Background: an optimization exercise with open tools, aiming at a short achievable clock period. Do not read the settings as production practice.
Where RTL was checked, it was by simulation tests only, not by an equivalence proof against the original.
The series may have gaps, and a smaller design here may also do less where the tests do not look.
The RTL of run 2 was laid out without a check of its function.
No run shown here takes its clock network from TritonCTS; it comes from the design's own scripts or RTL.
No driver is modelled on the clock port, so clock power and skew are understated where the tree is cut down; a real chip needs a root buffer or a tree.
Power is estimated from default activity; no workload was simulated.

===== standard.sh =====
#!/bin/bash
# synth_recipe.tcl (not shown) runs the flow's synth.tcl, then flattens the netlist and writes it again
# the make line also repeats each setting of config.mk as NAME=value (left out here)
make -C /OpenROAD-flow-scripts/flow DESIGN_CONFIG=/design/flow/config.mk WORK_HOME=/design/flow/orfs CLKGATE_MAP_FILE= SYNTH_SCRIPT=/design/flow/synth_recipe.tcl "${@:-finish}"

===== flow/manual_cts.tcl =====
# Manual two-level clock tree: the clock port drives NROOT root buffers, each
# root drives the leaf buffers of one region, and each leaf buffer drives a
# cluster of about LEAF_SIZE neighbouring flip-flops.
set leaf_size [expr {[info exists ::env(MCTS_LEAF_SIZE)] ? $::env(MCTS_LEAF_SIZE) : 28}]
set nroot [expr {[info exists ::env(MCTS_NROOT)] ? $::env(MCTS_NROOT) : 4}]
set bufcell [expr {[info exists ::env(MCTS_BUF)] ? $::env(MCTS_BUF) : "sky130_fd_sc_hd__clkbuf_16"}]
set rootcell [expr {[info exists ::env(MCTS_ROOTBUF)] ? $::env(MCTS_ROOTBUF) : "sky130_fd_sc_hd__clkbuf_16"}]

set block [ord::get_db_block]
set dbu [$block getDbUnitsPerMicron]
set clk_port_name [get_full_name [lindex [get_property [lindex [all_clocks] 0] sources] 0]]
set clknet [$block findNet $clk_port_name]

# sinks: every instance pin on the clock net, with its location in um
set sinks {}
foreach it [$clknet getITerms] {
  set inst [$it getInst]
  set bb [$inst getBBox]
  set x [expr {([$bb xMin] + [$bb xMax]) / 2.0 / $dbu}]
  set y [expr {([$bb yMin] + [$bb yMax]) / 2.0 / $dbu}]
  lappend sinks [list [$inst getName]/[[$it getMTerm] getName] $x $y]
}
set n [llength $sinks]
puts "manual_cts: $n sinks on $clk_port_name"

# split a list of {name x y} into groups of near-equal size on a grid
proc grid_split {items ngroups} {
  set xs [lsort -real [lmap i $items {lindex $i 1}]]
  set ys [lsort -real [lmap i $items {lindex $i 2}]]
  set w [expr {max(1.0, [lindex $xs end] - [lindex $xs 0])}]
  set h [expr {max(1.0, [lindex $ys end] - [lindex $ys 0])}]
  set nx [expr {max(1, int(round(sqrt($ngroups * $w / $h))))}]
  if {$nx > $ngroups} { set nx $ngroups }
  set ny [expr {int(ceil(double($ngroups) / $nx))}]
  set byx [lsort -real -index 1 $items]
  set m [llength $byx]
  set groups {}
  for {set i 0} {$i < $nx} {incr i} {
    set a [expr {$i * $m / $nx}]
    set b [expr {($i + 1) * $m / $nx - 1}]
    set col [lsort -real -index 2 [lrange $byx $a $b]]
    set mc [llength $col]
    # snake order so neighbouring groups stay close
    for {set j 0} {$j < $ny} {incr j} {
      set c [expr {$j * $mc / $ny}]
      set d [expr {($j + 1) * $mc / $ny - 1}]
      if {$d >= $c} { lappend groups [lrange $col $c $d] }
    }
  }
  return $groups
}

proc centroid {g} {
  set sx 0; set sy 0
  foreach i $g { set sx [expr {$sx + [lindex $i 1]}]; set sy [expr {$sy + [lindex $i 2]}] }
  return [list [expr {$sx / [llength $g]}] [expr {$sy / [llength $g]}]]
}

set nleaf [expr {int(ceil(double($n) / $leaf_size))}]
set leaves {}
set k 0
foreach g [grid_split $sinks $nleaf] {
  lassign [centroid $g] cx cy
  set pins [lmap i $g {get_pins [lindex $i 0]}]
  set name clkleaf_$k
  insert_buffer -buffer_cell $bufcell -net $clk_port_name -load_pins $pins -location [list $cx $cy] -buffer_name $name -net_name clknet_leaf_$k
  set drv [[[$block findITerm [lindex $g 0 0]] getNet] getFirstOutput]
  lappend leaves [list [[$drv getInst] getName]/A $cx $cy]
  incr k
}
puts "manual_cts: $k leaf buffers"
set k 0
foreach g [grid_split $leaves $nroot] {
  lassign [centroid $g] cx cy
  set pins [lmap i $g {get_pins [lindex $i 0]}]
  insert_buffer -buffer_cell $rootcell -net $clk_port_name -load_pins $pins -location [list $cx $cy] -buffer_name clkroot_$k -net_name clknet_root_$k
  incr k
}
puts "manual_cts: $k root buffers"
foreach net [$block getNets] {
  if {[string match clknet_* [$net getName]] || [$net getName] eq $clk_port_name} { $net setSigType CLOCK }
}
set_propagated_clock [all_clocks]

# The tree is complete: TritonCTS, which cts.tcl calls next, has nothing left to do.
rename clock_tree_synthesis triton_clock_tree_synthesis
proc clock_tree_synthesis {args} { puts "manual_cts: clock tree built by manual_cts.tcl" }

===== design.v =====
module pe (
    input clk,
    input rst,
    input ok,
    input [7:0] a,
    input [7:0] b,
    output reg [15:0] result
);
    reg [48:0] s1;
    reg [28:0] s2;
    wire pp0_0 = a[0] & b[0];
    wire pp0_1 = a[0] & b[1];
    wire pp0_2 = a[0] & b[2];
    wire pp0_3 = a[0] & b[3];
    wire pp0_4 = a[0] & b[4];
    wire pp0_5 = a[0] & b[5];
    wire pp0_6 = a[0] & b[6];
    wire pp0_7 = a[0] & b[7];
    wire pp1_0 = a[1] & b[0];
    wire pp1_1 = a[1] & b[1];
    wire pp1_2 = a[1] & b[2];
    wire pp1_3 = a[1] & b[3];
    wire pp1_4 = a[1] & b[4];
    wire pp1_5 = a[1] & b[5];
    wire pp1_6 = a[1] & b[6];
    wire pp1_7 = a[1] & b[7];
    wire pp2_0 = a[2] & b[0];
    wire pp2_1 = a[2] & b[1];
    wire pp2_2 = a[2] & b[2];
    wire pp2_3 = a[2] & b[3];
    wire pp2_4 = a[2] & b[4];
    wire pp2_5 = a[2] & b[5];
    wire pp2_6 = a[2] & b[6];
    wire pp2_7 = a[2] & b[7];
    wire pp3_0 = a[3] & b[0];
    wire pp3_1 = a[3] & b[1];
    wire pp3_2 = a[3] & b[2];
    wire pp3_3 = a[3] & b[3];
    wire pp3_4 = a[3] & b[4];
    wire pp3_5 = a[3] & b[5];
    wire pp3_6 = a[3] & b[6];
    wire pp3_7 = a[3] & b[7];
    wire pp4_0 = a[4] & b[0];
    wire pp4_1 = a[4] & b[1];
    wire pp4_2 = a[4] & b[2];
    wire pp4_3 = a[4] & b[3];
    wire pp4_4 = a[4] & b[4];
    wire pp4_5 = a[4] & b[5];
    wire pp4_6 = a[4] & b[6];
    wire pp4_7 = a[4] & b[7];
    wire pp5_0 = a[5] & b[0];
    wire pp5_1 = a[5] & b[1];
    wire pp5_2 = a[5] & b[2];
    wire pp5_3 = a[5] & b[3];
    wire pp5_4 = a[5] & b[4];
    wire pp5_5 = a[5] & b[5];
    wire pp5_6 = a[5] & b[6];
    wire pp5_7 = a[5] & b[7];
    wire pp6_0 = a[6] & b[0];
    wire pp6_1 = a[6] & b[1];
    wire pp6_2 = a[6] & b[2];
    wire pp6_3 = a[6] & b[3];
    wire pp6_4 = a[6] & b[4];
    wire pp6_5 = a[6] & b[5];
    wire pp6_6 = a[6] & b[6];
    wire pp6_7 = a[6] & b[7];
    wire pp7_0 = a[7] & b[0];
    wire pp7_1 = a[7] & b[1];
    wire pp7_2 = a[7] & b[2];
    wire pp7_3 = a[7] & b[3];
    wire pp7_4 = a[7] & b[4];
    wire pp7_5 = a[7] & b[5];
    wire pp7_6 = a[7] & b[6];
    wire pp7_7 = a[7] & b[7];
    wire xs1;
    wire xc2;
    assign xs1 = pp0_6 ^ pp1_5;
    assign xc2 = pp0_6 & pp1_5;
    wire xs3;
    wire xc4;
    assign xs3 = pp0_7 ^ pp1_6 ^ pp2_5;
    assign xc4 = (pp0_7 & pp1_6) | (pp2_5 & (pp0_7 ^ pp1_6));
    wire xs5;
    wire xc6;
    assign xs5 = pp3_4 ^ pp4_3;
    assign xc6 = pp3_4 & pp4_3;
    wire xs7;
    wire xc8;
    assign xs7 = pp1_7 ^ pp2_6 ^ pp3_5;
    assign xc8 = (pp1_7 & pp2_6) | (pp3_5 & (pp1_7 ^ pp2_6));
    wire xs9;
    wire xc10;
    assign xs9 = pp4_4 ^ pp5_3;
    assign xc10 = pp4_4 & pp5_3;
    wire xs11;
    wire xc12;
    assign xs11 = pp2_7 ^ pp3_6 ^ pp4_5;
    assign xc12 = (pp2_7 & pp3_6) | (pp4_5 & (pp2_7 ^ pp3_6));
    wire xs13;
    wire xc14;
    assign xs13 = pp0_4 ^ pp1_3;
    assign xc14 = pp0_4 & pp1_3;
    wire xs15;
    wire xc16;
    assign xs15 = pp0_5 ^ pp1_4 ^ pp2_3;
    assign xc16 = (pp0_5 & pp1_4) | (pp2_3 & (pp0_5 ^ pp1_4));
    wire xs17;
    wire xc18;
    assign xs17 = pp3_2 ^ pp4_1;
    assign xc18 = pp3_2 & pp4_1;
    wire xs19;
    wire xc20;
    assign xs19 = pp2_4 ^ pp3_3 ^ pp4_2;
    assign xc20 = (pp2_4 & pp3_3) | (pp4_2 & (pp2_4 ^ pp3_3));
    wire xs21;
    wire xc22;
    assign xs21 = pp5_1 ^ pp6_0 ^ xs1;
    assign xc22 = (pp5_1 & pp6_0) | (xs1 & (pp5_1 ^ pp6_0));
    wire xs23;
    wire xc24;
    assign xs23 = pp5_2 ^ pp6_1 ^ pp7_0;
    assign xc24 = (pp5_2 & pp6_1) | (pp7_0 & (pp5_2 ^ pp6_1));
    wire xs25;
    wire xc26;
    assign xs25 = xs3 ^ xs5 ^ xc2;
    assign xc26 = (xs3 & xs5) | (xc2 & (xs3 ^ xs5));
    wire xs27;
    wire xc28;
    assign xs27 = pp6_2 ^ pp7_1 ^ xs7;
    assign xc28 = (pp6_2 & pp7_1) | (xs7 & (pp6_2 ^ pp7_1));
    wire xs29;
    wire xc30;
    assign xs29 = xs9 ^ xc4 ^ xc6;
    assign xc30 = (xs9 & xc4) | (xc6 & (xs9 ^ xc4));
    wire xs31;
    wire xc32;
    assign xs31 = pp5_4 ^ pp6_3 ^ pp7_2;
    assign xc32 = (pp5_4 & pp6_3) | (pp7_2 & (pp5_4 ^ pp6_3));
    wire xs33;
    wire xc34;
    assign xs33 = xs11 ^ xc8 ^ xc10;
    assign xc34 = (xs11 & xc8) | (xc10 & (xs11 ^ xc8));
    wire xs35;
    wire xc36;
    assign xs35 = pp3_7 ^ pp4_6 ^ pp5_5;
    assign xc36 = (pp3_7 & pp4_6) | (pp5_5 & (pp3_7 ^ pp4_6));
    wire xs37;
    wire xc38;
    assign xs37 = pp6_4 ^ pp7_3 ^ xc12;
    assign xc38 = (pp6_4 & pp7_3) | (xc12 & (pp6_4 ^ pp7_3));
    wire xs39;
    wire xc40;
    assign xs39 = pp4_7 ^ pp5_6 ^ pp6_5;
    assign xc40 = (pp4_7 & pp5_6) | (pp6_5 & (pp4_7 ^ pp5_6));
    wire xs41;
    wire xc42;
    assign xs41 = s1[6] ^ s1[7];
    assign xc42 = s1[6] & s1[7];
    wire xs43;
    wire xc44;
    assign xs43 = s1[10] ^ s1[11] ^ s1[12];
    assign xc44 = (s1[10] & s1[11]) | (s1[12] & (s1[10] ^ s1[11]));
    wire xs45;
    wire xc46;
    assign xs45 = s1[14] ^ s1[15] ^ s1[16];
    assign xc46 = (s1[14] & s1[15]) | (s1[16] & (s1[14] ^ s1[15]));
    wire xs47;
    wire xc48;
    assign xs47 = s1[18] ^ s1[19] ^ s1[20];
    assign xc48 = (s1[18] & s1[19]) | (s1[20] & (s1[18] ^ s1[19]));
    wire xs49;
    wire xc50;
    assign xs49 = s1[22] ^ s1[23] ^ s1[24];
    assign xc50 = (s1[22] & s1[23]) | (s1[24] & (s1[22] ^ s1[23]));
    wire xs51;
    wire xc52;
    assign xs51 = s1[26] ^ s1[27] ^ s1[28];
    assign xc52 = (s1[26] & s1[27]) | (s1[28] & (s1[26] ^ s1[27]));
    wire xs53;
    wire xc54;
    assign xs53 = s1[30] ^ s1[31] ^ s1[32];
    assign xc54 = (s1[30] & s1[31]) | (s1[32] & (s1[30] ^ s1[31]));
    wire xs55;
    wire xc56;
    assign xs55 = s1[34] ^ s1[35] ^ s1[36];
    assign xc56 = (s1[34] & s1[35]) | (s1[36] & (s1[34] ^ s1[35]));
    wire xs57;
    wire xc58;
    assign xs57 = s1[38] ^ s1[39] ^ s1[40];
    assign xc58 = (s1[38] & s1[39]) | (s1[40] & (s1[38] ^ s1[39]));
    wire xs59;
    wire xc60;
    assign xs59 = s1[42] ^ s1[43] ^ s1[44];
    assign xc60 = (s1[42] & s1[43]) | (s1[44] & (s1[42] ^ s1[43]));
    wire xs61;
    wire xc62;
    assign xs61 = s1[3] ^ s1[4];
    assign xc62 = s1[3] & s1[4];
    wire xs63;
    wire xc64;
    assign xs63 = s1[8] ^ s1[9] ^ xs41;
    assign xc64 = (s1[8] & s1[9]) | (xs41 & (s1[8] ^ s1[9]));
    wire xs65;
    wire xc66;
    assign xs65 = s1[13] ^ xs43 ^ xc42;
    assign xc66 = (s1[13] & xs43) | (xc42 & (s1[13] ^ xs43));
    wire xs67;
    wire xc68;
    assign xs67 = s1[17] ^ xs45 ^ xc44;
    assign xc68 = (s1[17] & xs45) | (xc44 & (s1[17] ^ xs45));
    wire xs69;
    wire xc70;
    assign xs69 = s1[21] ^ xs47 ^ xc46;
    assign xc70 = (s1[21] & xs47) | (xc46 & (s1[21] ^ xs47));
    wire xs71;
    wire xc72;
    assign xs71 = s1[25] ^ xs49 ^ xc48;
    assign xc72 = (s1[25] & xs49) | (xc48 & (s1[25] ^ xs49));
    wire xs73;
    wire xc74;
    assign xs73 = s1[29] ^ xs51 ^ xc50;
    assign xc74 = (s1[29] & xs51) | (xc50 & (s1[29] ^ xs51));
    wire xs75;
    wire xc76;
    assign xs75 = s1[33] ^ xs53 ^ xc52;
    assign xc76 = (s1[33] & xs53) | (xc52 & (s1[33] ^ xs53));
    wire xs77;
    wire xc78;
    assign xs77 = s1[37] ^ xs55 ^ xc54;
    assign xc78 = (s1[37] & xs55) | (xc54 & (s1[37] ^ xs55));
    wire xs79;
    wire xc80;
    assign xs79 = s1[41] ^ xs57 ^ xc56;
    assign xc80 = (s1[41] & xs57) | (xc56 & (s1[41] ^ xs57));
    wire xs81;
    wire xc82;
    assign xs81 = s1[45] ^ xs59 ^ xc58;
    assign xc82 = (s1[45] & xs59) | (xc58 & (s1[45] ^ xs59));
    wire xs83;
    wire xc84;
    assign xs83 = s1[46] ^ s1[47] ^ xc60;
    assign xc84 = (s1[46] & s1[47]) | (xc60 & (s1[46] ^ s1[47]));
    wire h85;
    wire g86;
    assign h85 = s1[1] ^ s1[2];
    assign g86 = s1[1] & s1[2];
    wire h87;
    wire g88;
    assign h87 = s1[5] ^ xs61;
    assign g88 = s1[5] & xs61;
    wire h89;
    wire g90;
    assign h89 = xs63 ^ xc62;
    assign g90 = xs63 & xc62;
    wire h91;
    wire g92;
    assign h91 = xs65 ^ xc64;
    assign g92 = xs65 & xc64;
    wire h93;
    wire g94;
    assign h93 = xs67 ^ xc66;
    assign g94 = xs67 & xc66;
    wire h95;
    wire g96;
    assign h95 = xs69 ^ xc68;
    assign g96 = xs69 & xc68;
    wire h97;
    wire g98;
    assign h97 = xs71 ^ xc70;
    assign g98 = xs71 & xc70;
    wire h99;
    wire g100;
    assign h99 = xs73 ^ xc72;
    assign g100 = xs73 & xc72;
    wire h101;
    wire g102;
    assign h101 = xs75 ^ xc74;
    assign g102 = xs75 & xc74;
    wire h103;
    wire g104;
    assign h103 = xs77 ^ xc76;
    assign g104 = xs77 & xc76;
    wire h105;
    wire g106;
    assign h105 = xs79 ^ xc78;
    assign g106 = xs79 & xc78;
    wire h107;
    wire g108;
    assign h107 = xs81 ^ xc80;
    assign g108 = xs81 & xc80;
    wire h109;
    wire g110;
    assign h109 = xs83 ^ xc82;
    assign g110 = xs83 & xc82;
    wire h111;
    wire g112;
    assign h111 = s1[48] ^ xc84;
    assign g112 = s1[48] & xc84;
    wire [48:0] s1_d;
    assign s1_d[0] = pp0_0;
    assign s1_d[1] = pp0_1;
    assign s1_d[2] = pp1_0;
    assign s1_d[3] = pp0_2;
    assign s1_d[4] = pp1_1;
    assign s1_d[5] = pp2_0;
    assign s1_d[6] = pp0_3;
    assign s1_d[7] = pp1_2;
    assign s1_d[8] = pp2_1;
    assign s1_d[9] = pp3_0;
    assign s1_d[10] = pp2_2;
    assign s1_d[11] = pp3_1;
    assign s1_d[12] = pp4_0;
    assign s1_d[13] = xs13;
    assign s1_d[14] = pp5_0;
    assign s1_d[15] = xs15;
    assign s1_d[16] = xs17;
    assign s1_d[17] = xc14;
    assign s1_d[18] = xs19;
    assign s1_d[19] = xs21;
    assign s1_d[20] = xc16;
    assign s1_d[21] = xc18;
    assign s1_d[22] = xs23;
    assign s1_d[23] = xs25;
    assign s1_d[24] = xc20;
    assign s1_d[25] = xc22;
    assign s1_d[26] = xs27;
    assign s1_d[27] = xs29;
    assign s1_d[28] = xc24;
    assign s1_d[29] = xc26;
    assign s1_d[30] = xs31;
    assign s1_d[31] = xs33;
    assign s1_d[32] = xc28;
    assign s1_d[33] = xc30;
    assign s1_d[34] = xs35;
    assign s1_d[35] = xs37;
    assign s1_d[36] = xc32;
    assign s1_d[37] = xc34;
    assign s1_d[38] = pp7_4;
    assign s1_d[39] = xs39;
    assign s1_d[40] = xc36;
    assign s1_d[41] = xc38;
    assign s1_d[42] = pp5_7;
    assign s1_d[43] = pp6_6;
    assign s1_d[44] = pp7_5;
    assign s1_d[45] = xc40;
    assign s1_d[46] = pp6_7;
    assign s1_d[47] = pp7_6;
    assign s1_d[48] = pp7_7;
    wire [28:0] s2_d;
    assign s2_d[0] = s1[0];
    assign s2_d[1] = h85;
    assign s2_d[2] = g86;
    assign s2_d[3] = h87;
    assign s2_d[4] = g88;
    assign s2_d[5] = h89;
    assign s2_d[6] = g90;
    assign s2_d[7] = h91;
    assign s2_d[8] = g92;
    assign s2_d[9] = h93;
    assign s2_d[10] = g94;
    assign s2_d[11] = h95;
    assign s2_d[12] = g96;
    assign s2_d[13] = h97;
    assign s2_d[14] = g98;
    assign s2_d[15] = h99;
    assign s2_d[16] = g100;
    assign s2_d[17] = h101;
    assign s2_d[18] = g102;
    assign s2_d[19] = h103;
    assign s2_d[20] = g104;
    assign s2_d[21] = h105;
    assign s2_d[22] = g106;
    assign s2_d[23] = h107;
    assign s2_d[24] = g108;
    assign s2_d[25] = h109;
    assign s2_d[26] = g110;
    assign s2_d[27] = h111;
    assign s2_d[28] = g112;
    wire pg113;
    wire pp114;
    wire px115;
    assign pg113 = (racc[0] ^ s2[0]) & 1'b0;
    assign pp114 = (racc[0] ^ s2[0]) ^ 1'b0;
    assign px115 = (racc[0] ^ s2[0]) ^ 1'b0;
    wire pg116;
    wire pp117;
    wire px118;
    assign pg116 = (racc[1] ^ s2[1]) & (racc[0] & s2[0]);
    assign pp117 = (racc[1] ^ s2[1]) ^ (racc[0] & s2[0]);
    assign px118 = (racc[1] ^ s2[1]) ^ (racc[0] & s2[0]);
    wire pg119;
    wire pp120;
    wire px121;
    assign pg119 = (racc[2] ^ s2[3]) & (racc[1] ? (s2[1] | s2[2]) : s2[2]);
    assign pp120 = (racc[2] ^ s2[3]) ^ (racc[1] ? (s2[1] | s2[2]) : s2[2]);
    assign px121 = (racc[2] ^ s2[3]) ^ (racc[1] ? (s2[1] | s2[2]) : s2[2]);
    wire pg122;
    wire pp123;
    wire px124;
    assign pg122 = (racc[3] ^ s2[5]) & (racc[2] ? (s2[3] | s2[4]) : s2[4]);
    assign pp123 = (racc[3] ^ s2[5]) ^ (racc[2] ? (s2[3] | s2[4]) : s2[4]);
    assign px124 = (racc[3] ^ s2[5]) ^ (racc[2] ? (s2[3] | s2[4]) : s2[4]);
    wire pg125;
    wire pp126;
    wire px127;
    assign pg125 = (racc[4] ^ s2[7]) & (racc[3] ? (s2[5] | s2[6]) : s2[6]);
    assign pp126 = (racc[4] ^ s2[7]) ^ (racc[3] ? (s2[5] | s2[6]) : s2[6]);
    assign px127 = (racc[4] ^ s2[7]) ^ (racc[3] ? (s2[5] | s2[6]) : s2[6]);
    wire pg128;
    wire pp129;
    wire px130;
    assign pg128 = (racc[5] ^ s2[9]) & (racc[4] ? (s2[7] | s2[8]) : s2[8]);
    assign pp129 = (racc[5] ^ s2[9]) ^ (racc[4] ? (s2[7] | s2[8]) : s2[8]);
    assign px130 = (racc[5] ^ s2[9]) ^ (racc[4] ? (s2[7] | s2[8]) : s2[8]);
    wire pg131;
    wire pp132;
    wire px133;
    assign pg131 = (racc[6] ^ s2[11]) & (racc[5] ? (s2[9] | s2[10]) : s2[10]);
    assign pp132 = (racc[6] ^ s2[11]) ^ (racc[5] ? (s2[9] | s2[10]) : s2[10]);
    assign px133 = (racc[6] ^ s2[11]) ^ (racc[5] ? (s2[9] | s2[10]) : s2[10]);
    wire pg134;
    wire pp135;
    wire px136;
    assign pg134 = (racc[7] ^ s2[13]) & (racc[6] ? (s2[11] | s2[12]) : s2[12]);
    assign pp135 = (racc[7] ^ s2[13]) ^ (racc[6] ? (s2[11] | s2[12]) : s2[12]);
    assign px136 = (racc[7] ^ s2[13]) ^ (racc[6] ? (s2[11] | s2[12]) : s2[12]);
    wire pg137;
    wire pp138;
    wire px139;
    assign pg137 = (racc[8] ^ s2[15]) & (racc[7] ? (s2[13] | s2[14]) : s2[14]);
    assign pp138 = (racc[8] ^ s2[15]) ^ (racc[7] ? (s2[13] | s2[14]) : s2[14]);
    assign px139 = (racc[8] ^ s2[15]) ^ (racc[7] ? (s2[13] | s2[14]) : s2[14]);
    wire pg140;
    wire pp141;
    wire px142;
    assign pg140 = (racc[9] ^ s2[17]) & (racc[8] ? (s2[15] | s2[16]) : s2[16]);
    assign pp141 = (racc[9] ^ s2[17]) ^ (racc[8] ? (s2[15] | s2[16]) : s2[16]);
    assign px142 = (racc[9] ^ s2[17]) ^ (racc[8] ? (s2[15] | s2[16]) : s2[16]);
    wire pg143;
    wire pp144;
    wire px145;
    assign pg143 = (racc[10] ^ s2[19]) & (racc[9] ? (s2[17] | s2[18]) : s2[18]);
    assign pp144 = (racc[10] ^ s2[19]) ^ (racc[9] ? (s2[17] | s2[18]) : s2[18]);
    assign px145 = (racc[10] ^ s2[19]) ^ (racc[9] ? (s2[17] | s2[18]) : s2[18]);
    wire pg146;
    wire pp147;
    wire px148;
    assign pg146 = (racc[11] ^ s2[21]) & (racc[10] ? (s2[19] | s2[20]) : s2[20]);
    assign pp147 = (racc[11] ^ s2[21]) ^ (racc[10] ? (s2[19] | s2[20]) : s2[20]);
    assign px148 = (racc[11] ^ s2[21]) ^ (racc[10] ? (s2[19] | s2[20]) : s2[20]);
    wire pg149;
    wire pp150;
    wire px151;
    assign pg149 = (racc[12] ^ s2[23]) & (racc[11] ? (s2[21] | s2[22]) : s2[22]);
    assign pp150 = (racc[12] ^ s2[23]) ^ (racc[11] ? (s2[21] | s2[22]) : s2[22]);
    assign px151 = (racc[12] ^ s2[23]) ^ (racc[11] ? (s2[21] | s2[22]) : s2[22]);
    wire pg152;
    wire pp153;
    wire px154;
    assign pg152 = (racc[13] ^ s2[25]) & (racc[12] ? (s2[23] | s2[24]) : s2[24]);
    assign pp153 = (racc[13] ^ s2[25]) ^ (racc[12] ? (s2[23] | s2[24]) : s2[24]);
    assign px154 = (racc[13] ^ s2[25]) ^ (racc[12] ? (s2[23] | s2[24]) : s2[24]);
    wire pg155;
    wire pp156;
    wire px157;
    assign pg155 = (racc[14] ^ s2[27]) & (racc[13] ? (s2[25] | s2[26]) : s2[26]);
    assign pp156 = (racc[14] ^ s2[27]) ^ (racc[13] ? (s2[25] | s2[26]) : s2[26]);
    assign px157 = (racc[14] ^ s2[27]) ^ (racc[13] ? (s2[25] | s2[26]) : s2[26]);
    wire pg158;
    wire pp159;
    wire px160;
    assign pg158 = racc[15] & (racc[14] ? (s2[27] | s2[28]) : s2[28]);
    assign pp159 = racc[15] ^ (racc[14] ? (s2[27] | s2[28]) : s2[28]);
    assign px160 = racc[15] ^ (racc[14] ? (s2[27] | s2[28]) : s2[28]);
    wire pG161;
    wire pP162;
    assign pG161 = pg116 | (pp117 & pg113);
    assign pP162 = pp117 & pp114;
    wire pG163;
    wire pP164;
    assign pG163 = pg119 | (pp120 & pg116);
    assign pP164 = pp120 & pp117;
    wire pG165;
    wire pP166;
    assign pG165 = pg122 | (pp123 & pg119);
    assign pP166 = pp123 & pp120;
    wire pG167;
    wire pP168;
    assign pG167 = pg125 | (pp126 & pg122);
    assign pP168 = pp126 & pp123;
    wire pG169;
    wire pP170;
    assign pG169 = pg128 | (pp129 & pg125);
    assign pP170 = pp129 & pp126;
    wire pG171;
    wire pP172;
    assign pG171 = pg131 | (pp132 & pg128);
    assign pP172 = pp132 & pp129;
    wire pG173;
    wire pP174;
    assign pG173 = pg134 | (pp135 & pg131);
    assign pP174 = pp135 & pp132;
    wire pG175;
    wire pP176;
    assign pG175 = pg137 | (pp138 & pg134);
    assign pP176 = pp138 & pp135;
    wire pG177;
    wire pP178;
    assign pG177 = pg140 | (pp141 & pg137);
    assign pP178 = pp141 & pp138;
    wire pG179;
    wire pP180;
    assign pG179 = pg143 | (pp144 & pg140);
    assign pP180 = pp144 & pp141;
    wire pG181;
    wire pP182;
    assign pG181 = pg146 | (pp147 & pg143);
    assign pP182 = pp147 & pp144;
    wire pG183;
    wire pP184;
    assign pG183 = pg149 | (pp150 & pg146);
    assign pP184 = pp150 & pp147;
    wire pG185;
    wire pP186;
    assign pG185 = pg152 | (pp153 & pg149);
    assign pP186 = pp153 & pp150;
    wire pG187;
    wire pP188;
    assign pG187 = pg155 | (pp156 & pg152);
    assign pP188 = pp156 & pp153;
    wire pG189;
    wire pP190;
    assign pG189 = pg158 | (pp159 & pg155);
    assign pP190 = pp159 & pp156;
    wire pG191;
    wire pP192;
    assign pG191 = pG163 | (pP164 & pg113);
    assign pP192 = pP164 & pp114;
    wire pG193;
    wire pP194;
    assign pG193 = pG165 | (pP166 & pG161);
    assign pP194 = pP166 & pP162;
    wire pG195;
    wire pP196;
    assign pG195 = pG167 | (pP168 & pG163);
    assign pP196 = pP168 & pP164;
    wire pG197;
    wire pP198;
    assign pG197 = pG169 | (pP170 & pG165);
    assign pP198 = pP170 & pP166;
    wire pG199;
    wire pP200;
    assign pG199 = pG171 | (pP172 & pG167);
    assign pP200 = pP172 & pP168;
    wire pG201;
    wire pP202;
    assign pG201 = pG173 | (pP174 & pG169);
    assign pP202 = pP174 & pP170;
    wire pG203;
    wire pP204;
    assign pG203 = pG175 | (pP176 & pG171);
    assign pP204 = pP176 & pP172;
    wire pG205;
    wire pP206;
    assign pG205 = pG177 | (pP178 & pG173);
    assign pP206 = pP178 & pP174;
    wire pG207;
    wire pP208;
    assign pG207 = pG179 | (pP180 & pG175);
    assign pP208 = pP180 & pP176;
    wire pG209;
    wire pP210;
    assign pG209 = pG181 | (pP182 & pG177);
    assign pP210 = pP182 & pP178;
    wire pG211;
    wire pP212;
    assign pG211 = pG183 | (pP184 & pG179);
    assign pP212 = pP184 & pP180;
    wire pG213;
    wire pP214;
    assign pG213 = pG185 | (pP186 & pG181);
    assign pP214 = pP186 & pP182;
    wire pG215;
    wire pP216;
    assign pG215 = pG187 | (pP188 & pG183);
    assign pP216 = pP188 & pP184;
    wire pG217;
    wire pP218;
    assign pG217 = pG189 | (pP190 & pG185);
    assign pP218 = pP190 & pP186;
    wire pG219;
    wire pP220;
    assign pG219 = pG195 | (pP196 & pg113);
    assign pP220 = pP196 & pp114;
    wire pG221;
    wire pP222;
    assign pG221 = pG197 | (pP198 & pG161);
    assign pP222 = pP198 & pP162;
    wire pG223;
    wire pP224;
    assign pG223 = pG199 | (pP200 & pG191);
    assign pP224 = pP200 & pP192;
    wire pG225;
    wire pP226;
    assign pG225 = pG201 | (pP202 & pG193);
    assign pP226 = pP202 & pP194;
    wire pG227;
    wire pP228;
    assign pG227 = pG203 | (pP204 & pG195);
    assign pP228 = pP204 & pP196;
    wire pG229;
    wire pP230;
    assign pG229 = pG205 | (pP206 & pG197);
    assign pP230 = pP206 & pP198;
    wire pG231;
    wire pP232;
    assign pG231 = pG207 | (pP208 & pG199);
    assign pP232 = pP208 & pP200;
    wire pG233;
    wire pP234;
    assign pG233 = pG209 | (pP210 & pG201);
    assign pP234 = pP210 & pP202;
    wire pG235;
    wire pP236;
    assign pG235 = pG211 | (pP212 & pG203);
    assign pP236 = pP212 & pP204;
    wire pG237;
    wire pP238;
    assign pG237 = pG213 | (pP214 & pG205);
    assign pP238 = pP214 & pP206;
    wire pG239;
    wire pP240;
    assign pG239 = pG215 | (pP216 & pG207);
    assign pP240 = pP216 & pP208;
    wire pG241;
    wire pP242;
    assign pG241 = pG217 | (pP218 & pG209);
    assign pP242 = pP218 & pP210;
    wire pG243;
    wire pP244;
    assign pG243 = pG227 | (pP228 & pg113);
    assign pP244 = pP228 & pp114;
    wire pG245;
    wire pP246;
    assign pG245 = pG229 | (pP230 & pG161);
    assign pP246 = pP230 & pP162;
    wire pG247;
    wire pP248;
    assign pG247 = pG231 | (pP232 & pG191);
    assign pP248 = pP232 & pP192;
    wire pG249;
    wire pP250;
    assign pG249 = pG233 | (pP234 & pG193);
    assign pP250 = pP234 & pP194;
    wire pG251;
    wire pP252;
    assign pG251 = pG235 | (pP236 & pG219);
    assign pP252 = pP236 & pP220;
    wire pG253;
    wire pP254;
    assign pG253 = pG237 | (pP238 & pG221);
    assign pP254 = pP238 & pP222;
    wire pG255;
    wire pP256;
    assign pG255 = pG239 | (pP240 & pG223);
    assign pP256 = pP240 & pP224;
    wire pG257;
    wire pP258;
    assign pG257 = pG241 | (pP242 & pG225);
    assign pP258 = pP242 & pP226;
    wire ps259;
    assign ps259 = px118 ^ pg113;
    wire ps260;
    assign ps260 = px121 ^ pG161;
    wire ps261;
    assign ps261 = px124 ^ pG191;
    wire ps262;
    assign ps262 = px127 ^ pG193;
    wire ps263;
    assign ps263 = px130 ^ pG219;
    wire ps264;
    assign ps264 = px133 ^ pG221;
    wire ps265;
    assign ps265 = px136 ^ pG223;
    wire ps266;
    assign ps266 = px139 ^ pG225;
    wire ps267;
    assign ps267 = px142 ^ pG243;
    wire ps268;
    assign ps268 = px145 ^ pG245;
    wire ps269;
    assign ps269 = px148 ^ pG247;
    wire ps270;
    assign ps270 = px151 ^ pG249;
    wire ps271;
    assign ps271 = px154 ^ pG251;
    wire ps272;
    assign ps272 = px157 ^ pG253;
    wire ps273;
    assign ps273 = px160 ^ pG255;
    wire [15:0] acc_x = {ps273, ps272, ps271, ps270, ps269, ps268, ps267, ps266, ps265, ps264, ps263, ps262, ps261, ps260, ps259, px115};
    wire [15:0] acc_y = {1'b0, 1'b0, 1'b0, 1'b0, 1'b0, 1'b0, 1'b0, 1'b0, 1'b0, 1'b0, 1'b0, 1'b0, 1'b0, 1'b0, 1'b0, 1'b0};
    reg [15:0] racc_n;
    wire [15:0] racc = ~racc_n;
    always @(posedge clk) s1 <= s1_d;
    always @(posedge clk or posedge rst) begin
        if (rst) begin
            s2 <= 0;
            result <= 0;
            racc_n <= 16'hffff;
        end else begin
            s2 <= ok ? s2_d : 0;
            result <= acc_x;
            racc_n <= ~acc_x;
        end
    end
endmodule
module systolic_array
#(
    parameter DATA_BIT = 8
)
(
    input [DATA_BIT-1:0] input_west0,
    input [DATA_BIT-1:0] input_west4,
    input [DATA_BIT-1:0] input_west8,
    input [DATA_BIT-1:0] input_west12,
    input [DATA_BIT-1:0] input_north0,
    input [DATA_BIT-1:0] input_north1,
    input [DATA_BIT-1:0] input_north2,
    input [DATA_BIT-1:0] input_north3,
    input clk,
    input rst,
    output reg done,
    output [2*DATA_BIT-1:0] result0, result1, result2, result3,
                            result4, result5, result6, result7,
                            result8, result9, result10, result11,
                            result12, result13, result14, result15
);
    reg [3:0] count;
    reg [7:0] wd0_0, wd0_1, wd0_2, wd1_0, wd1_1, wd1_2, wd2_0, wd2_1, wd2_2, wd3_0, wd3_1, wd3_2;
    reg [7:0] nd0_0, nd0_1, nd0_2, nd1_0, nd1_1, nd1_2, nd2_0, nd2_1, nd2_2, nd3_0, nd3_1, nd3_2;
    always @(posedge clk) begin
            wd0_0 <= input_west0;  wd0_1 <= wd0_0; wd0_2 <= wd0_1;
            wd1_0 <= input_west4;  wd1_1 <= wd1_0; wd1_2 <= wd1_1;
            wd2_0 <= input_west8;  wd2_1 <= wd2_0; wd2_2 <= wd2_1;
            wd3_0 <= input_west12; wd3_1 <= wd3_0; wd3_2 <= wd3_1;
            nd0_0 <= input_north0; nd0_1 <= nd0_0; nd0_2 <= nd0_1;
            nd1_0 <= input_north1; nd1_1 <= nd1_0; nd1_2 <= nd1_1;
            nd2_0 <= input_north2; nd2_1 <= nd2_0; nd2_2 <= nd2_1;
            nd3_0 <= input_north3; nd3_1 <= nd3_0; nd3_2 <= nd3_1;
    end
    reg [3:0] vld;
    always @(posedge clk or posedge rst) begin
        if (rst) vld <= 4'b0;
        else vld <= {vld[2:0], 1'b1};
    end
    pe P0 (.clk(clk), .rst(rst), .ok(vld[0]), .a(input_north0), .b(input_west0), .result(result0));
    pe P1 (.clk(clk), .rst(rst), .ok(vld[1]), .a(input_north1), .b(wd0_0), .result(result1));
    pe P2 (.clk(clk), .rst(rst), .ok(vld[2]), .a(input_north2), .b(wd0_1), .result(result2));
    pe P3 (.clk(clk), .rst(rst), .ok(vld[3]), .a(input_north3), .b(wd0_2), .result(result3));
    pe P4 (.clk(clk), .rst(rst), .ok(vld[1]), .a(nd0_0), .b(input_west4), .result(result4));
    pe P5 (.clk(clk), .rst(rst), .ok(vld[1]), .a(nd1_0), .b(wd1_0), .result(result5));
    pe P6 (.clk(clk), .rst(rst), .ok(vld[2]), .a(nd2_0), .b(wd1_1), .result(result6));
    pe P7 (.clk(clk), .rst(rst), .ok(vld[3]), .a(nd3_0), .b(wd1_2), .result(result7));
    pe P8 (.clk(clk), .rst(rst), .ok(vld[2]), .a(nd0_1), .b(input_west8), .result(result8));
    pe P9 (.clk(clk), .rst(rst), .ok(vld[2]), .a(nd1_1), .b(wd2_0), .result(result9));
    pe P10 (.clk(clk), .rst(rst), .ok(vld[2]), .a(nd2_1), .b(wd2_1), .result(result10));
    pe P11 (.clk(clk), .rst(rst), .ok(vld[3]), .a(nd3_1), .b(wd2_2), .result(result11));
    pe P12 (.clk(clk), .rst(rst), .ok(vld[3]), .a(nd0_2), .b(input_west12), .result(result12));
    pe P13 (.clk(clk), .rst(rst), .ok(vld[3]), .a(nd1_2), .b(wd3_0), .result(result13));
    pe P14 (.clk(clk), .rst(rst), .ok(vld[3]), .a(nd2_2), .b(wd3_1), .result(result14));
    pe P15 (.clk(clk), .rst(rst), .ok(vld[3]), .a(nd3_2), .b(wd3_2), .result(result15));
    always @(posedge clk or posedge rst) begin
        if (rst) begin
            done <= 0;
            count <= 0;
        end else begin
            if (count == 9) begin
                done <= 1;
                count <= 0;
            end else begin
                done <= 0;
                count <= count + 1;
            end
        end
    end
endmodule

===== flow/run.sh =====
#!/bin/bash
# The standard ORFS flow (standard.sh), except that the clock tree is a
# two-level tree built by flow/manual_cts.tcl (sourced as the PRE_CTS_TCL hook).
set -euo pipefail
here=$(pwd)
bash standard.sh synth > synth.log 2>&1
bash standard.sh floorplan > floorplan.log 2>&1
bash standard.sh place > place.log 2>&1
PRE_CTS_TCL=$here/flow/manual_cts.tcl bash standard.sh cts > cts.log 2>&1
grep -q "manual_cts: clock tree built" orfs/logs/sky130hd/systolic_array/base/4_1_cts.log
bash standard.sh finish > finish.log 2>&1

===== constraint.sdc =====
create_clock -name core_clock -period 5.0 [get_ports {clk}]
set_input_delay 1.0000 -clock core_clock [delete_from_list [all_inputs] [get_ports {clk}]]
set_output_delay 1.0000 -clock core_clock [all_outputs]
set_load 0.01 [all_outputs]

===== config.mk =====
export PLATFORM = sky130hd
export DESIGN_NAME = systolic_array
export DESIGN_NICKNAME = systolic_array
export VERILOG_FILES = /design/flow/design.v
export SDC_FILE = /design/flow/constraint.sdc
export NUM_CORES = 4
export LEC_CHECK = 0
export ABC_AREA = 1
export CAP_MARGIN = 20
export CORE_MARGIN = 2
export CORE_UTILIZATION = 65
export PLACE_DENSITY = 0.75
export SETUP_SLACK_MARGIN = 3.2
export SLEW_MARGIN = 20

==> run_1/power_grid.png <==
Scale: 1 px per um. Pins as bars on the die edge.
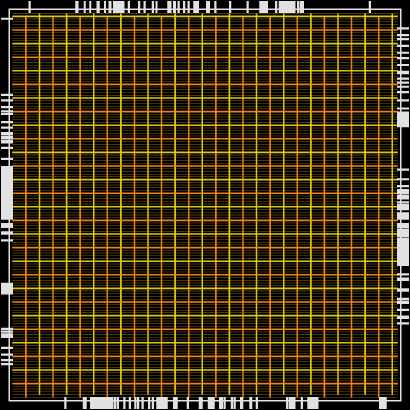
legend:
  yellow:
    net: VDD
  orange:
    net: VSS
met4 straps: 28
met1 rails: 142
signal pins: 323
core area: 148000 sq um
chip height: 390 um
worst vdd ir: 517 uV
Die X: 390 um

==> run_1/placement_by_type.png <==
Scale: 1.5 px per um. Fill, decap, tap and diode cells in grey.
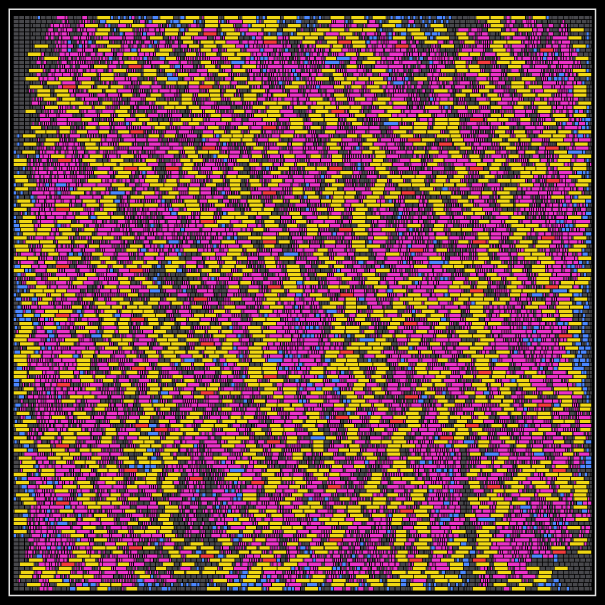
legend:
  blue:
    class: other buffers and delay cells
    cells: 677
  magenta:
    class: combinational and other logic
    cells: 8736
  red:
    class: clock drivers
    cells: 76
  yellow:
    class: flops
    cells: 1961
Cell Rows: 141
fraction of area in registers: 38.8%
cell area after layout: 116000 sq um
post-layout util: 78.6%

==> run_1/clk_routes.png <==
Scale: 1 px per um.
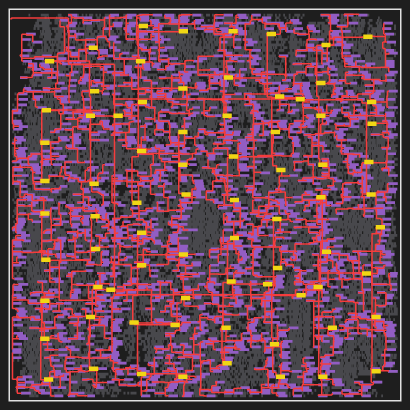
legend:
  red:
    item: clock wires
    length: 19300 um
  yellow:
    item: clock drivers
    count: 76
  purple:
    item: flip-flops
    count: 1961
flops lie: spread over the die
clock power share: 10.0%
clock latency on the worst-skew pair: 0.57 ns
skew final: 0.0414 ns
clock network power: 7.33 mW

==> results.sh, run 1 <==
export IMPL_status="timing/DRC/antenna clean"
export IMPL_cts_setup_buffers=124
export IMPL_seq_cell_count=1961
export IMPL_final_nets=12670
export IMPL_grt_max_degree=91
export IMPL_synth_common_cells="inv_1, nand2_1, dfxtp_1"
export IMPL_use_met2_pct=49.3
export IMPL_hold_class="flop to flop"
export IMPL_met3_usage_pct=2.57
export IMPL_p_seq_share_pct=31.7
export IMPL_required_ns=4.00
export IMPL_fmax_mhz=452
export IMPL_antennaDiodeCount=2
export IMPL_min_period_ns=2.21
export IMPL_ys_ff_latch=1961
export IMPL_yosysMostFrequentCell="inv_1"
export IMPL_p_int_mw=41.3
export IMPL_crit_path_end_kind="output port"
export IMPL_tapCellCount=1930
export IMPL_power_top_group="combinational cells"
export IMPL_crit_arrival_ns=1.21
export IMPL_ys_warn_count=2
export IMPL_grt_pass1_wl_um=339000
export IMPL_slew_headroom_pct=14.0
export IMPL_critPathKind="flop to output port"
export IMPL_cp_top_family="flip-flops"
export IMPL_io_buffers=322
export IMPL_cts_resized=2636
export IMPL_leakagePower_nw=66.1
export IMPL_drc=0
export IMPL_ys_seq_area_share_pct=46.0
export IMPL_multi_input_area_share_pct=41.4
export IMPL_area_dominant_class="multi-input gates"
export IMPL_nNonClkInverters=3429
export IMPL_routed_wl_met2_um=115000
export IMPL_hpwl_um=153000
export IMPL_p_switching_mw=31.8
export IMPL_layout_common_cells="inv_1, nand2_1, dfrtp_1, dfxtp_1, nand2_2"
export IMPL_yosys_area_share_adder_pct=19.4
export IMPL_first_global_vias=67630
export IMPL_r2r_end="P3.result[15]$_DFF_PP0_"
export IMPL_dp_cells=12977
export IMPL_layout_drive_gt1_share_pct=31.4
export IMPL_synth_area_sq_um=96800
export IMPL_synth_flop_cell="dfxtp_1"
export IMPL_netlist_top_cell_by_area="dfxtp_1"
export IMPL_grt_overflow=0
export IMPL_worstHoldPathCells=2
export IMPL_instances_no_fill=13382
export IMPL_finalSetupViolCount=0
export IMPL_pin_count=323
export IMPL_synth_area_per_cell_sq_um=8.80
export IMPL_worst_path_max_delay_cell="dfrtp_2"
export IMPL_p_per_area_nw_per_um2=629
export IMPL_wl_um=224000
export IMPL_p_seq_mw=23.2
export IMPL_highest_layer="met5"
export IMPL_dr_wl_met3_um=9930
export IMPL_first_pass_iters=8
export IMPL_multiInputGateArea_sq_um=48000
export IMPL_worst_pin_slew_ns=1.29
export IMPL_comb_cell_power_mw=42.6
export IMPL_rsz0062_at_grt="true"
export IMPL_start_util_pct=65.5
export IMPL_crit_path_start="P3.result[4]$_DFF_PP0_"
export IMPL_grtUsageTotal_pct=27.7
export IMPL_vias=66460
export IMPL_synth_top_family_by_area="adder cells"
export IMPL_synth_fp_nets=12223
export IMPL_synth_xor_area_share_pct=3.53
export IMPL_ff2ff_path_depth=12
export IMPL_whs_endpoint="P14.s2[0]$_DFF_PP0_"
export IMPL_hp_start="P14.s1[0]$_DFF_P_"
export IMPL_post_dp_cell_area_sq_um=102000
export IMPL_fill_cells=9404
export IMPL_finalCritPeriodShare_pct=44.3
export IMPL_routedWlPerCell_um=16.8
export IMPL_timing_max_cap_violations=0
export IMPL_path_cells="buf_6"
export IMPL_fin_setup_tns_ns=0
export IMPL_synthDistinctLibCells=25
export IMPL_synthArstFlopShare_pct=50.2
export IMPL_synthCells=11005
export IMPL_layout_commonest_cell="inv_1"
export IMPL_r2r_setup_slack_ns=2.89
export IMPL_cp_max_fo=1
export IMPL_multi_input_cells=5307
export IMPL_switching_share_pct=43.5
export IMPL_synth_compound_area_share_pct=2.24
export IMPL_cp_endpoint="result3[4]"
export IMPL_synthMuxAreaShare_pct=0
export IMPL_m1WireLength_um=90800
export IMPL_regArea_sq_um=45100
export IMPL_crit_path_start_kind="flop"
export IMPL_synthSimpleGateAreaFrac_pct=14.4
export IMPL_use_met1_pct=36.2
==> run 1 -> run 2 <==
--- a/design.v
+++ b/design.v
@@ -382,3 +382,3 @@
     assign pg113 = (racc[0] ^ s2[0]) & 1'b0;
-    assign pp114 = (racc[0] ^ s2[0]) ^ 1'b0;
+    assign pp114 = (racc[0] ^ s2[0]) | 1'b0;
     assign px115 = (racc[0] ^ s2[0]) ^ 1'b0;
@@ -388,3 +388,3 @@
     assign pg116 = (racc[1] ^ s2[1]) & (racc[0] & s2[0]);
-    assign pp117 = (racc[1] ^ s2[1]) ^ (racc[0] & s2[0]);
+    assign pp117 = (racc[1] ^ s2[1]) | (racc[0] & s2[0]);
     assign px118 = (racc[1] ^ s2[1]) ^ (racc[0] & s2[0]);
@@ -394,3 +394,3 @@
     assign pg119 = (racc[2] ^ s2[3]) & (racc[1] ? (s2[1] | s2[2]) : s2[2]);
-    assign pp120 = (racc[2] ^ s2[3]) ^ (racc[1] ? (s2[1] | s2[2]) : s2[2]);
+    assign pp120 = (racc[2] ^ s2[3]) | (racc[1] ? (s2[1] | s2[2]) : s2[2]);
     assign px121 = (racc[2] ^ s2[3]) ^ (racc[1] ? (s2[1] | s2[2]) : s2[2]);
@@ -400,3 +400,3 @@
     assign pg122 = (racc[3] ^ s2[5]) & (racc[2] ? (s2[3] | s2[4]) : s2[4]);
-    assign pp123 = (racc[3] ^ s2[5]) ^ (racc[2] ? (s2[3] | s2[4]) : s2[4]);
+    assign pp123 = (racc[3] ^ s2[5]) | (racc[2] ? (s2[3] | s2[4]) : s2[4]);
     assign px124 = (racc[3] ^ s2[5]) ^ (racc[2] ? (s2[3] | s2[4]) : s2[4]);
@@ -406,3 +406,3 @@
     assign pg125 = (racc[4] ^ s2[7]) & (racc[3] ? (s2[5] | s2[6]) : s2[6]);
-    assign pp126 = (racc[4] ^ s2[7]) ^ (racc[3] ? (s2[5] | s2[6]) : s2[6]);
+    assign pp126 = (racc[4] ^ s2[7]) | (racc[3] ? (s2[5] | s2[6]) : s2[6]);
     assign px127 = (racc[4] ^ s2[7]) ^ (racc[3] ? (s2[5] | s2[6]) : s2[6]);
@@ -412,3 +412,3 @@
     assign pg128 = (racc[5] ^ s2[9]) & (racc[4] ? (s2[7] | s2[8]) : s2[8]);
-    assign pp129 = (racc[5] ^ s2[9]) ^ (racc[4] ? (s2[7] | s2[8]) : s2[8]);
+    assign pp129 = (racc[5] ^ s2[9]) | (racc[4] ? (s2[7] | s2[8]) : s2[8]);
     assign px130 = (racc[5] ^ s2[9]) ^ (racc[4] ? (s2[7] | s2[8]) : s2[8]);
@@ -418,3 +418,3 @@
     assign pg131 = (racc[6] ^ s2[11]) & (racc[5] ? (s2[9] | s2[10]) : s2[10]);
-    assign pp132 = (racc[6] ^ s2[11]) ^ (racc[5] ? (s2[9] | s2[10]) : s2[10]);
+    assign pp132 = (racc[6] ^ s2[11]) | (racc[5] ? (s2[9] | s2[10]) : s2[10]);
     assign px133 = (racc[6] ^ s2[11]) ^ (racc[5] ? (s2[9] | s2[10]) : s2[10]);
@@ -424,3 +424,3 @@
     assign pg134 = (racc[7] ^ s2[13]) & (racc[6] ? (s2[11] | s2[12]) : s2[12]);
-    assign pp135 = (racc[7] ^ s2[13]) ^ (racc[6] ? (s2[11] | s2[12]) : s2[12]);
+    assign pp135 = (racc[7] ^ s2[13]) | (racc[6] ? (s2[11] | s2[12]) : s2[12]);
     assign px136 = (racc[7] ^ s2[13]) ^ (racc[6] ? (s2[11] | s2[12]) : s2[12]);
@@ -430,3 +430,3 @@
     assign pg137 = (racc[8] ^ s2[15]) & (racc[7] ? (s2[13] | s2[14]) : s2[14]);
-    assign pp138 = (racc[8] ^ s2[15]) ^ (racc[7] ? (s2[13] | s2[14]) : s2[14]);
+    assign pp138 = (racc[8] ^ s2[15]) | (racc[7] ? (s2[13] | s2[14]) : s2[14]);
     assign px139 = (racc[8] ^ s2[15]) ^ (racc[7] ? (s2[13] | s2[14]) : s2[14]);
@@ -436,3 +436,3 @@
     assign pg140 = (racc[9] ^ s2[17]) & (racc[8] ? (s2[15] | s2[16]) : s2[16]);
-    assign pp141 = (racc[9] ^ s2[17]) ^ (racc[8] ? (s2[15] | s2[16]) : s2[16]);
+    assign pp141 = (racc[9] ^ s2[17]) | (racc[8] ? (s2[15] | s2[16]) : s2[16]);
     assign px142 = (racc[9] ^ s2[17]) ^ (racc[8] ? (s2[15] | s2[16]) : s2[16]);
@@ -442,3 +442,3 @@
     assign pg143 = (racc[10] ^ s2[19]) & (racc[9] ? (s2[17] | s2[18]) : s2[18]);
-    assign pp144 = (racc[10] ^ s2[19]) ^ (racc[9] ? (s2[17] | s2[18]) : s2[18]);
+    assign pp144 = (racc[10] ^ s2[19]) | (racc[9] ? (s2[17] | s2[18]) : s2[18]);
     assign px145 = (racc[10] ^ s2[19]) ^ (racc[9] ? (s2[17] | s2[18]) : s2[18]);
@@ -448,3 +448,3 @@
     assign pg146 = (racc[11] ^ s2[21]) & (racc[10] ? (s2[19] | s2[20]) : s2[20]);
-    assign pp147 = (racc[11] ^ s2[21]) ^ (racc[10] ? (s2[19] | s2[20]) : s2[20]);
+    assign pp147 = (racc[11] ^ s2[21]) | (racc[10] ? (s2[19] | s2[20]) : s2[20]);
     assign px148 = (racc[11] ^ s2[21]) ^ (racc[10] ? (s2[19] | s2[20]) : s2[20]);
@@ -454,3 +454,3 @@
     assign pg149 = (racc[12] ^ s2[23]) & (racc[11] ? (s2[21] | s2[22]) : s2[22]);
-    assign pp150 = (racc[12] ^ s2[23]) ^ (racc[11] ? (s2[21] | s2[22]) : s2[22]);
+    assign pp150 = (racc[12] ^ s2[23]) | (racc[11] ? (s2[21] | s2[22]) : s2[22]);
     assign px151 = (racc[12] ^ s2[23]) ^ (racc[11] ? (s2[21] | s2[22]) : s2[22]);
@@ -460,3 +460,3 @@
     assign pg152 = (racc[13] ^ s2[25]) & (racc[12] ? (s2[23] | s2[24]) : s2[24]);
-    assign pp153 = (racc[13] ^ s2[25]) ^ (racc[12] ? (s2[23] | s2[24]) : s2[24]);
+    assign pp153 = (racc[13] ^ s2[25]) | (racc[12] ? (s2[23] | s2[24]) : s2[24]);
     assign px154 = (racc[13] ^ s2[25]) ^ (racc[12] ? (s2[23] | s2[24]) : s2[24]);
@@ -466,3 +466,3 @@
     assign pg155 = (racc[14] ^ s2[27]) & (racc[13] ? (s2[25] | s2[26]) : s2[26]);
-    assign pp156 = (racc[14] ^ s2[27]) ^ (racc[13] ? (s2[25] | s2[26]) : s2[26]);
+    assign pp156 = (racc[14] ^ s2[27]) | (racc[13] ? (s2[25] | s2[26]) : s2[26]);
     assign px157 = (racc[14] ^ s2[27]) ^ (racc[13] ? (s2[25] | s2[26]) : s2[26]);
@@ -472,3 +472,3 @@
     assign pg158 = racc[15] & (racc[14] ? (s2[27] | s2[28]) : s2[28]);
-    assign pp159 = racc[15] ^ (racc[14] ? (s2[27] | s2[28]) : s2[28]);
+    assign pp159 = racc[15] | (racc[14] ? (s2[27] | s2[28]) : s2[28]);
     assign px160 = racc[15] ^ (racc[14] ? (s2[27] | s2[28]) : s2[28]);
@@ -700,6 +700,328 @@
     assign ps273 = px160 ^ pG255;
-    wire [15:0] acc_x = {ps273, ps272, ps271, ps270, ps269, ps268, ps267, ps266, ps265, ps264, ps263, ps262, ps261, ps260, ps259, px115};
+    wire [15:0] oz = {ps273, ps272, ps271, ps270, ps269, ps268, ps267, ps266, ps265, ps264, ps263, ps262, ps261, ps260, ps259, px115};
+    wire lg274;
+    wire lt275;
+    wire lp276;
+    assign lg274 = (racc[0] ^ s2[0]) & 1'b0;
+    assign lt275 = (racc[0] ^ s2[0]) | 1'b0;
+    assign lp276 = (racc[0] ^ s2[0]) ^ 1'b0;
+    wire lg277;
+    wire lt278;
+    wire lp279;
+    assign lg277 = (racc[1] ^ s2[1]) & (racc[0] & s2[0]);
+    assign lt278 = (racc[1] ^ s2[1]) | (racc[0] & s2[0]);
+    assign lp279 = (racc[1] ^ s2[1]) ^ (racc[0] & s2[0]);
+    wire lg280;
+    wire lt281;
+    wire lp282;
+    assign lg280 = (racc[2] ^ s2[3]) & (racc[1] ? (s2[1] | s2[2]) : s2[2]);
+    assign lt281 = (racc[2] ^ s2[3]) | (racc[1] ? (s2[1] | s2[2]) : s2[2]);
+    assign lp282 = (racc[2] ^ s2[3]) ^ (racc[1] ? (s2[1] | s2[2]) : s2[2]);
+    wire lg283;
+    wire lt284;
+    wire lp285;
+    assign lg283 = (racc[3] ^ s2[5]) & (racc[2] ? (s2[3] | s2[4]) : s2[4]);
+    assign lt284 = (racc[3] ^ s2[5]) | (racc[2] ? (s2[3] | s2[4]) : s2[4]);
+    assign lp285 = (racc[3] ^ s2[5]) ^ (racc[2] ? (s2[3] | s2[4]) : s2[4]);
+    wire lg286;
+    wire lt287;
+    wire lp288;
+    assign lg286 = (racc[4] ^ s2[7]) & (racc[3] ? (s2[5] | s2[6]) : s2[6]);
+    assign lt287 = (racc[4] ^ s2[7]) | (racc[3] ? (s2[5] | s2[6]) : s2[6]);
+    assign lp288 = (racc[4] ^ s2[7]) ^ (racc[3] ? (s2[5] | s2[6]) : s2[6]);
+    wire lg289;
+    wire lt290;
+    wire lp291;
+    assign lg289 = (racc[5] ^ s2[9]) & (racc[4] ? (s2[7] | s2[8]) : s2[8]);
+    assign lt290 = (racc[5] ^ s2[9]) | (racc[4] ? (s2[7] | s2[8]) : s2[8]);
+    assign lp291 = (racc[5] ^ s2[9]) ^ (racc[4] ? (s2[7] | s2[8]) : s2[8]);
+    wire lg292;
+    wire lt293;
+    wire lp294;
+    assign lg292 = (racc[6] ^ s2[11]) & (racc[5] ? (s2[9] | s2[10]) : s2[10]);
+    assign lt293 = (racc[6] ^ s2[11]) | (racc[5] ? (s2[9] | s2[10]) : s2[10]);
+    assign lp294 = (racc[6] ^ s2[11]) ^ (racc[5] ? (s2[9] | s2[10]) : s2[10]);
+    wire lg295;
+    wire lt296;
+    wire lp297;
+    assign lg295 = (racc[7] ^ s2[13]) & (racc[6] ? (s2[11] | s2[12]) : s2[12]);
+    assign lt296 = (racc[7] ^ s2[13]) | (racc[6] ? (s2[11] | s2[12]) : s2[12]);
+    assign lp297 = (racc[7] ^ s2[13]) ^ (racc[6] ? (s2[11] | s2[12]) : s2[12]);
+    wire lg298;
+    wire lt299;
+    wire lp300;
+    assign lg298 = (racc[8] ^ s2[15]) & (racc[7] ? (s2[13] | s2[14]) : s2[14]);
+    assign lt299 = (racc[8] ^ s2[15]) | (racc[7] ? (s2[13] | s2[14]) : s2[14]);
+    assign lp300 = (racc[8] ^ s2[15]) ^ (racc[7] ? (s2[13] | s2[14]) : s2[14]);
+    wire lg301;
+    wire lt302;
+    wire lp303;
+    assign lg301 = (racc[9] ^ s2[17]) & (racc[8] ? (s2[15] | s2[16]) : s2[16]);
+    assign lt302 = (racc[9] ^ s2[17]) | (racc[8] ? (s2[15] | s2[16]) : s2[16]);
+    assign lp303 = (racc[9] ^ s2[17]) ^ (racc[8] ? (s2[15] | s2[16]) : s2[16]);
+    wire lg304;
+    wire lt305;
+    wire lp306;
+    assign lg304 = (racc[10] ^ s2[19]) & (racc[9] ? (s2[17] | s2[18]) : s2[18]);
+    assign lt305 = (racc[10] ^ s2[19]) | (racc[9] ? (s2[17] | s2[18]) : s2[18]);
+    assign lp306 = (racc[10] ^ s2[19]) ^ (racc[9] ? (s2[17] | s2[18]) : s2[18]);
+    wire lg307;
+    wire lt308;
+    wire lp309;
+    assign lg307 = (racc[11] ^ s2[21]) & (racc[10] ? (s2[19] | s2[20]) : s2[20]);
+    assign lt308 = (racc[11] ^ s2[21]) | (racc[10] ? (s2[19] | s2[20]) : s2[20]);
+    assign lp309 = (racc[11] ^ s2[21]) ^ (racc[10] ? (s2[19] | s2[20]) : s2[20]);
+    wire lg310;
+    wire lt311;
+    wire lp312;
+    assign lg310 = (racc[12] ^ s2[23]) & (racc[11] ? (s2[21] | s2[22]) : s2[22]);
+    assign lt311 = (racc[12] ^ s2[23]) | (racc[11] ? (s2[21] | s2[22]) : s2[22]);
+    assign lp312 = (racc[12] ^ s2[23]) ^ (racc[11] ? (s2[21] | s2[22]) : s2[22]);
+    wire lg313;
+    wire lt314;
+    wire lp315;
+    assign lg313 = (racc[13] ^ s2[25]) & (racc[12] ? (s2[23] | s2[24]) : s2[24]);
+    assign lt314 = (racc[13] ^ s2[25]) | (racc[12] ? (s2[23] | s2[24]) : s2[24]);
+    assign lp315 = (racc[13] ^ s2[25]) ^ (racc[12] ? (s2[23] | s2[24]) : s2[24]);
+    wire lg316;
+    wire lt317;
+    wire lp318;
+    assign lg316 = (racc[14] ^ s2[27]) & (racc[13] ? (s2[25] | s2[26]) : s2[26]);
+    assign lt317 = (racc[14] ^ s2[27]) | (racc[13] ? (s2[25] | s2[26]) : s2[26]);
+    assign lp318 = (racc[14] ^ s2[27]) ^ (racc[13] ? (s2[25] | s2[26]) : s2[26]);
+    wire lg319;
+    wire lt320;
+    wire lp321;
+    assign lg319 = racc[15] & (racc[14] ? (s2[27] | s2[28]) : s2[28]);
+    assign lt320 = racc[15] | (racc[14] ? (s2[27] | s2[28]) : s2[28]);
+    assign lp321 = racc[15] ^ (racc[14] ? (s2[27] | s2[28]) : s2[28]);
+    wire lH322;
+    wire lT323;
+    assign lH322 = lg277 | (lt275 & lg274);
+    assign lT323 = lt275 & 1'b0;
+    wire lH324;
+    wire lT325;
+    assign lH324 = lg280 | (lt278 & lg277);
+    assign lT325 = lt278 & lt275;
+    wire lH326;
+    wire lT327;
+    assign lH326 = lg283 | (lt281 & lg280);
+    assign lT327 = lt281 & lt278;
+    wire lH328;
+    wire lT329;
+    assign lH328 = lg286 | (lt284 & lg283);
+    assign lT329 = lt284 & lt281;
+    wire lH330;
+    wire lT331;
+    assign lH330 = lg289 | (lt287 & lg286);
+    assign lT331 = lt287 & lt284;
+    wire lH332;
+    wire lT333;
+    assign lH332 = lg292 | (lt290 & lg289);
+    assign lT333 = lt290 & lt287;
+    wire lH334;
+    wire lT335;
+    assign lH334 = lg295 | (lt293 & lg292);
+    assign lT335 = lt293 & lt290;
+    wire lH336;
+    wire lT337;
+    assign lH336 = lg298 | (lt296 & lg295);
+    assign lT337 = lt296 & lt293;
+    wire lH338;
+    wire lT339;
+    assign lH338 = lg301 | (lt299 & lg298);
+    assign lT339 = lt299 & lt296;
+    wire lH340;
+    wire lT341;
+    assign lH340 = lg304 | (lt302 & lg301);
+    assign lT341 = lt302 & lt299;
+    wire lH342;
+    wire lT343;
+    assign lH342 = lg307 | (lt305 & lg304);
+    assign lT343 = lt305 & lt302;
+    wire lH344;
+    wire lT345;
+    assign lH344 = lg310 | (lt308 & lg307);
+    assign lT345 = lt308 & lt305;
+    wire lH346;
+    wire lT347;
+    assign lH346 = lg313 | (lt311 & lg310);
+    assign lT347 = lt311 & lt308;
+    wire lH348;
+    wire lT349;
+    assign lH348 = lg316 | (lt314 & lg313);
+    assign lT349 = lt314 & lt311;
+    wire lH350;
+    wire lT351;
+    assign lH350 = lg319 | (lt317 & lg316);
+    assign lT351 = lt317 & lt314;
+    wire lH352;
+    wire lT353;
+    assign lH352 = lH324 | (lT325 & lg274);
+    assign lT353 = lT325 & 1'b0;
+    wire lH354;
+    wire lT355;
+    assign lH354 = lH326 | (lT327 & lH322);
+    assign lT355 = lT327 & lT323;
+    wire lH356;
+    wire lT357;
+    assign lH356 = lH328 | (lT329 & lH324);
+    assign lT357 = lT329 & lT325;
+    wire lH358;
+    wire lT359;
+    assign lH358 = lH330 | (lT331 & lH326);
+    assign lT359 = lT331 & lT327;
+    wire lH360;
+    wire lT361;
+    assign lH360 = lH332 | (lT333 & lH328);
+    assign lT361 = lT333 & lT329;
+    wire lH362;
+    wire lT363;
+    assign lH362 = lH334 | (lT335 & lH330);
+    assign lT363 = lT335 & lT331;
+    wire lH364;
+    wire lT365;
+    assign lH364 = lH336 | (lT337 & lH332);
+    assign lT365 = lT337 & lT333;
+    wire lH366;
+    wire lT367;
+    assign lH366 = lH338 | (lT339 & lH334);
+    assign lT367 = lT339 & lT335;
+    wire lH368;
+    wire lT369;
+    assign lH368 = lH340 | (lT341 & lH336);
+    assign lT369 = lT341 & lT337;
+    wire lH370;
+    wire lT371;
+    assign lH370 = lH342 | (lT343 & lH338);
+    assign lT371 = lT343 & lT339;
+    wire lH372;
+    wire lT373;
+    assign lH372 = lH344 | (lT345 & lH340);
+    assign lT373 = lT345 & lT341;
+    wire lH374;
+    wire lT375;
+    assign lH374 = lH346 | (lT347 & lH342);
+    assign lT375 = lT347 & lT343;
+    wire lH376;
+    wire lT377;
+    assign lH376 = lH348 | (lT349 & lH344);
+    assign lT377 = lT349 & lT345;
+    wire lH378;
+    wire lT379;
+    assign lH378 = lH350 | (lT351 & lH346);
+    assign lT379 = lT351 & lT347;
+    wire lH380;
+    wire lT381;
+    assign lH380 = lH356 | (lT357 & lg274);
+    assign lT381 = lT357 & 1'b0;
+    wire lH382;
+    wire lT383;
+    assign lH382 = lH358 | (lT359 & lH322);
+    assign lT383 = lT359 & lT323;
+    wire lH384;
+    wire lT385;
+    assign lH384 = lH360 | (lT361 & lH352);
+    assign lT385 = lT361 & lT353;
+    wire lH386;
+    wire lT387;
+    assign lH386 = lH362 | (lT363 & lH354);
+    assign lT387 = lT363 & lT355;
+    wire lH388;
+    wire lT389;
+    assign lH388 = lH364 | (lT365 & lH356);
+    assign lT389 = lT365 & lT357;
+    wire lH390;
+    wire lT391;
+    assign lH390 = lH366 | (lT367 & lH358);
+    assign lT391 = lT367 & lT359;
+    wire lH392;
+    wire lT393;
+    assign lH392 = lH368 | (lT369 & lH360);
+    assign lT393 = lT369 & lT361;
+    wire lH394;
+    wire lT395;
+    assign lH394 = lH370 | (lT371 & lH362);
+    assign lT395 = lT371 & lT363;
+    wire lH396;
+    wire lT397;
+    assign lH396 = lH372 | (lT373 & lH364);
+    assign lT397 = lT373 & lT365;
+    wire lH398;
+    wire lT399;
+    assign lH398 = lH374 | (lT375 & lH366);
+    assign lT399 = lT375 & lT367;
+    wire lH400;
+    wire lT401;
+    assign lH400 = lH376 | (lT377 & lH368);
+    assign lT401 = lT377 & lT369;
+    wire lH402;
+    wire lT403;
+    assign lH402 = lH378 | (lT379 & lH370);
+    assign lT403 = lT379 & lT371;
+    wire lH404;
+    wire lT405;
+    assign lH404 = lH388 | (lT389 & lg274);
+    assign lT405 = lT389 & 1'b0;
+    wire lH406;
+    wire lT407;
+    assign lH406 = lH390 | (lT391 & lH322);
+    assign lT407 = lT391 & lT323;
+    wire lH408;
+    wire lT409;
+    assign lH408 = lH392 | (lT393 & lH352);
+    assign lT409 = lT393 & lT353;
+    wire lH410;
+    wire lT411;
+    assign lH410 = lH394 | (lT395 & lH354);
+    assign lT411 = lT395 & lT355;
+    wire lH412;
+    wire lT413;
+    assign lH412 = lH396 | (lT397 & lH380);
+    assign lT413 = lT397 & lT381;
+    wire lH414;
+    wire lT415;
+    assign lH414 = lH398 | (lT399 & lH382);
+    assign lT415 = lT399 & lT383;
+    wire lH416;
+    wire lT417;
+    assign lH416 = lH400 | (lT401 & lH384);
+    assign lT417 = lT401 & lT385;
+    wire lH418;
+    wire lT419;
+    assign lH418 = lH402 | (lT403 & lH386);
+    assign lT419 = lT403 & lT387;
+    wire ls420;
+    assign ls420 = lp279 ^ (lt275 & lg274);
+    wire ls421;
+    assign ls421 = lp282 ^ (lt278 & lH322);
+    wire ls422;
+    assign ls422 = lp285 ^ (lt281 & lH352);
+    wire ls423;
+    assign ls423 = lp288 ^ (lt284 & lH354);
+    wire ls424;
+    assign ls424 = lp291 ^ (lt287 & lH380);
+    wire ls425;
+    assign ls425 = lp294 ^ (lt290 & lH382);
+    wire ls426;
+    assign ls426 = lp297 ^ (lt293 & lH384);
+    wire ls427;
+    assign ls427 = lp300 ^ (lt296 & lH386);
+    wire ls428;
+    assign ls428 = lp303 ^ (lt299 & lH404);
+    wire ls429;
+    assign ls429 = lp306 ^ (lt302 & lH406);
+    wire ls430;
+    assign ls430 = lp309 ^ (lt305 & lH408);
+    wire ls431;
+    assign ls431 = lp312 ^ (lt308 & lH410);
+    wire ls432;
+    assign ls432 = lp315 ^ (lt311 & lH412);
+    wire ls433;
+    assign ls433 = lp318 ^ (lt314 & lH414);
+    wire ls434;
+    assign ls434 = lp321 ^ (lt317 & lH416);
+    wire [15:0] acc_x = {ls434, ls433, ls432, ls431, ls430, ls429, ls428, ls427, ls426, ls425, ls424, ls423, ls422, ls421, ls420, lp276};
     wire [15:0] acc_y = {1'b0, 1'b0, 1'b0, 1'b0, 1'b0, 1'b0, 1'b0, 1'b0, 1'b0, 1'b0, 1'b0, 1'b0, 1'b0, 1'b0, 1'b0, 1'b0};
-    reg [15:0] racc_n;
-    wire [15:0] racc = ~racc_n;
+    reg [15:0] racc;
     always @(posedge clk) s1 <= s1_d;
@@ -709,7 +1031,7 @@
             result <= 0;
-            racc_n <= 16'hffff;
+            racc <= 0;
         end else begin
             s2 <= ok ? s2_d : 0;
-            result <= acc_x;
-            racc_n <= ~acc_x;
+            result <= oz;
+            racc <= acc_x;
         end
--- a/flow/manual_cts.tcl
+++ b/flow/manual_cts.tcl
@@ -7,2 +7,28 @@
 set rootcell [expr {[info exists ::env(MCTS_ROOTBUF)] ? $::env(MCTS_ROOTBUF) : "sky130_fd_sc_hd__clkbuf_16"}]
+
+# Output buffers: move each port's buffer next to the cell that drives it, so the
+# buffer (not the flip-flop) drives the long wire to the pin.
+if {![info exists ::env(MCTS_MOVE_OUTBUF)] || $::env(MCTS_MOVE_OUTBUF)} {
+  set nmoved 0
+  set blk [ord::get_db_block]
+  foreach bt [$blk getBTerms] {
+    if {[$bt getIoType] ne "OUTPUT"} continue
+    set onet [$bt getNet]
+    if {$onet eq "NULL"} continue
+    set drv [$onet getFirstOutput]
+    if {$drv eq "NULL"} continue
+    set buf [$drv getInst]
+    if {![string match *buf* [[$buf getMaster] getName]]} continue
+    set ain [$buf findITerm A]
+    if {$ain eq "NULL"} continue
+    set inet [$ain getNet]
+    if {$inet eq "NULL"} continue
+    set src [$inet getFirstOutput]
+    if {$src eq "NULL"} continue
+    lassign [[$src getInst] getLocation] sx sy
+    $buf setLocation $sx $sy
+    incr nmoved
+  }
+  puts "manual_cts: moved $nmoved output buffers next to their drivers"
+}
 
==> run_2/clocks.png <==
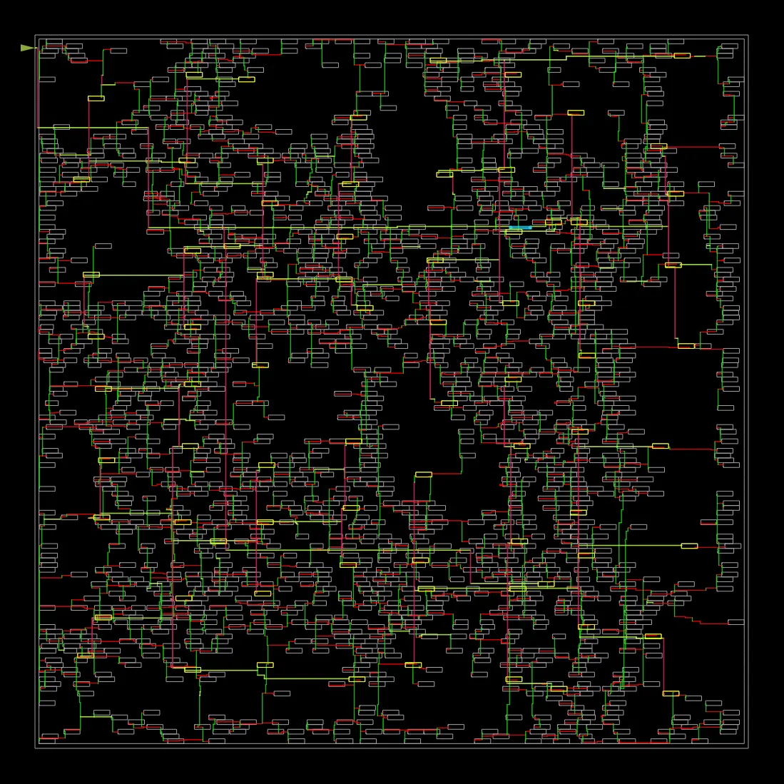
sequential cell count: 1913
clock latency on the worst-skew pair: 0.58 ns
skew final: 0.0305 ns
clock network power: 7.45 mW

==> run_2/clk_routes.png <==
Scale: 1 px per um.
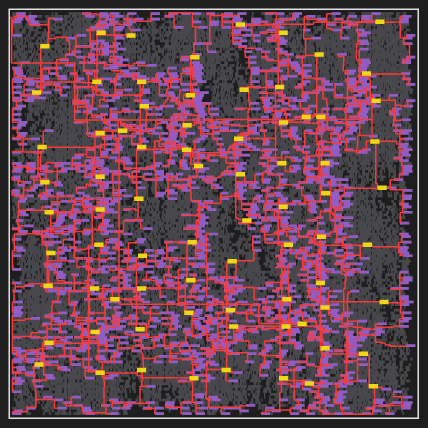
legend:
  red:
    item: clock wires
    length: 20.2 mm
  yellow:
    item: clock drivers
    count: 76
  purple:
    item: flip-flops
    count: 1913
routed clock nets: 77
flops lie: spread over the die
clock power share: 8.4%

==> run_2/power_grid.png <==
Scale: 1 px per um. Pins as bars on the die edge.
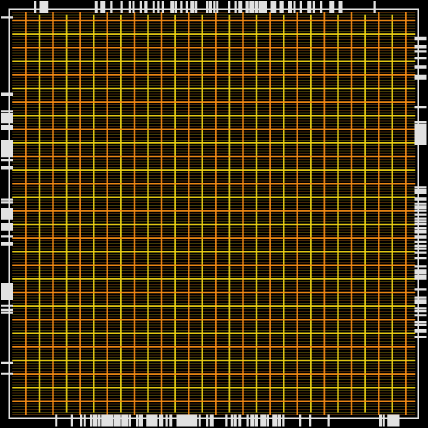
legend:
  orange:
    net: VSS
  yellow:
    net: VDD
met4 straps: 29
met1 rails: 149
rows: 148
signal pins: 323
met5 straps: 29
worst vdd ir: 528 uV
core area: 162000 sq um
chip height: 408 um

==> run_2/placement_by_type.png <==
Scale: 1.5 px per um. Fill, decap, tap and diode cells in grey.
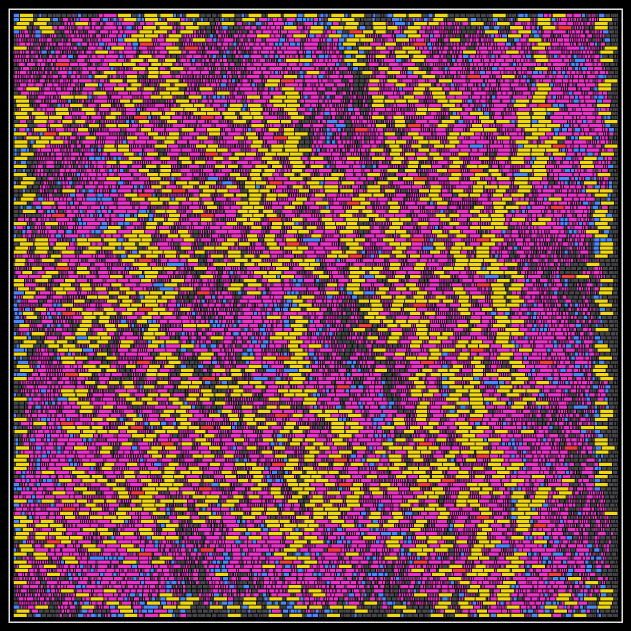
legend:
  red:
    class: clock drivers
    cells: 76
  yellow:
    class: flops
    cells: 1913
  magenta:
    class: combinational and other logic
    cells: 10537
  blue:
    class: other buffers and delay cells
    cells: 1042
Cell Rows: 148
cell area after layout: 135000 sq um
post-layout util: 83.2%

==> results.sh, run 2 <==
export IMPL_min_period_ns=2.24
export IMPL_multi_input_cells=6815
export IMPL_cts_resized=3758
export IMPL_synthCells=12806
export IMPL_cp_max_fo=3
export IMPL_multi_input_area_share_pct=46.6
export IMPL_instances_no_fill=15765
export IMPL_synth_flop_cell="dfxtp_1"
export IMPL_cp_top_family="simple AND/OR/NAND/NOR gates"
export IMPL_timing_max_cap_violations=0
export IMPL_worst_pin_slew_ns=0.954
export IMPL_ys_seq_area_share_pct=40.6
export IMPL_vias=83151
export IMPL_layout_drive_gt1_share_pct=36.9
export IMPL_switching_share_pct=47.6
export IMPL_cp_endpoint="P13.racc[15]$_DFF_PP0_"
export IMPL_p_switching_mw=42.1
export IMPL_crit_arrival_ns=2.70
export IMPL_netlist_top_cell_by_area="dfrtp_1"
export IMPL_status="timing/DRC/antenna clean"
export IMPL_grt_overflow=0
export IMPL_comb_cell_power_mw=59.1
export IMPL_fill_cells=9087
export IMPL_pin_count=323
export IMPL_power_top_group="combinational cells"
export IMPL_fmax_mhz=447
export IMPL_synthSimpleGateAreaFrac_pct=16.5
export IMPL_multiInputGateArea_sq_um=62800
export IMPL_tapCellCount=2175
export IMPL_post_dp_cell_area_sq_um=111000
export IMPL_ff2ff_path_depth=14
export IMPL_synthArstFlopShare_pct=49.0
export IMPL_yosysMostFrequentCell="inv_1"
export IMPL_synth_xor_area_share_pct=3.48
export IMPL_crit_path_start="P13.racc[2]$_DFF_PP0_"
export IMPL_regArea_sq_um=43700
export IMPL_hp_start="P7.s1[0]$_DFF_P_"
export IMPL_final_nets=15044
export IMPL_p_per_area_nw_per_um2=656
export IMPL_grtUsageTotal_pct=32.4
export IMPL_first_pass_iters=6
export IMPL_grt_max_degree=127
export IMPL_path_cells="buf_6 > buf_6 > buf_6 > a21oi_4 > inv_2 > ha_4 > nor2_2 > inv_1 > a21oi_1 > nand2_1 > nand2_1 > nand2_1 > nand3_1 > nand2_1"
export IMPL_synth_fp_nets=14280
export IMPL_routed_wl_met2_um=157000
export IMPL_grt_pass1_wl_um=434000
export IMPL_start_util_pct=65.3
export IMPL_nNonClkInverters=3722
export IMPL_p_seq_mw=21.9
export IMPL_use_met1_pct=41.2
export IMPL_synth_area_sq_um=106000
export IMPL_r2r_end="P13.racc[15]$_DFF_PP0_"
export IMPL_highest_layer="met5"
export IMPL_first_global_vias=82892
export IMPL_dieWidth_um=408
export IMPL_crit_path_end_kind="flop"
export IMPL_synth_compound_area_share_pct=4.14
export IMPL_crit_path_start_kind="flop"
export IMPL_synth_area_per_cell_sq_um=8.27
export IMPL_synthMuxAreaShare_pct=0
export IMPL_synth_common_cells="inv_1, nand2_1, dfxtp_1"
export IMPL_critPathKind="flop to flop"
export IMPL_whs_endpoint="P7.s2[0]$_DFF_PP0_"
--- run 3: outline of the changes from run 2 ---
design.v: 1109 -> 787 lines; modules unchanged: 1
  pe: edited, 1039 -> 717 lines
==> run_3/power_grid.png <==
Scale: 1 px per um. Pins as bars on the die edge.
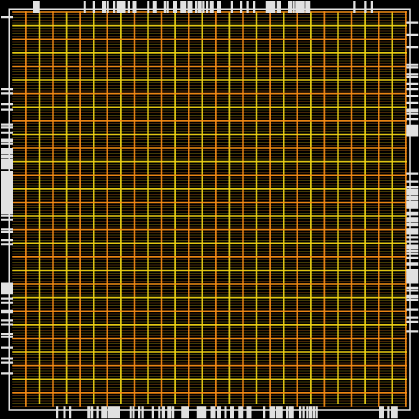
legend:
  yellow:
    net: VDD
  orange:
    net: VSS
met5 straps: 29
signal pins: 323
met1 rails: 146
worst vdd ir: 567 uV
core area: 156000 sq um
Die X: 399 um
chip height: 399 um

==> run_3/placement_by_type.png <==
Scale: 1.5 px per um. Fill, decap, tap and diode cells in grey.
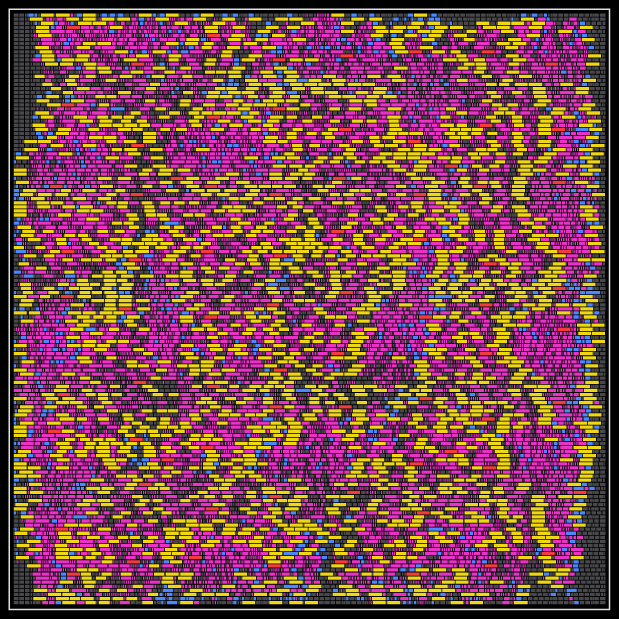
legend:
  red:
    class: clock drivers
    cells: 76
  yellow:
    class: flops
    cells: 1961
  magenta:
    class: combinational and other logic
    cells: 9472
  blue:
    class: other buffers and delay cells
    cells: 747
Cell Rows: 145
cell area after layout: 124000 sq um
post-layout util: 79.5%
fraction of area in registers: 36.5%

==> run_3/clk_routes.png <==
Scale: 1 px per um.
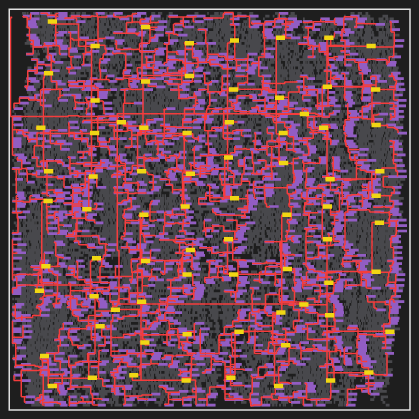
legend:
  yellow:
    item: clock drivers
    count: 76
  purple:
    item: flip-flops
    count: 1961
  red:
    item: clock wires
    length: 19600 um
flops lie: spread over the die
routed clock nets: 77
skew final: 0.0206 ns
clock network power: 7.36 mW
clock power share: 9.7%

==> run_3/wires.png <==
Scale: 1 px per um. Only two layers are drawn.
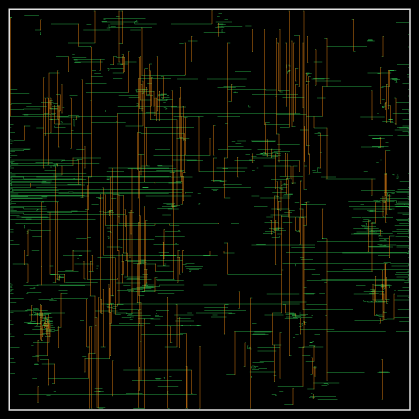
legend:
  green:
    layer: metal 3
    wire_length: 13700 um
  orange:
    layer: metal 4
    wire_length: 11400 um
Via Count: 71392
WL/cell: 17.3 um

==> results.sh, run 3 <==
export IMPL_synth_compound_area_share_pct=1.85
export IMPL_r2r_end="P14.result[14]$_DFF_PP0_"
export IMPL_antennaDiodeCount=12
export IMPL_multi_input_area_share_pct=42.6
export IMPL_crit_path_start_kind="flop"
export IMPL_grt_max_degree=114
export IMPL_layout_drive_gt1_share_pct=33.9
export IMPL_switching_share_pct=44.6
export IMPL_p_seq_share_pct=30.8
export IMPL_r2r_setup_slack_ns=2.87
export IMPL_grtUsageTotal_pct=28.7
export IMPL_status="timing/DRC/antenna clean"
export IMPL_leakagePower_nw=71.1
export IMPL_worst_skew_pair_late_latency_ns=0.57
export IMPL_synthArstFlopShare_pct=50.2
export IMPL_cts_setup_buffers=219
export IMPL_routed_wl_met2_um=125000
export IMPL_synth_xor_area_share_pct=3.16
export IMPL_area_dominant_class="multi-input gates"
export IMPL_nNonClkInverters=3748
export IMPL_rsz0062_at_grt="true"
export IMPL_post_dp_cell_area_sq_um=107000
export IMPL_drc=0
export IMPL_timing_max_cap_violations=0
export IMPL_ys_ff_latch=1961
export IMPL_whs_endpoint="P14.s2[0]$_DFF_PP0_"
export IMPL_grt_overflow=0
export IMPL_synth_area_sq_um=101000
export IMPL_finalCritPeriodShare_pct=42.7
export IMPL_final_nets=13764
export IMPL_slew_headroom_pct=27.6
export IMPL_tapCellCount=2058
export IMPL_ys_seq_area_share_pct=43.9
export IMPL_use_met2_pct=50.1
export IMPL_ys_warn_count=2
export IMPL_synthMuxAreaShare_pct=0
export IMPL_cts_resized=3417
export IMPL_hp_start="P14.s1[0]$_DFF_P_"
export IMPL_met3_usage_pct=4.10
export IMPL_synthCells=11741
export IMPL_crit_arrival_ns=2.58
export IMPL_cp_endpoint="P14.result[14]$_DFF_PP0_"
export IMPL_synth_area_per_cell_sq_um=8.64
export IMPL_p_switching_mw=33.9
export IMPL_ff2ff_path_depth=13
export IMPL_hpwl_um=160000
export IMPL_io_buffers=322
export IMPL_start_util_pct=65.2
export IMPL_cp_max_fo=3
export IMPL_worst_path_max_delay_cell="dfstp_2"
export IMPL_comb_cell_power_mw=45.2
export IMPL_dr_wl_met3_um=13700
export IMPL_first_pass_iters=6
export IMPL_multiInputGateArea_sq_um=52800
export IMPL_use_met1_pct=36.8
export IMPL_fin_setup_tns_ns=0
export IMPL_yosysMostFrequentCell="inv_1"
export IMPL_fmax_mhz=469
export IMPL_yosys_area_share_adder_pct=22.0
==> run 3 -> run 4 <==
--- a/config.mk
+++ b/config.mk
@@ -14 +14,2 @@
 export SLEW_MARGIN = 20
+export TNS_END_PERCENT = 5
==> run_4/clocks.png <==
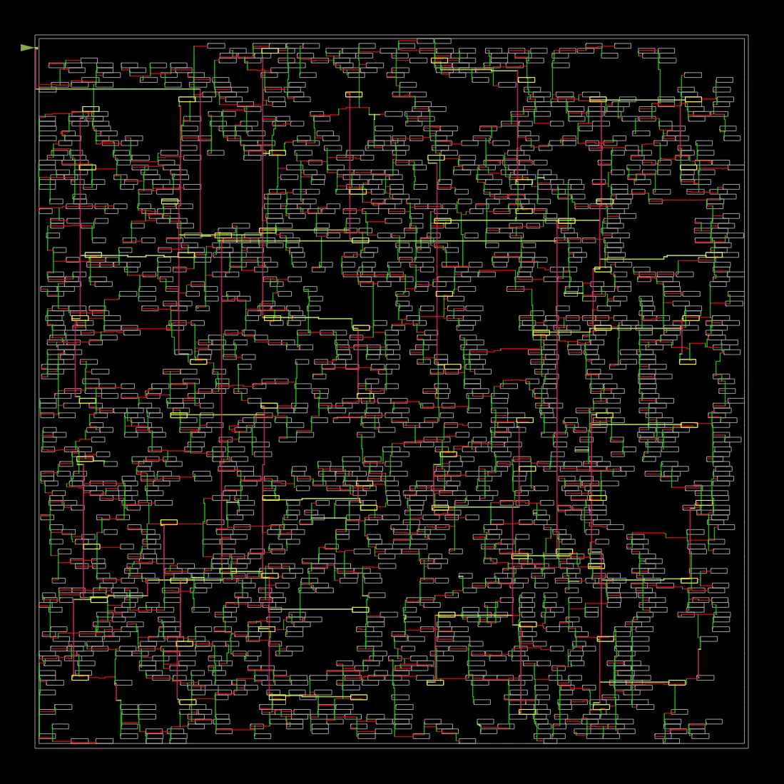
skew final: 0.0189 ns
clock latency on the worst-skew pair: 0.56 ns

==> run_4/wires.png <==
Scale: 1 px per um. Only two layers are drawn.
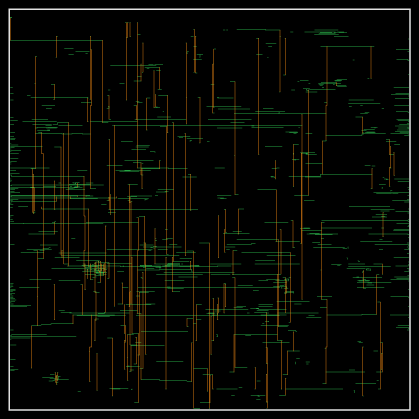
legend:
  green:
    layer: metal 3
    wire_length: 9290 um
  orange:
    layer: metal 4
    wire_length: 7870 um
GRT Total Usage: 26.7%
Via Count: 68167

==> run_4/clk_routes.png <==
Scale: 1 px per um.
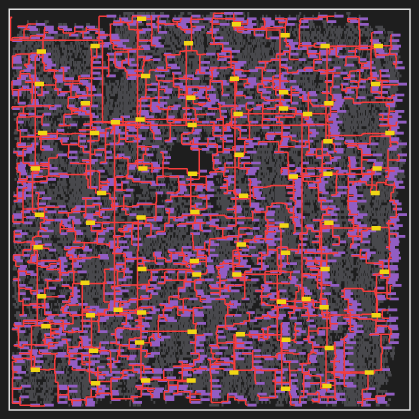
legend:
  purple:
    item: flip-flops
    count: 1961
  red:
    item: clock wires
    length: 19700 um
  yellow:
    item: clock drivers
    count: 76
routed clock nets: 77
flops lie: spread over the die
clock network power: 7.33 mW
clock power share: 11.2%

==> run_4/power_grid.png <==
Scale: 1 px per um. Pins as bars on the die edge.
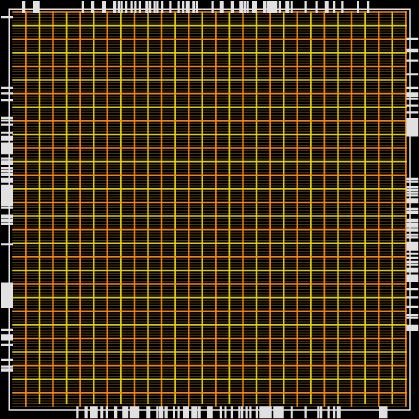
legend:
  yellow:
    net: VDD
  orange:
    net: VSS
rows: 145
signal pins: 323
met4 straps: 29
met1 rails: 146
met5 straps: 29
worst vdd ir: 465 uV

==> results.sh, run 4 <==
export IMPL_crit_path_end_kind="flop"
export IMPL_r2r_end="P1.result[15]$_DFF_PP0_"
export IMPL_whs_endpoint="P15.s2[0]$_DFF_PP0_"
export IMPL_routed_wl_met2_um=111000
export IMPL_worst_pin_slew_ns=1.05
export IMPL_io_buffers=322
export IMPL_comb_cell_power_mw=35.3
export IMPL_rsz0062_at_grt="true"
export IMPL_dieWidth_um=399
export IMPL_cp_max_fo=3
export IMPL_drc=0
export IMPL_core_area_sq_um=156000
export IMPL_ys_seq_area_share_pct=43.9
export IMPL_hold_class="flop to flop"
export IMPL_synth_area_per_cell_sq_um=8.64
export IMPL_first_global_vias=70253
export IMPL_layout_common_cells="inv_1, nand2_1, dfxtp_1, ha_1, dfrtp_1"
export IMPL_fin_area_sq_um=113000
export IMPL_p_per_area_nw_per_um2=580
export IMPL_multi_input_area_share_pct=40.8
export IMPL_synthDistinctLibCells=32
export IMPL_ys_ff_latch=1961
export IMPL_hpwl_um=160000
export IMPL_crit_path_start="P1.racc_n[10]$_DFF_PP1_"
export IMPL_ys_warn_count=2
export IMPL_final_nets=13498
export IMPL_chipHeight_um=399
export IMPL_r2r_setup_slack_ns=2.87
export IMPL_tapCellCount=2058
export IMPL_first_pass_iters=8
export IMPL_power_top_group="combinational cells"
export IMPL_grt_overflow=0
export IMPL_crit_arrival_ns=2.56
export IMPL_crit_path_start_kind="flop"
export IMPL_cts_setup_buffers=6
export IMPL_netlist_top_cell_by_area="dfxtp_1"
export IMPL_nNonClkInverters=3749
export IMPL_critPathKind="flop to flop"
export IMPL_worst_path_max_delay_cell="dfstp_2"
export IMPL_synth_fp_nets=13247
export IMPL_finalCritPeriodShare_pct=42.6
export IMPL_layout_commonest_cell="inv_1"
export IMPL_status="timing/DRC/antenna clean"
export IMPL_start_util_pct=65.2
export IMPL_synth_xor_area_share_pct=3.16
export IMPL_p_switching_mw=28.8
export IMPL_instances_no_fill=14052
==> run 4 -> run 5 <==
--- a/config.mk
+++ b/config.mk
@@ -12,4 +12,3 @@
 export PLACE_DENSITY = 0.75
-export SETUP_SLACK_MARGIN = 3.2
+export SETUP_SLACK_MARGIN = 2.95
 export SLEW_MARGIN = 20
-export TNS_END_PERCENT = 5
==> run_5/placement_by_type.png <==
Scale: 1.5 px per um. Fill, decap, tap and diode cells in grey.
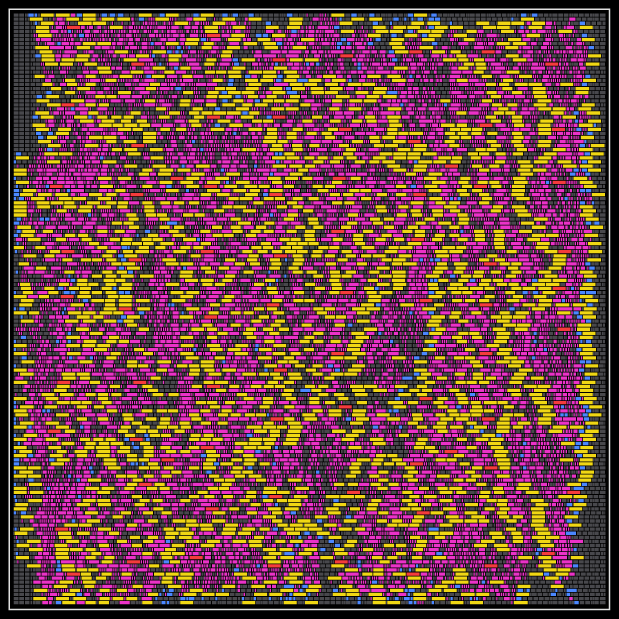
legend:
  red:
    class: clock drivers
    cells: 76
  blue:
    class: other buffers and delay cells
    cells: 456
  yellow:
    class: flops
    cells: 1961
  magenta:
    class: combinational and other logic
    cells: 9472
post-layout util: 72.5%
fraction of area in registers: 39.5%
cell area after layout: 113000 sq um

==> run_5/clocks.png <==
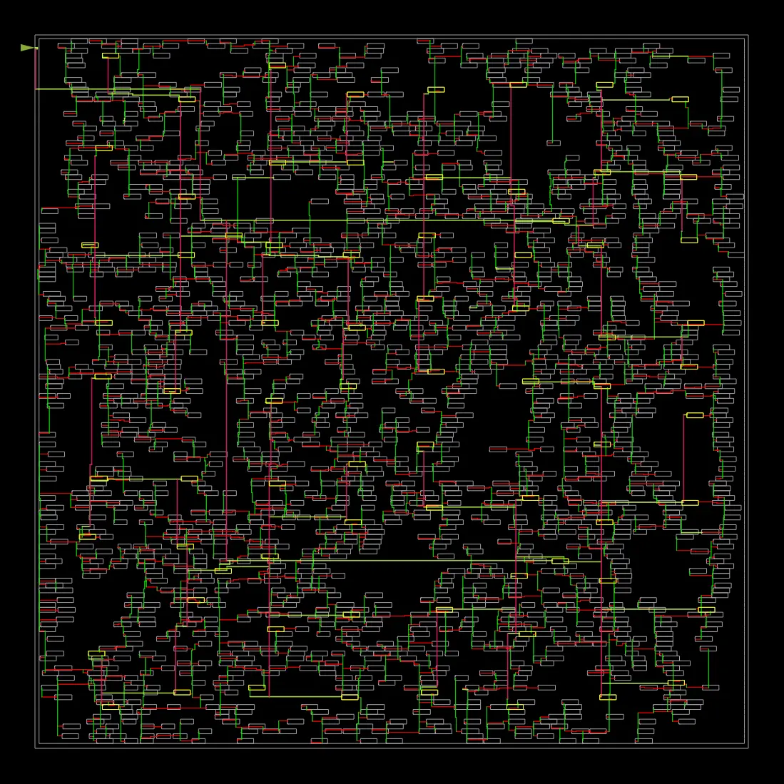
clock network power: 7.29 mW
sequential cell count: 1961
skew final: 0.0180 ns
clock latency on the worst-skew pair: 0.57 ns

==> run_5/clk_routes.png <==
Scale: 1 px per um.
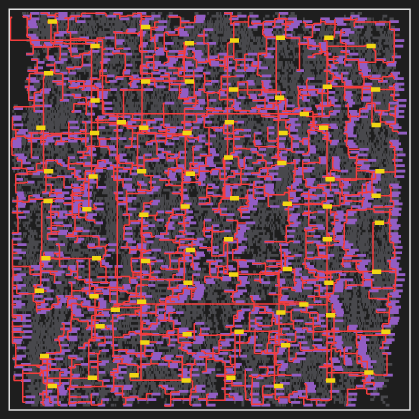
legend:
  purple:
    item: flip-flops
    count: 1961
  red:
    item: clock wires
    length: 19300 um
  yellow:
    item: clock drivers
    count: 76
routed clock nets: 77
flops lie: spread over the die
clock power share: 11.4%

==> run_5/wires.png <==
Scale: 1 px per um. Only two layers are drawn.
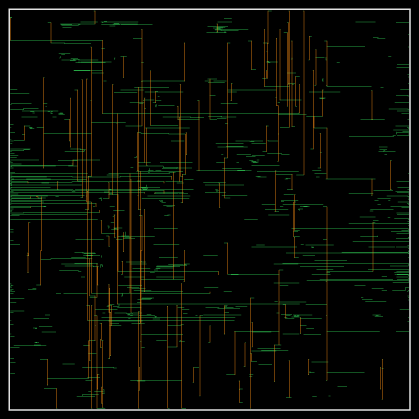
legend:
  orange:
    layer: metal 4
    wire_length: 7010 um
  green:
    layer: metal 3
    wire_length: 11000 um
GRT Total Usage: 26.8%
WL final: 215000 um

==> results.sh, run 5 <==
export IMPL_status="timing/DRC/antenna clean"
export IMPL_first_global_vias=69468
export IMPL_fmax_mhz=475
export IMPL_worst_pin_slew_ns=1.04
export IMPL_first_pass_iters=6
export IMPL_critPathKind="flop to output port"
export IMPL_area_dominant_class="multi-input gates"
export IMPL_crit_arrival_ns=1.10
export IMPL_final_nets=13473
export IMPL_tapCellCount=2058
export IMPL_maxSlewViolCount=0
export IMPL_r2r_setup_slack_ns=2.95
export IMPL_slew_headroom_pct=30.4
export IMPL_cts_hold_buf=0
export IMPL_min_period_ns=2.10
export IMPL_nNonClkInverters=3748
export IMPL_m1WireLength_um=91500
export IMPL_crit_path_start_kind="flop"
export IMPL_layout_commonest_cell="inv_1"
export IMPL_p_seq_mw=23.1
export IMPL_ys_ff_latch=1961
export IMPL_p_switching_mw=27.5
export IMPL_timing_max_cap_violations=0
export IMPL_num_rows=145
export IMPL_use_met1_pct=35.4
export IMPL_synth_area_sq_um=101000
export IMPL_layout_drive_gt1_share_pct=15.8
export IMPL_cp_endpoint="result3[6]"
export IMPL_hp_start="P14.s1[0]$_DFF_P_"
export IMPL_routed_wl_met2_um=105000
export IMPL_fin_setup_tns_ns=0
export IMPL_antennaDiodeCount=13
export IMPL_finalCritPeriodShare_pct=42.1
export IMPL_synth_compound_area_share_pct=1.85
export IMPL_vias=67498
export IMPL_dieWidth_um=399
export IMPL_hpwl_um=160000
export IMPL_pin_count=323
export IMPL_layout_common_cells="inv_1, nand2_1, dfxtp_1, ha_1, dfrtp_1"
export IMPL_synthSimpleGateAreaFrac_pct=14.1
export IMPL_cts_resized=1560
export IMPL_required_ns=4.00
export IMPL_p_seq_share_pct=36.0
export IMPL_power_top_group="combinational cells"
export IMPL_crit_path_start="P3.result[6]$_DFF_PP0_"
export IMPL_io_buffers=322
export IMPL_grt_max_degree=126
export IMPL_grt_pass1_wl_um=346000
export IMPL_hold_class="flop to flop"
export IMPL_synth_area_per_cell_sq_um=8.64
export IMPL_instances_no_fill=14036
export IMPL_synthDistinctLibCells=32
export IMPL_synth_top_family_by_area="adder cells"
export IMPL_critPathMaxStageDelay_ns=0.40
export IMPL_top_usage_layer="met2"
export IMPL_dp_cells=13843
export IMPL_core_area_sq_um=156000
export IMPL_synth_xor_area_share_pct=3.16
export IMPL_ys_seq_area_share_pct=43.9
export IMPL_multi_input_area_share_pct=40.3
export IMPL_ff2ff_path_depth=14
export IMPL_crit_path_end_kind="output port"
export IMPL_highest_layer="met5"
export IMPL_regArea_sq_um=44600
export IMPL_synthMuxAreaShare_pct=0
export IMPL_r2r_end="P10.result[14]$_DFF_PP0_"
export IMPL_synthCells=11741
export IMPL_multi_input_cells=5724
export IMPL_dr_wl_met3_um=11000
export IMPL_grt_overflow=0
export IMPL_p_int_mw=36.6
export IMPL_synth_flop_cell="dfxtp_1"
export IMPL_worst_path_max_delay_cell="dfrtp_1"
export IMPL_drc=0
export IMPL_switching_share_pct=42.8
export IMPL_post_dp_cell_area_sq_um=107000
export IMPL_multiInputGateArea_sq_um=45500
export IMPL_met3_usage_pct=3.78
export IMPL_ys_warn_count=2
export IMPL_cp_max_fo=1
export IMPL_p_per_area_nw_per_um2=568
export IMPL_leakagePower_nw=68.0
export IMPL_yosys_area_share_adder_pct=22.0
export IMPL_finalSetupViolCount=0
export IMPL_worstHoldPathCells=2
export IMPL_cp_top_family="flip-flops"
export IMPL_synth_fp_nets=13247
export IMPL_whs_endpoint="P14.s2[0]$_DFF_PP0_"
export IMPL_routedWlPerCell_um=15.3
==> run 5 -> run 6 <==
--- a/flow/manual_cts.tcl
+++ b/flow/manual_cts.tcl
@@ -7,2 +7,20 @@
 set rootcell [expr {[info exists ::env(MCTS_ROOTBUF)] ? $::env(MCTS_ROOTBUF) : "sky130_fd_sc_hd__clkbuf_16"}]
+
+# Port buffers that an earlier step left as delay cells become plain buffers.
+if {![info exists ::env(MCTS_FIX_IOBUF)] || $::env(MCTS_FIX_IOBUF)} {
+  set nfix 0
+  foreach bt [[ord::get_db_block] getBTerms] {
+    set n [$bt getNet]
+    if {$n eq "NULL"} continue
+    foreach it [$n getITerms] {
+      set inst [$it getInst]
+      set mname [[$inst getMaster] getName]
+      if {[string match *clkdlybuf* $mname] || [string match *dlygate* $mname] || [string match *dlymetal* $mname]} {
+        replace_cell [$inst getName] sky130_fd_sc_hd__buf_6
+        incr nfix
+      }
+    }
+  }
+  puts "manual_cts: $nfix port buffers made plain buffers"
+}
 
@@ -59,3 +77,2 @@
   if {$nx > $ngroups} { set nx $ngroups }
-  set ny [expr {int(ceil(double($ngroups) / $nx))}]
   set byx [lsort -real -index 1 $items]
@@ -63,8 +80,12 @@
   set groups {}
+  set start 0
   for {set i 0} {$i < $nx} {incr i} {
-    set a [expr {$i * $m / $nx}]
-    set b [expr {($i + 1) * $m / $nx - 1}]
-    set col [lsort -real -index 2 [lrange $byx $a $b]]
+    # column i gets ny groups and a matching share of the items
+    set g0 [expr {$i * $ngroups / $nx}]
+    set g1 [expr {($i + 1) * $ngroups / $nx}]
+    set ny [expr {$g1 - $g0}]
+    set end [expr {$g1 * $m / $ngroups}]
+    set col [lsort -real -index 2 [lrange $byx $start [expr {$end - 1}]]]
+    set start $end
     set mc [llength $col]
-    # snake order so neighbouring groups stay close
     for {set j 0} {$j < $ny} {incr j} {
--- a/config.mk
+++ b/config.mk
@@ -10,4 +10,4 @@
 export CORE_MARGIN = 2
-export CORE_UTILIZATION = 65
-export PLACE_DENSITY = 0.75
+export CORE_UTILIZATION = 72
+export PLACE_DENSITY = 0.82
 export SETUP_SLACK_MARGIN = 2.95
==> run_6/clk_routes.png <==
Scale: 1 px per um.
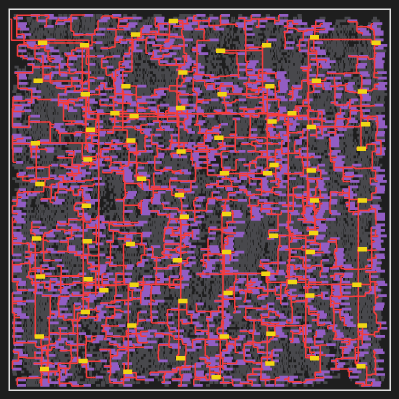
legend:
  red:
    item: clock wires
    length: 19000 um
  yellow:
    item: clock drivers
    count: 75
  purple:
    item: flip-flops
    count: 1961
flops lie: spread over the die
clock latency on the worst-skew pair: 0.56 ns
skew final: 0.0220 ns
clock power share: 11.1%

==> run_6/clocks.png <==
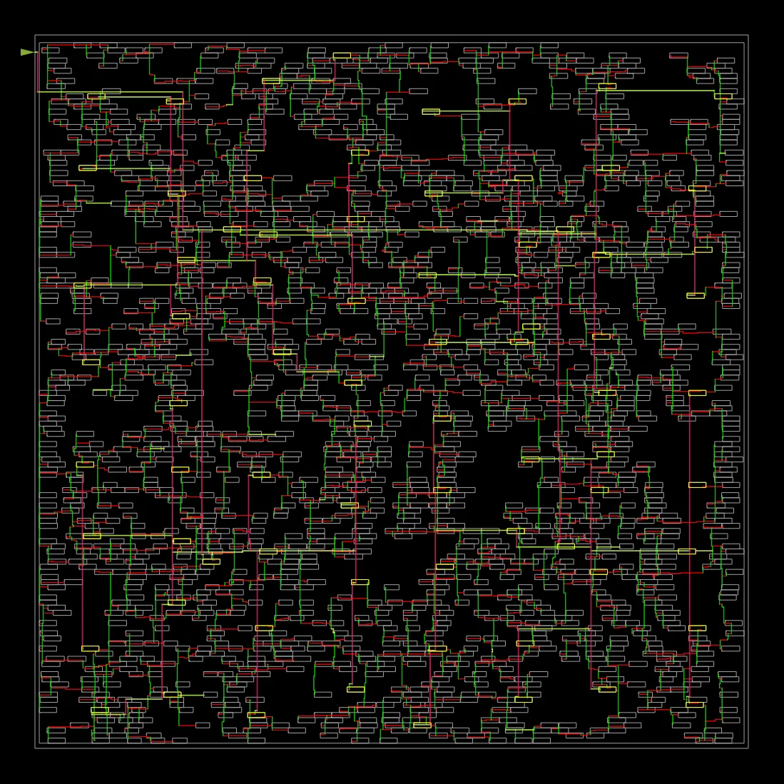

==> run_6/placement_by_type.png <==
Scale: 1.5 px per um. Fill, decap, tap and diode cells in grey.
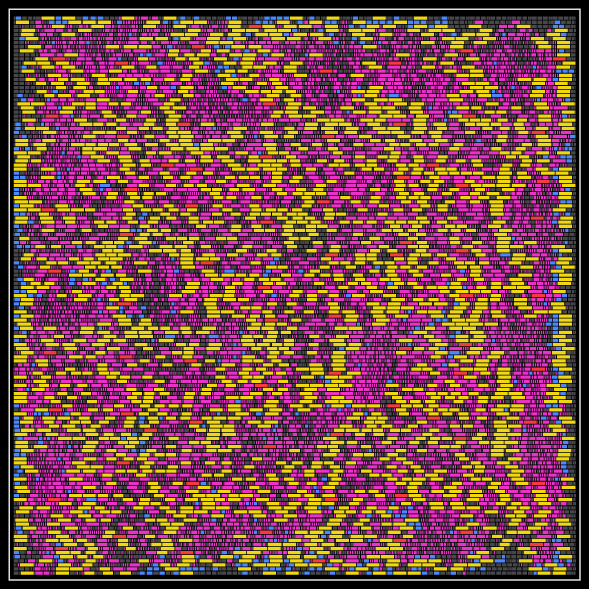
legend:
  magenta:
    class: combinational and other logic
    cells: 9472
  yellow:
    class: flops
    cells: 1961
  red:
    class: clock drivers
    cells: 75
  blue:
    class: other buffers and delay cells
    cells: 473
Cell Rows: 137
post-layout util: 81.2%
core area: 140000 sq um
cell area after layout: 113000 sq um

==> run_6/wires.png <==
Scale: 1 px per um. Only two layers are drawn.
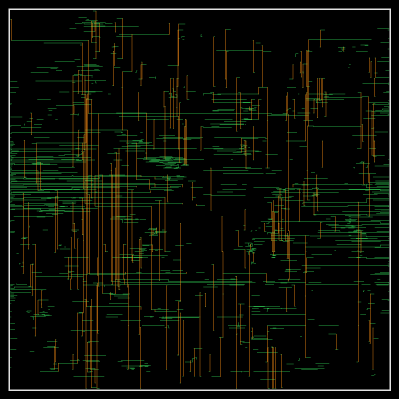
legend:
  green:
    layer: metal 3
    wire_length: 13400 um
  orange:
    layer: metal 4
    wire_length: 9800 um
Via Count: 69379
WL final: 227000 um
WL/cell: 16.4 um
GRT Total Usage: 30.7%

==> results.sh, run 6 <==
export IMPL_synth_area_sq_um=101000
export IMPL_crit_path_start_kind="flop"
export IMPL_switching_share_pct=43.4
export IMPL_crit_arrival_ns=1.11
export IMPL_post_dp_cell_area_sq_um=106000
export IMPL_finalCritPeriodShare_pct=42.3
export IMPL_power_top_group="combinational cells"
export IMPL_slew_headroom_pct=33.4
export IMPL_hp_start="vld[1]$_DFF_PP0_"
export IMPL_path_cells="buf_6"
export IMPL_multi_input_area_share_pct=40.2
export IMPL_r2r_end="P8.racc_n[15]$_DFF_PP1_"
export IMPL_synth_compound_area_share_pct=1.85
export IMPL_layout_drive_gt1_share_pct=17.1
export IMPL_drc=0
export IMPL_start_util_pct=72.7
export IMPL_critPathMaxStageDelay_ns=0.43
export IMPL_ys_seq_area_share_pct=43.9
export IMPL_dr_wl_met3_um=13400
export IMPL_fmax_mhz=473
export IMPL_routed_wl_met2_um=114000
export IMPL_cts_hold_buf=0
export IMPL_cp_max_fo=1
export IMPL_leakagePower_nw=68.1
export IMPL_layout_common_cells="inv_1, nand2_1, dfxtp_1, ha_1, dfrtp_1"
export IMPL_min_period_ns=2.11
export IMPL_nNonClkInverters=3748
export IMPL_synthCells=11741
export IMPL_fill_cells=8599
export IMPL_first_pass_iters=6
export IMPL_p_seq_mw=23.2
export IMPL_cp_top_family="flip-flops"
export IMPL_crit_path_start="P11.result[0]$_DFF_PP0_"
export IMPL_vdd_drop_max_uv=475
export IMPL_top_usage_layer="met2"
export IMPL_cts_setup_buffers=17
export IMPL_hold_class="flop to flop"
export IMPL_status="timing/DRC/antenna clean"
export IMPL_synthMuxAreaShare_pct=0
export IMPL_synthArstFlopShare_pct=50.2
export IMPL_highest_layer="met5"
export IMPL_regArea_sq_um=44600
export IMPL_p_switching_mw=28.5
export IMPL_met3_usage_pct=4.29
export IMPL_synth_top_family_by_area="adder cells"
export IMPL_p_seq_share_pct=35.4
export IMPL_ff2ff_path_depth=12
export IMPL_grt_max_degree=118
export IMPL_synth_fp_nets=13247
export IMPL_final_nets=13489
export IMPL_timing_max_cap_violations=0
export IMPL_whs_endpoint="vld[2]$_DFF_PP0_"
export IMPL_clk_power_mw=7.29
export IMPL_synth_flop_cell="dfxtp_1"
export IMPL_worst_pin_slew_ns=0.998
export IMPL_chipHeight_um=379
export IMPL_r2r_setup_slack_ns=2.90
export IMPL_grt_pass1_wl_um=354000
export IMPL_dp_cells=13667
export IMPL_critPathKind="flop to output port"
export IMPL_crit_path_end_kind="output port"
export IMPL_use_met1_pct=38.5
export IMPL_comb_cell_power_mw=35.1
export IMPL_first_global_vias=71990
export IMPL_area_dominant_class="multi-input gates"
export IMPL_grt_overflow=0
export IMPL_cts_resized=152
export IMPL_seq_share_pct=39.3
export IMPL_synthDistinctLibCells=32
export IMPL_ys_ff_latch=1961
export IMPL_io_buffers=322
export IMPL_seq_cell_count=1961
export IMPL_worst_path_max_delay_cell="dfrtp_1"
export IMPL_use_met2_pct=54.2
export IMPL_netlist_top_cell_by_area="dfxtp_1"
export IMPL_required_ns=4.00
export IMPL_maxSlewViolCount=0
export IMPL_p_per_area_nw_per_um2=578
export IMPL_tapCellCount=1876
export IMPL_yosysMostFrequentCell="inv_1"
export IMPL_antennaDiodeCount=2
export IMPL_hpwl_um=163000
export IMPL_rsz0062_at_grt="true"
export IMPL_synthSimpleGateAreaFrac_pct=14.1
export IMPL_finalSetupViolCount=0
export IMPL_yosys_area_share_adder_pct=22.0
==> run 6 -> run 7 <==
--- a/config.mk
+++ b/config.mk
@@ -10,4 +10,4 @@
 export CORE_MARGIN = 2
-export CORE_UTILIZATION = 72
-export PLACE_DENSITY = 0.82
+export CORE_UTILIZATION = 65
+export PLACE_DENSITY = 0.75
 export SETUP_SLACK_MARGIN = 2.95
==> run_7/clk_routes.png <==
Scale: 1 px per um.
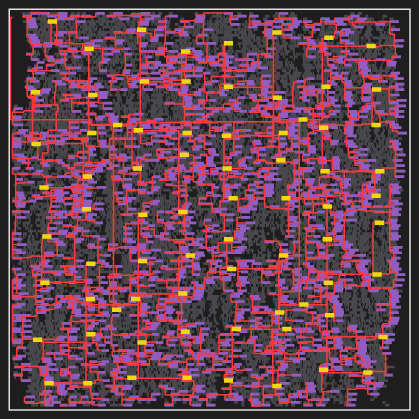
legend:
  red:
    item: clock wires
    length: 19300 um
  yellow:
    item: clock drivers
    count: 75
  purple:
    item: flip-flops
    count: 1961
flops lie: spread over the die
clock power share: 11.3%
skew final: 0.0239 ns
clock network power: 7.25 mW

==> run_7/placement_by_type.png <==
Scale: 1.5 px per um. Fill, decap, tap and diode cells in grey.
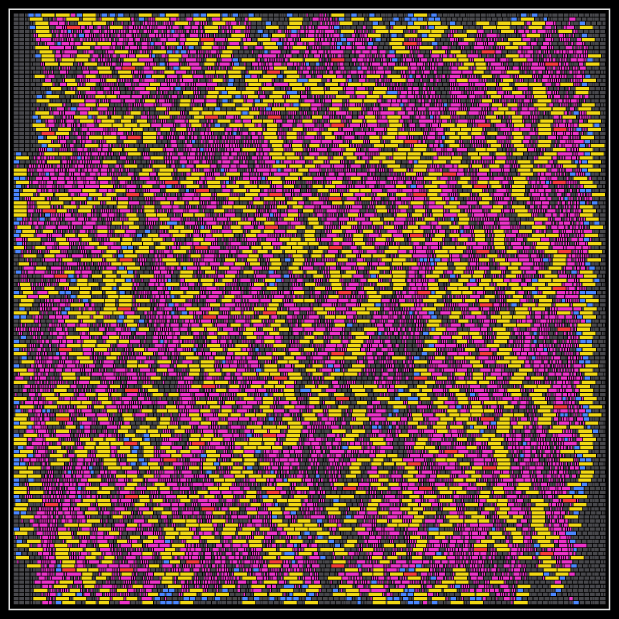
legend:
  blue:
    class: other buffers and delay cells
    cells: 447
  red:
    class: clock drivers
    cells: 75
  magenta:
    class: combinational and other logic
    cells: 9472
  yellow:
    class: flops
    cells: 1961
cell area after layout: 113000 sq um
core area: 156000 sq um
Cell Rows: 145
fraction of area in registers: 39.4%

==> run_7/clocks.png <==
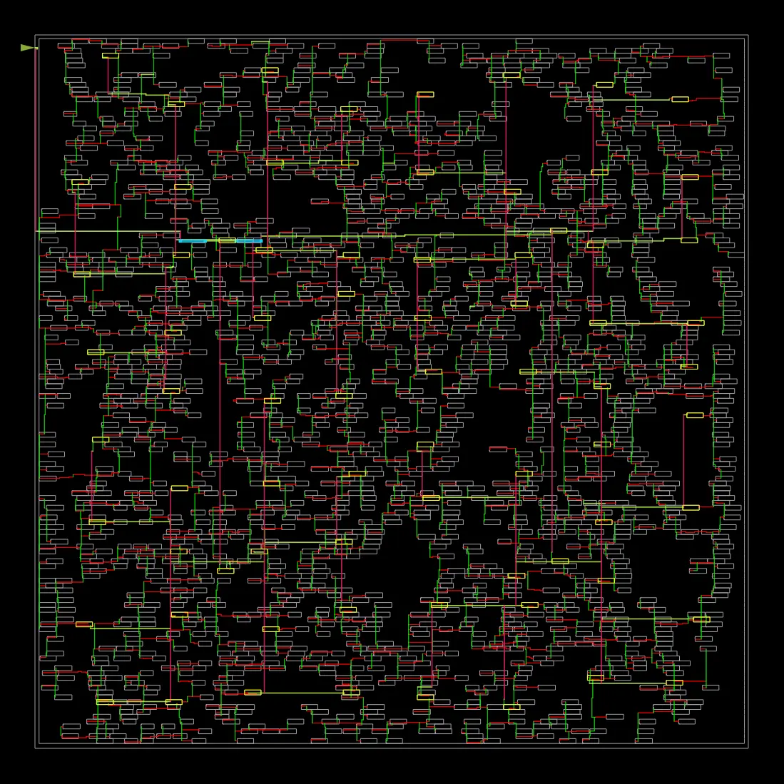

==> run_7/wires.png <==
Scale: 1 px per um. Only two layers are drawn.
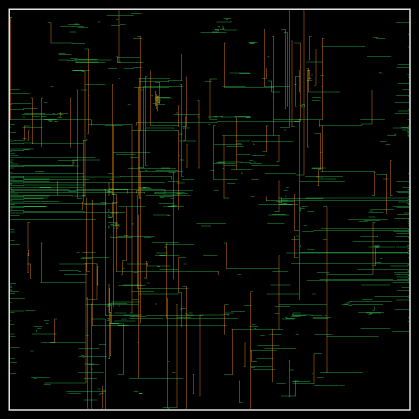
legend:
  orange:
    layer: metal 4
    wire_length: 7310 um
  green:
    layer: metal 3
    wire_length: 10900 um
WL final: 215000 um
Via Count: 67405
GRT Total Usage: 26.8%

==> results.sh, run 7 <==
export IMPL_status="timing/DRC/antenna clean"
export IMPL_fmax_mhz=477
export IMPL_whs_endpoint="P14.s2[0]$_DFF_PP0_"
export IMPL_cp_endpoint="result9[4]"
export IMPL_p_per_area_nw_per_um2=567
export IMPL_synth_area_sq_um=101000
export IMPL_slew_headroom_pct=31.2
export IMPL_r2r_end="P1.result[15]$_DFF_PP0_"
export IMPL_p_switching_mw=27.4
export IMPL_synth_fp_nets=13247
export IMPL_yosysMostFrequentCell="inv_1"
export IMPL_fill_cells=11466
export IMPL_use_met2_pct=46.4
export IMPL_worst_skew_pair_late_latency_ns=0.56
export IMPL_r2r_setup_slack_ns=2.93
export IMPL_switching_share_pct=42.7
export IMPL_comb_cell_power_mw=33.8
export IMPL_p_seq_mw=23.1
export IMPL_use_met1_pct=35.4
export IMPL_ff2ff_path_depth=11
export IMPL_layout_drive_gt1_share_pct=15.6
export IMPL_p_int_mw=36.8
export IMPL_synth_compound_area_share_pct=1.85
export IMPL_m1WireLength_um=91800
export IMPL_synthSimpleGateAreaFrac_pct=14.1
export IMPL_cp_top_family="flip-flops"
export IMPL_first_pass_iters=6
export IMPL_postLayoutCoreUtil_pct=72.7
export IMPL_antennaDiodeCount=5
export IMPL_start_util_pct=65.2
export IMPL_grt_pass1_wl_um=347000
export IMPL_synth_xor_area_share_pct=3.16
export IMPL_top_usage_layer="met2"
export IMPL_synth_flop_cell="dfxtp_1"
export IMPL_dieWidth_um=399
export IMPL_nNonClkInverters=3748
export IMPL_power_top_group="combinational cells"
export IMPL_dr_wl_met3_um=10900
export IMPL_worst_pin_slew_ns=1.03
export IMPL_hp_start="P14.s1[0]$_DFF_P_"
export IMPL_io_buffers=322
export IMPL_netlist_top_cell_by_area="dfxtp_1"
export IMPL_ys_ff_latch=1961
export IMPL_synth_area_per_cell_sq_um=8.64
export IMPL_met3_usage_pct=3.78
export IMPL_crit_arrival_ns=1.10
export IMPL_grt_overflow=0
export IMPL_worst_path_max_delay_cell="dfrtp_1"
export IMPL_grt_max_degree=126
export IMPL_multiInputGateArea_sq_um=45300
export IMPL_ys_warn_count=2
export IMPL_timing_max_cap_violations=0
export IMPL_pin_count=323
export IMPL_tapCellCount=2058
export IMPL_p_seq_share_pct=36.0
export IMPL_hpwl_um=160000
export IMPL_cp_max_fo=1
export IMPL_synth_top_family_by_area="adder cells"
export IMPL_chipHeight_um=399
export IMPL_synthCells=11741
export IMPL_rsz0062_at_grt="true"
export IMPL_multi_input_area_share_pct=40.1
export IMPL_ys_seq_area_share_pct=43.9
export IMPL_dp_cells=13843
export IMPL_synthDistinctLibCells=32
export IMPL_routed_wl_met2_um=105000
export IMPL_multi_input_cells=5724
export IMPL_path_cells="buf_6"
export IMPL_maxSlewViolCount=0
export IMPL_hold_class="flop to flop"
export IMPL_cts_setup_buffers=15
export IMPL_leakagePower_nw=68.0
export IMPL_finalSetupViolCount=0
export IMPL_critPathMaxStageDelay_ns=0.39
export IMPL_area_dominant_class="multi-input gates"
export IMPL_routedWlPerCell_um=15.3
export IMPL_synth_common_cells="inv_1, nand2_1, dfxtp_1"
export IMPL_synthMuxAreaShare_pct=0
export IMPL_vdd_drop_max_uv=455
export IMPL_regArea_sq_um=44600
export IMPL_crit_path_start_kind="flop"
export IMPL_drc=0
export IMPL_instances_no_fill=14018
export IMPL_final_nets=13463
export IMPL_crit_path_end_kind="output port"
export IMPL_min_period_ns=2.10
export IMPL_post_dp_cell_area_sq_um=107000
==> run 7 -> run 8 <==
--- a/config.mk
+++ b/config.mk
@@ -12,3 +12,3 @@
 export PLACE_DENSITY = 0.75
-export SETUP_SLACK_MARGIN = 2.95
+export SETUP_SLACK_MARGIN = 2.8
 export SLEW_MARGIN = 20
==> run_8/clk_routes.png <==
Scale: 1 px per um.
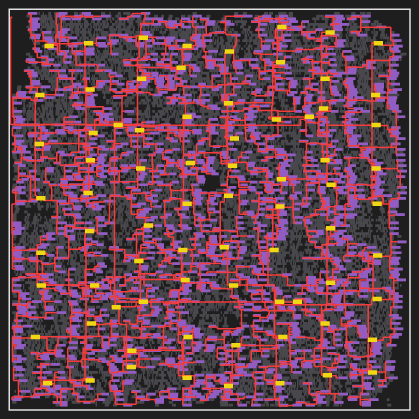
legend:
  yellow:
    item: clock drivers
    count: 75
  purple:
    item: flip-flops
    count: 1961
  red:
    item: clock wires
    length: 19200 um
routed clock nets: 76
skew final: 0.0335 ns
clock power share: 11.8%
clock network power: 7.24 mW
clock latency on the worst-skew pair: 0.57 ns

==> run_8/clocks.png <==
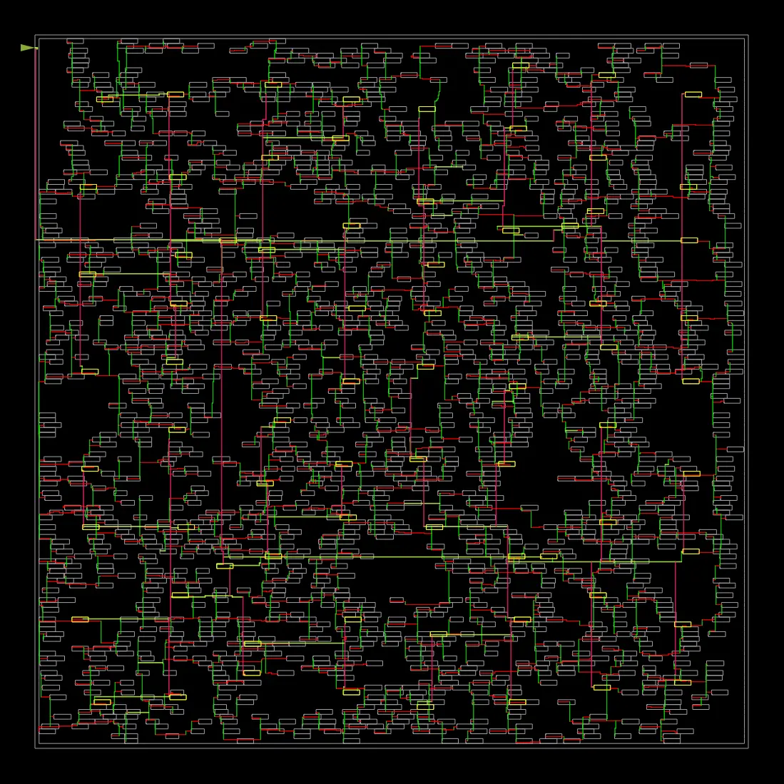

==> run_8/power_grid.png <==
Scale: 1 px per um. Pins as bars on the die edge.
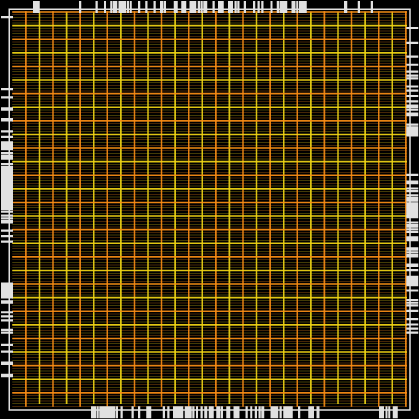
legend:
  yellow:
    net: VDD
  orange:
    net: VSS
met1 rails: 146
rows: 145
worst vdd ir: 462 uV

==> run_8/wires.png <==
Scale: 1 px per um. Only two layers are drawn.
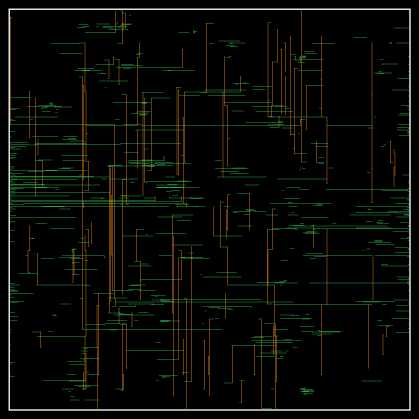
legend:
  orange:
    layer: metal 4
    wire_length: 6610 um
  green:
    layer: metal 3
    wire_length: 9890 um
WL final: 209000 um
WL/cell: 15.0 um
GRT Total Usage: 26.7%
Via Count: 66555

==> results.sh, run 8 <==
export IMPL_status="timing/DRC/antenna clean"
export IMPL_critPathMaxStageDelay_ns=0.60
export IMPL_cts_setup_buffers=0
export IMPL_first_pass_iters=6
export IMPL_layout_commonest_cell="inv_1"
export IMPL_grt_max_degree=152
export IMPL_ys_seq_area_share_pct=43.9
export IMPL_min_period_ns=2.14
export IMPL_dr_wl_met3_um=9890
export IMPL_p_seq_mw=22.9
export IMPL_grt_overflow=0
export IMPL_comb_cell_power_mw=31.1
export IMPL_fin_setup_tns_ns=0
export IMPL_synth_xor_area_share_pct=3.16
export IMPL_synthDistinctLibCells=32
export IMPL_power_top_group="combinational cells"
export IMPL_core_area_sq_um=156000
export IMPL_critPathKind="flop to flop"
export IMPL_area_dominant_class="flip-flops and latches"
export IMPL_multiInputGateArea_sq_um=43000
export IMPL_rsz0062_at_grt="true"
export IMPL_synth_fp_nets=13247
export IMPL_yosysMostFrequentCell="inv_1"
export IMPL_cp_top_family="simple AND/OR/NAND/NOR gates"
export IMPL_ff2ff_path_depth=13
export IMPL_post_dp_cell_area_sq_um=107000
export IMPL_routed_wl_met2_um=101000
export IMPL_synth_flop_cell="dfxtp_1"
export IMPL_synthSimpleGateAreaFrac_pct=14.1
export IMPL_hpwl_um=159000
export IMPL_start_util_pct=65.2
export IMPL_use_met2_pct=46.2
export IMPL_pin_count=323
export IMPL_switching_share_pct=42.4
export IMPL_required_ns=5.50
export IMPL_layout_drive_gt1_share_pct=9.85
export IMPL_pre_cts_slack_ns=1.78
export IMPL_cp_max_fo=3
export IMPL_multi_input_area_share_pct=39.0
export IMPL_finalHoldViolCount=0
export IMPL_num_rows=145
export IMPL_cts_hold_buf=0
export IMPL_fill_cells=12042
export IMPL_synth_top_family_by_area="adder cells"
export IMPL_r2r_end="P8.racc_n[14]$_DFF_PP1_"
export IMPL_hp_start="P2.s1[0]$_DFF_P_"
export IMPL_fin_area_sq_um=110000
export IMPL_worstHoldPathCells=2
export IMPL_synth_compound_area_share_pct=1.85
export IMPL_finalCritPeriodShare_pct=42.9
export IMPL_path_cells="inv_1 > a21oi_1 > inv_1 > ha_1 > nor2_1 > nand2_1 > nand2_2 > nand2_2 > nand2_1 > nand3b_1 > buf_4 > nand3_1 > nand2_1"
export IMPL_hold_class="flop to flop"
export IMPL_dp_cells=13842
export IMPL_ys_warn_count=2
export IMPL_instances_no_fill=13936
export IMPL_m1WireLength_um=91000
export IMPL_fmax_mhz=467
export IMPL_maxSlewViolCount=0
export IMPL_worst_pin_slew_ns=0.952
export IMPL_ys_ff_latch=1961
export IMPL_crit_path_start_kind="flop"
export IMPL_p_seq_share_pct=37.4
export IMPL_final_nets=13382
export IMPL_cts_resized=8
export IMPL_io_buffers=322
export IMPL_first_global_vias=68634
export IMPL_finalSetupViolCount=0
export IMPL_synth_area_per_cell_sq_um=8.64
export IMPL_timing_max_cap_violations=0
export IMPL_worst_path_max_delay_cell="dfstp_2"
export IMPL_regArea_sq_um=44500
export IMPL_met3_usage_pct=2.92
export IMPL_leakagePower_nw=67.3
export IMPL_nNonClkInverters=3748
export IMPL_p_per_area_nw_per_um2=556
export IMPL_crit_path_end_kind="flop"
export IMPL_tapCellCount=2058
export IMPL_drc=0
export IMPL_synthCells=11741
export IMPL_p_int_mw=35.2
export IMPL_cp_endpoint="P8.racc_n[14]$_DFF_PP1_"
export IMPL_highest_layer="met5"
export IMPL_netlist_top_cell_by_area="dfxtp_1"
export IMPL_top_usage_layer="met2"
export IMPL_synthArstFlopShare_pct=50.2
export IMPL_r2r_setup_slack_ns=2.86
export IMPL_synth_area_sq_um=101000
export IMPL_postLayoutCoreUtil_pct=70.7
export IMPL_p_switching_mw=26.0
export IMPL_synthMuxAreaShare_pct=0
export IMPL_slew_headroom_pct=36.5
==> run 8 -> run 9 <==
==> flow/run.sh (replaced) <==
#!/bin/bash
# The standard ORFS flow (standard.sh), except that the clock tree is a
# two-level tree built by flow/manual_cts.tcl (sourced as the PRE_CTS_TCL hook),
# followed by a second worst-path setup repair (flow/post_cts.tcl, the POST_CTS_TCL hook).
set -euo pipefail
here=$(pwd)
bash standard.sh synth > synth.log 2>&1
bash standard.sh floorplan > floorplan.log 2>&1
bash standard.sh place > place.log 2>&1
PRE_CTS_TCL=$here/flow/manual_cts.tcl POST_CTS_TCL=$here/flow/post_cts.tcl bash standard.sh cts > cts.log 2>&1
grep -q "manual_cts: clock tree built" orfs/logs/sky130hd/systolic_array/base/4_1_cts.log
bash standard.sh finish > finish.log 2>&1
==> flow/post_cts.tcl (new file) <==
# A second setup repair after the standard one, aimed at the worst path only.
log_cmd estimate_parasitics -placement
log_cmd repair_timing -setup -setup_margin $::env(SETUP_SLACK_MARGIN) -repair_tns 0 -verbose
log_cmd detailed_placement
check_placement -verbose
--- a/config.mk
+++ b/config.mk
@@ -12,3 +12,3 @@
 export PLACE_DENSITY = 0.75
-export SETUP_SLACK_MARGIN = 2.8
+export SETUP_SLACK_MARGIN = 2.95
 export SLEW_MARGIN = 20
==> results.sh, run 9 <==
export IMPL_status="timing/DRC/antenna clean"
export IMPL_grt_pass1_wl_um=347000
export IMPL_p_per_area_nw_per_um2=567
export IMPL_whs_endpoint="P14.s2[0]$_DFF_PP0_"
export IMPL_instances_no_fill=14018
export IMPL_synthDistinctLibCells=32
export IMPL_synth_area_sq_um=101000
export IMPL_routed_wl_met2_um=105000
export IMPL_hpwl_um=160000
export IMPL_first_global_vias=69410
export IMPL_io_buffers=322
export IMPL_chipHeight_um=399
export IMPL_crit_path_start="P9.result[4]$_DFF_PP0_"
export IMPL_power_top_group="combinational cells"
export IMPL_pin_count=323
export IMPL_dr_wl_met3_um=10900
export IMPL_comb_cell_power_mw=33.8
export IMPL_area_dominant_class="multi-input gates"
export IMPL_required_ns=4.00
export IMPL_pwr_share_clk_pct=11.3
export IMPL_netlist_top_cell_by_area="dfxtp_1"
export IMPL_crit_path_end_kind="output port"
export IMPL_ys_ff_latch=1961
export IMPL_start_util_pct=65.2
export IMPL_synthArstFlopShare_pct=50.2
export IMPL_multiInputGateArea_sq_um=45300
export IMPL_routedWlPerCell_um=15.3
export IMPL_multi_input_cells=5724
export IMPL_crit_arrival_ns=1.10
export IMPL_vias=67405
export IMPL_fill_cells=11466
export IMPL_worstHoldPathCells=2
export IMPL_synth_top_family_by_area="adder cells"
export IMPL_core_area_sq_um=156000
export IMPL_vdd_drop_max_uv=455
export IMPL_worst_skew_pair_late_latency_ns=0.56
export IMPL_yosys_area_share_adder_pct=22.0
export IMPL_synth_fp_nets=13247
export IMPL_synth_flop_cell="dfxtp_1"
export IMPL_grt_overflow=0
export IMPL_min_period_ns=2.10
export IMPL_ys_warn_count=2
export IMPL_switching_share_pct=42.7
export IMPL_worst_pin_slew_ns=1.03
export IMPL_leakagePower_nw=68.0
export IMPL_highest_layer="met5"
export IMPL_p_int_mw=36.8
export IMPL_antennaDiodeCount=5
export IMPL_vias_per_cell=4.81
export IMPL_layout_common_cells="inv_1, nand2_1, dfxtp_1, ha_1, dfrtp_1"
export IMPL_synthCells=11741
export IMPL_m1WireLength_um=91800
export IMPL_rsz0062_at_grt="true"
export IMPL_wl_um=215000
export IMPL_synth_compound_area_share_pct=1.85
export IMPL_tapCellCount=2058
export IMPL_p_seq_mw=23.1
export IMPL_layout_drive_gt1_share_pct=15.6
export IMPL_dp_cells=13843
export IMPL_p_seq_share_pct=36.0
export IMPL_finalHoldViolCount=0
export IMPL_synthMuxAreaShare_pct=0
export IMPL_fin_skew_ns=0.0239
export IMPL_multi_input_area_share_pct=40.1
export IMPL_cp_top_family="flip-flops"
export IMPL_hp_start="P14.s1[0]$_DFF_P_"
export IMPL_use_met2_pct=46.4
export IMPL_finalCritPeriodShare_pct=41.9
export IMPL_ff2ff_path_depth=11
export IMPL_clk_power_mw=7.25
export IMPL_fmax_mhz=477
export IMPL_ys_seq_area_share_pct=43.9
export IMPL_post_dp_cell_area_sq_um=107000
export IMPL_path_cells="buf_6"
export IMPL_fin_setup_tns_ns=0
export IMPL_yosysMostFrequentCell="inv_1"
export IMPL_postLayoutCoreUtil_pct=72.7
export IMPL_maxSlewViolCount=0
export IMPL_r2r_setup_slack_ns=2.93
export IMPL_p_switching_mw=27.4
export IMPL_cp_max_fo=1
export IMPL_synthSimpleGateAreaFrac_pct=14.1
export IMPL_final_nets=13463
export IMPL_seq_cell_count=1961
export IMPL_critPathKind="flop to output port"
export IMPL_first_pass_iters=6
export IMPL_num_rows=145
export IMPL_seq_share_pct=39.4
export IMPL_timing_max_cap_violations=0
export IMPL_layout_commonest_cell="inv_1"
export IMPL_crit_path_start_kind="flop"
export IMPL_regArea_sq_um=44600
export IMPL_top_usage_layer="met2"
export IMPL_finalSetupViolCount=0
export IMPL_hold_class="flop to flop"
export IMPL_critPathMaxStageDelay_ns=0.39
export IMPL_cp_endpoint="result9[4]"
export IMPL_drc=0
export IMPL_grtUsageTotal_pct=26.8
export IMPL_met3_usage_pct=3.78
export IMPL_slew_headroom_pct=31.2
export IMPL_synth_common_cells="inv_1, nand2_1, dfxtp_1"
export IMPL_dieWidth_um=399
export IMPL_pre_cts_slack_ns=1.84
export IMPL_grt_max_degree=126
export IMPL_synth_area_per_cell_sq_um=8.64
export IMPL_worst_path_max_delay_cell="dfrtp_1"

-- re-timing with driven ports --
In the flow no input, the clock included, has a driving cell. The finished layouts below were timed again as built, in two steps. Step 1 assumes that a clkbuf_16 drives the clock port and a buf_2 every other input. Step 2 also shifts input and output timing later by t, the mid clock arrival at the registers, as if the neighbouring blocks saw the same clock. Slacks: ideal / step 1 / step 2; pairs: ideal / step 1.
| run | t (ns) | setup WS [ns] | clock arrival spread, ns | worst register clock-pin slew, ns | pins driven straight from the clock port |
|---|---|---|---|---|---|
| run 1 | 0.737 | 2.787 / 2.603 / 2.471 | 0.042 / 0.042 | 0.12 / 0.12 | 4 |
| run 2 | 0.754 | 2.763 / 2.624 / 2.485 | 0.038 / 0.038 | 0.12 / 0.12 | 4 |
| run 3 | 0.726 | 2.867 / 2.704 / 2.478 | 0.030 / 0.030 | 0.12 / 0.12 | 4 |
| run 4 | 0.728 | 2.871 / 2.706 / 2.266 | 0.027 / 0.027 | 0.11 / 0.11 | 4 |
| run 5 | 0.724 | 2.896 / 2.724 / 2.316 | 0.029 / 0.030 | 0.12 / 0.12 | 4 |
| run 6 | 0.720 | 2.885 / 2.716 / 2.494 | 0.029 / 0.029 | 0.12 / 0.12 | 4 |
| run 7 | 0.722 | 2.903 / 2.726 / 2.446 | 0.028 / 0.028 | 0.12 / 0.12 | 4 |
| run 8 | 0.716 | 2.857 / 2.732 / 2.443 | 0.036 / 0.035 | 0.11 / 0.11 | 4 |
| run 9 | 0.722 | 2.903 / 2.726 / 2.446 | 0.028 / 0.028 | 0.12 / 0.12 | 4 |
After both steps every run listed still meets setup and hold. For run 4, which loses most, drivers alone change the setup slack by -0.165 ns; drivers and shift together by -0.605 ns.
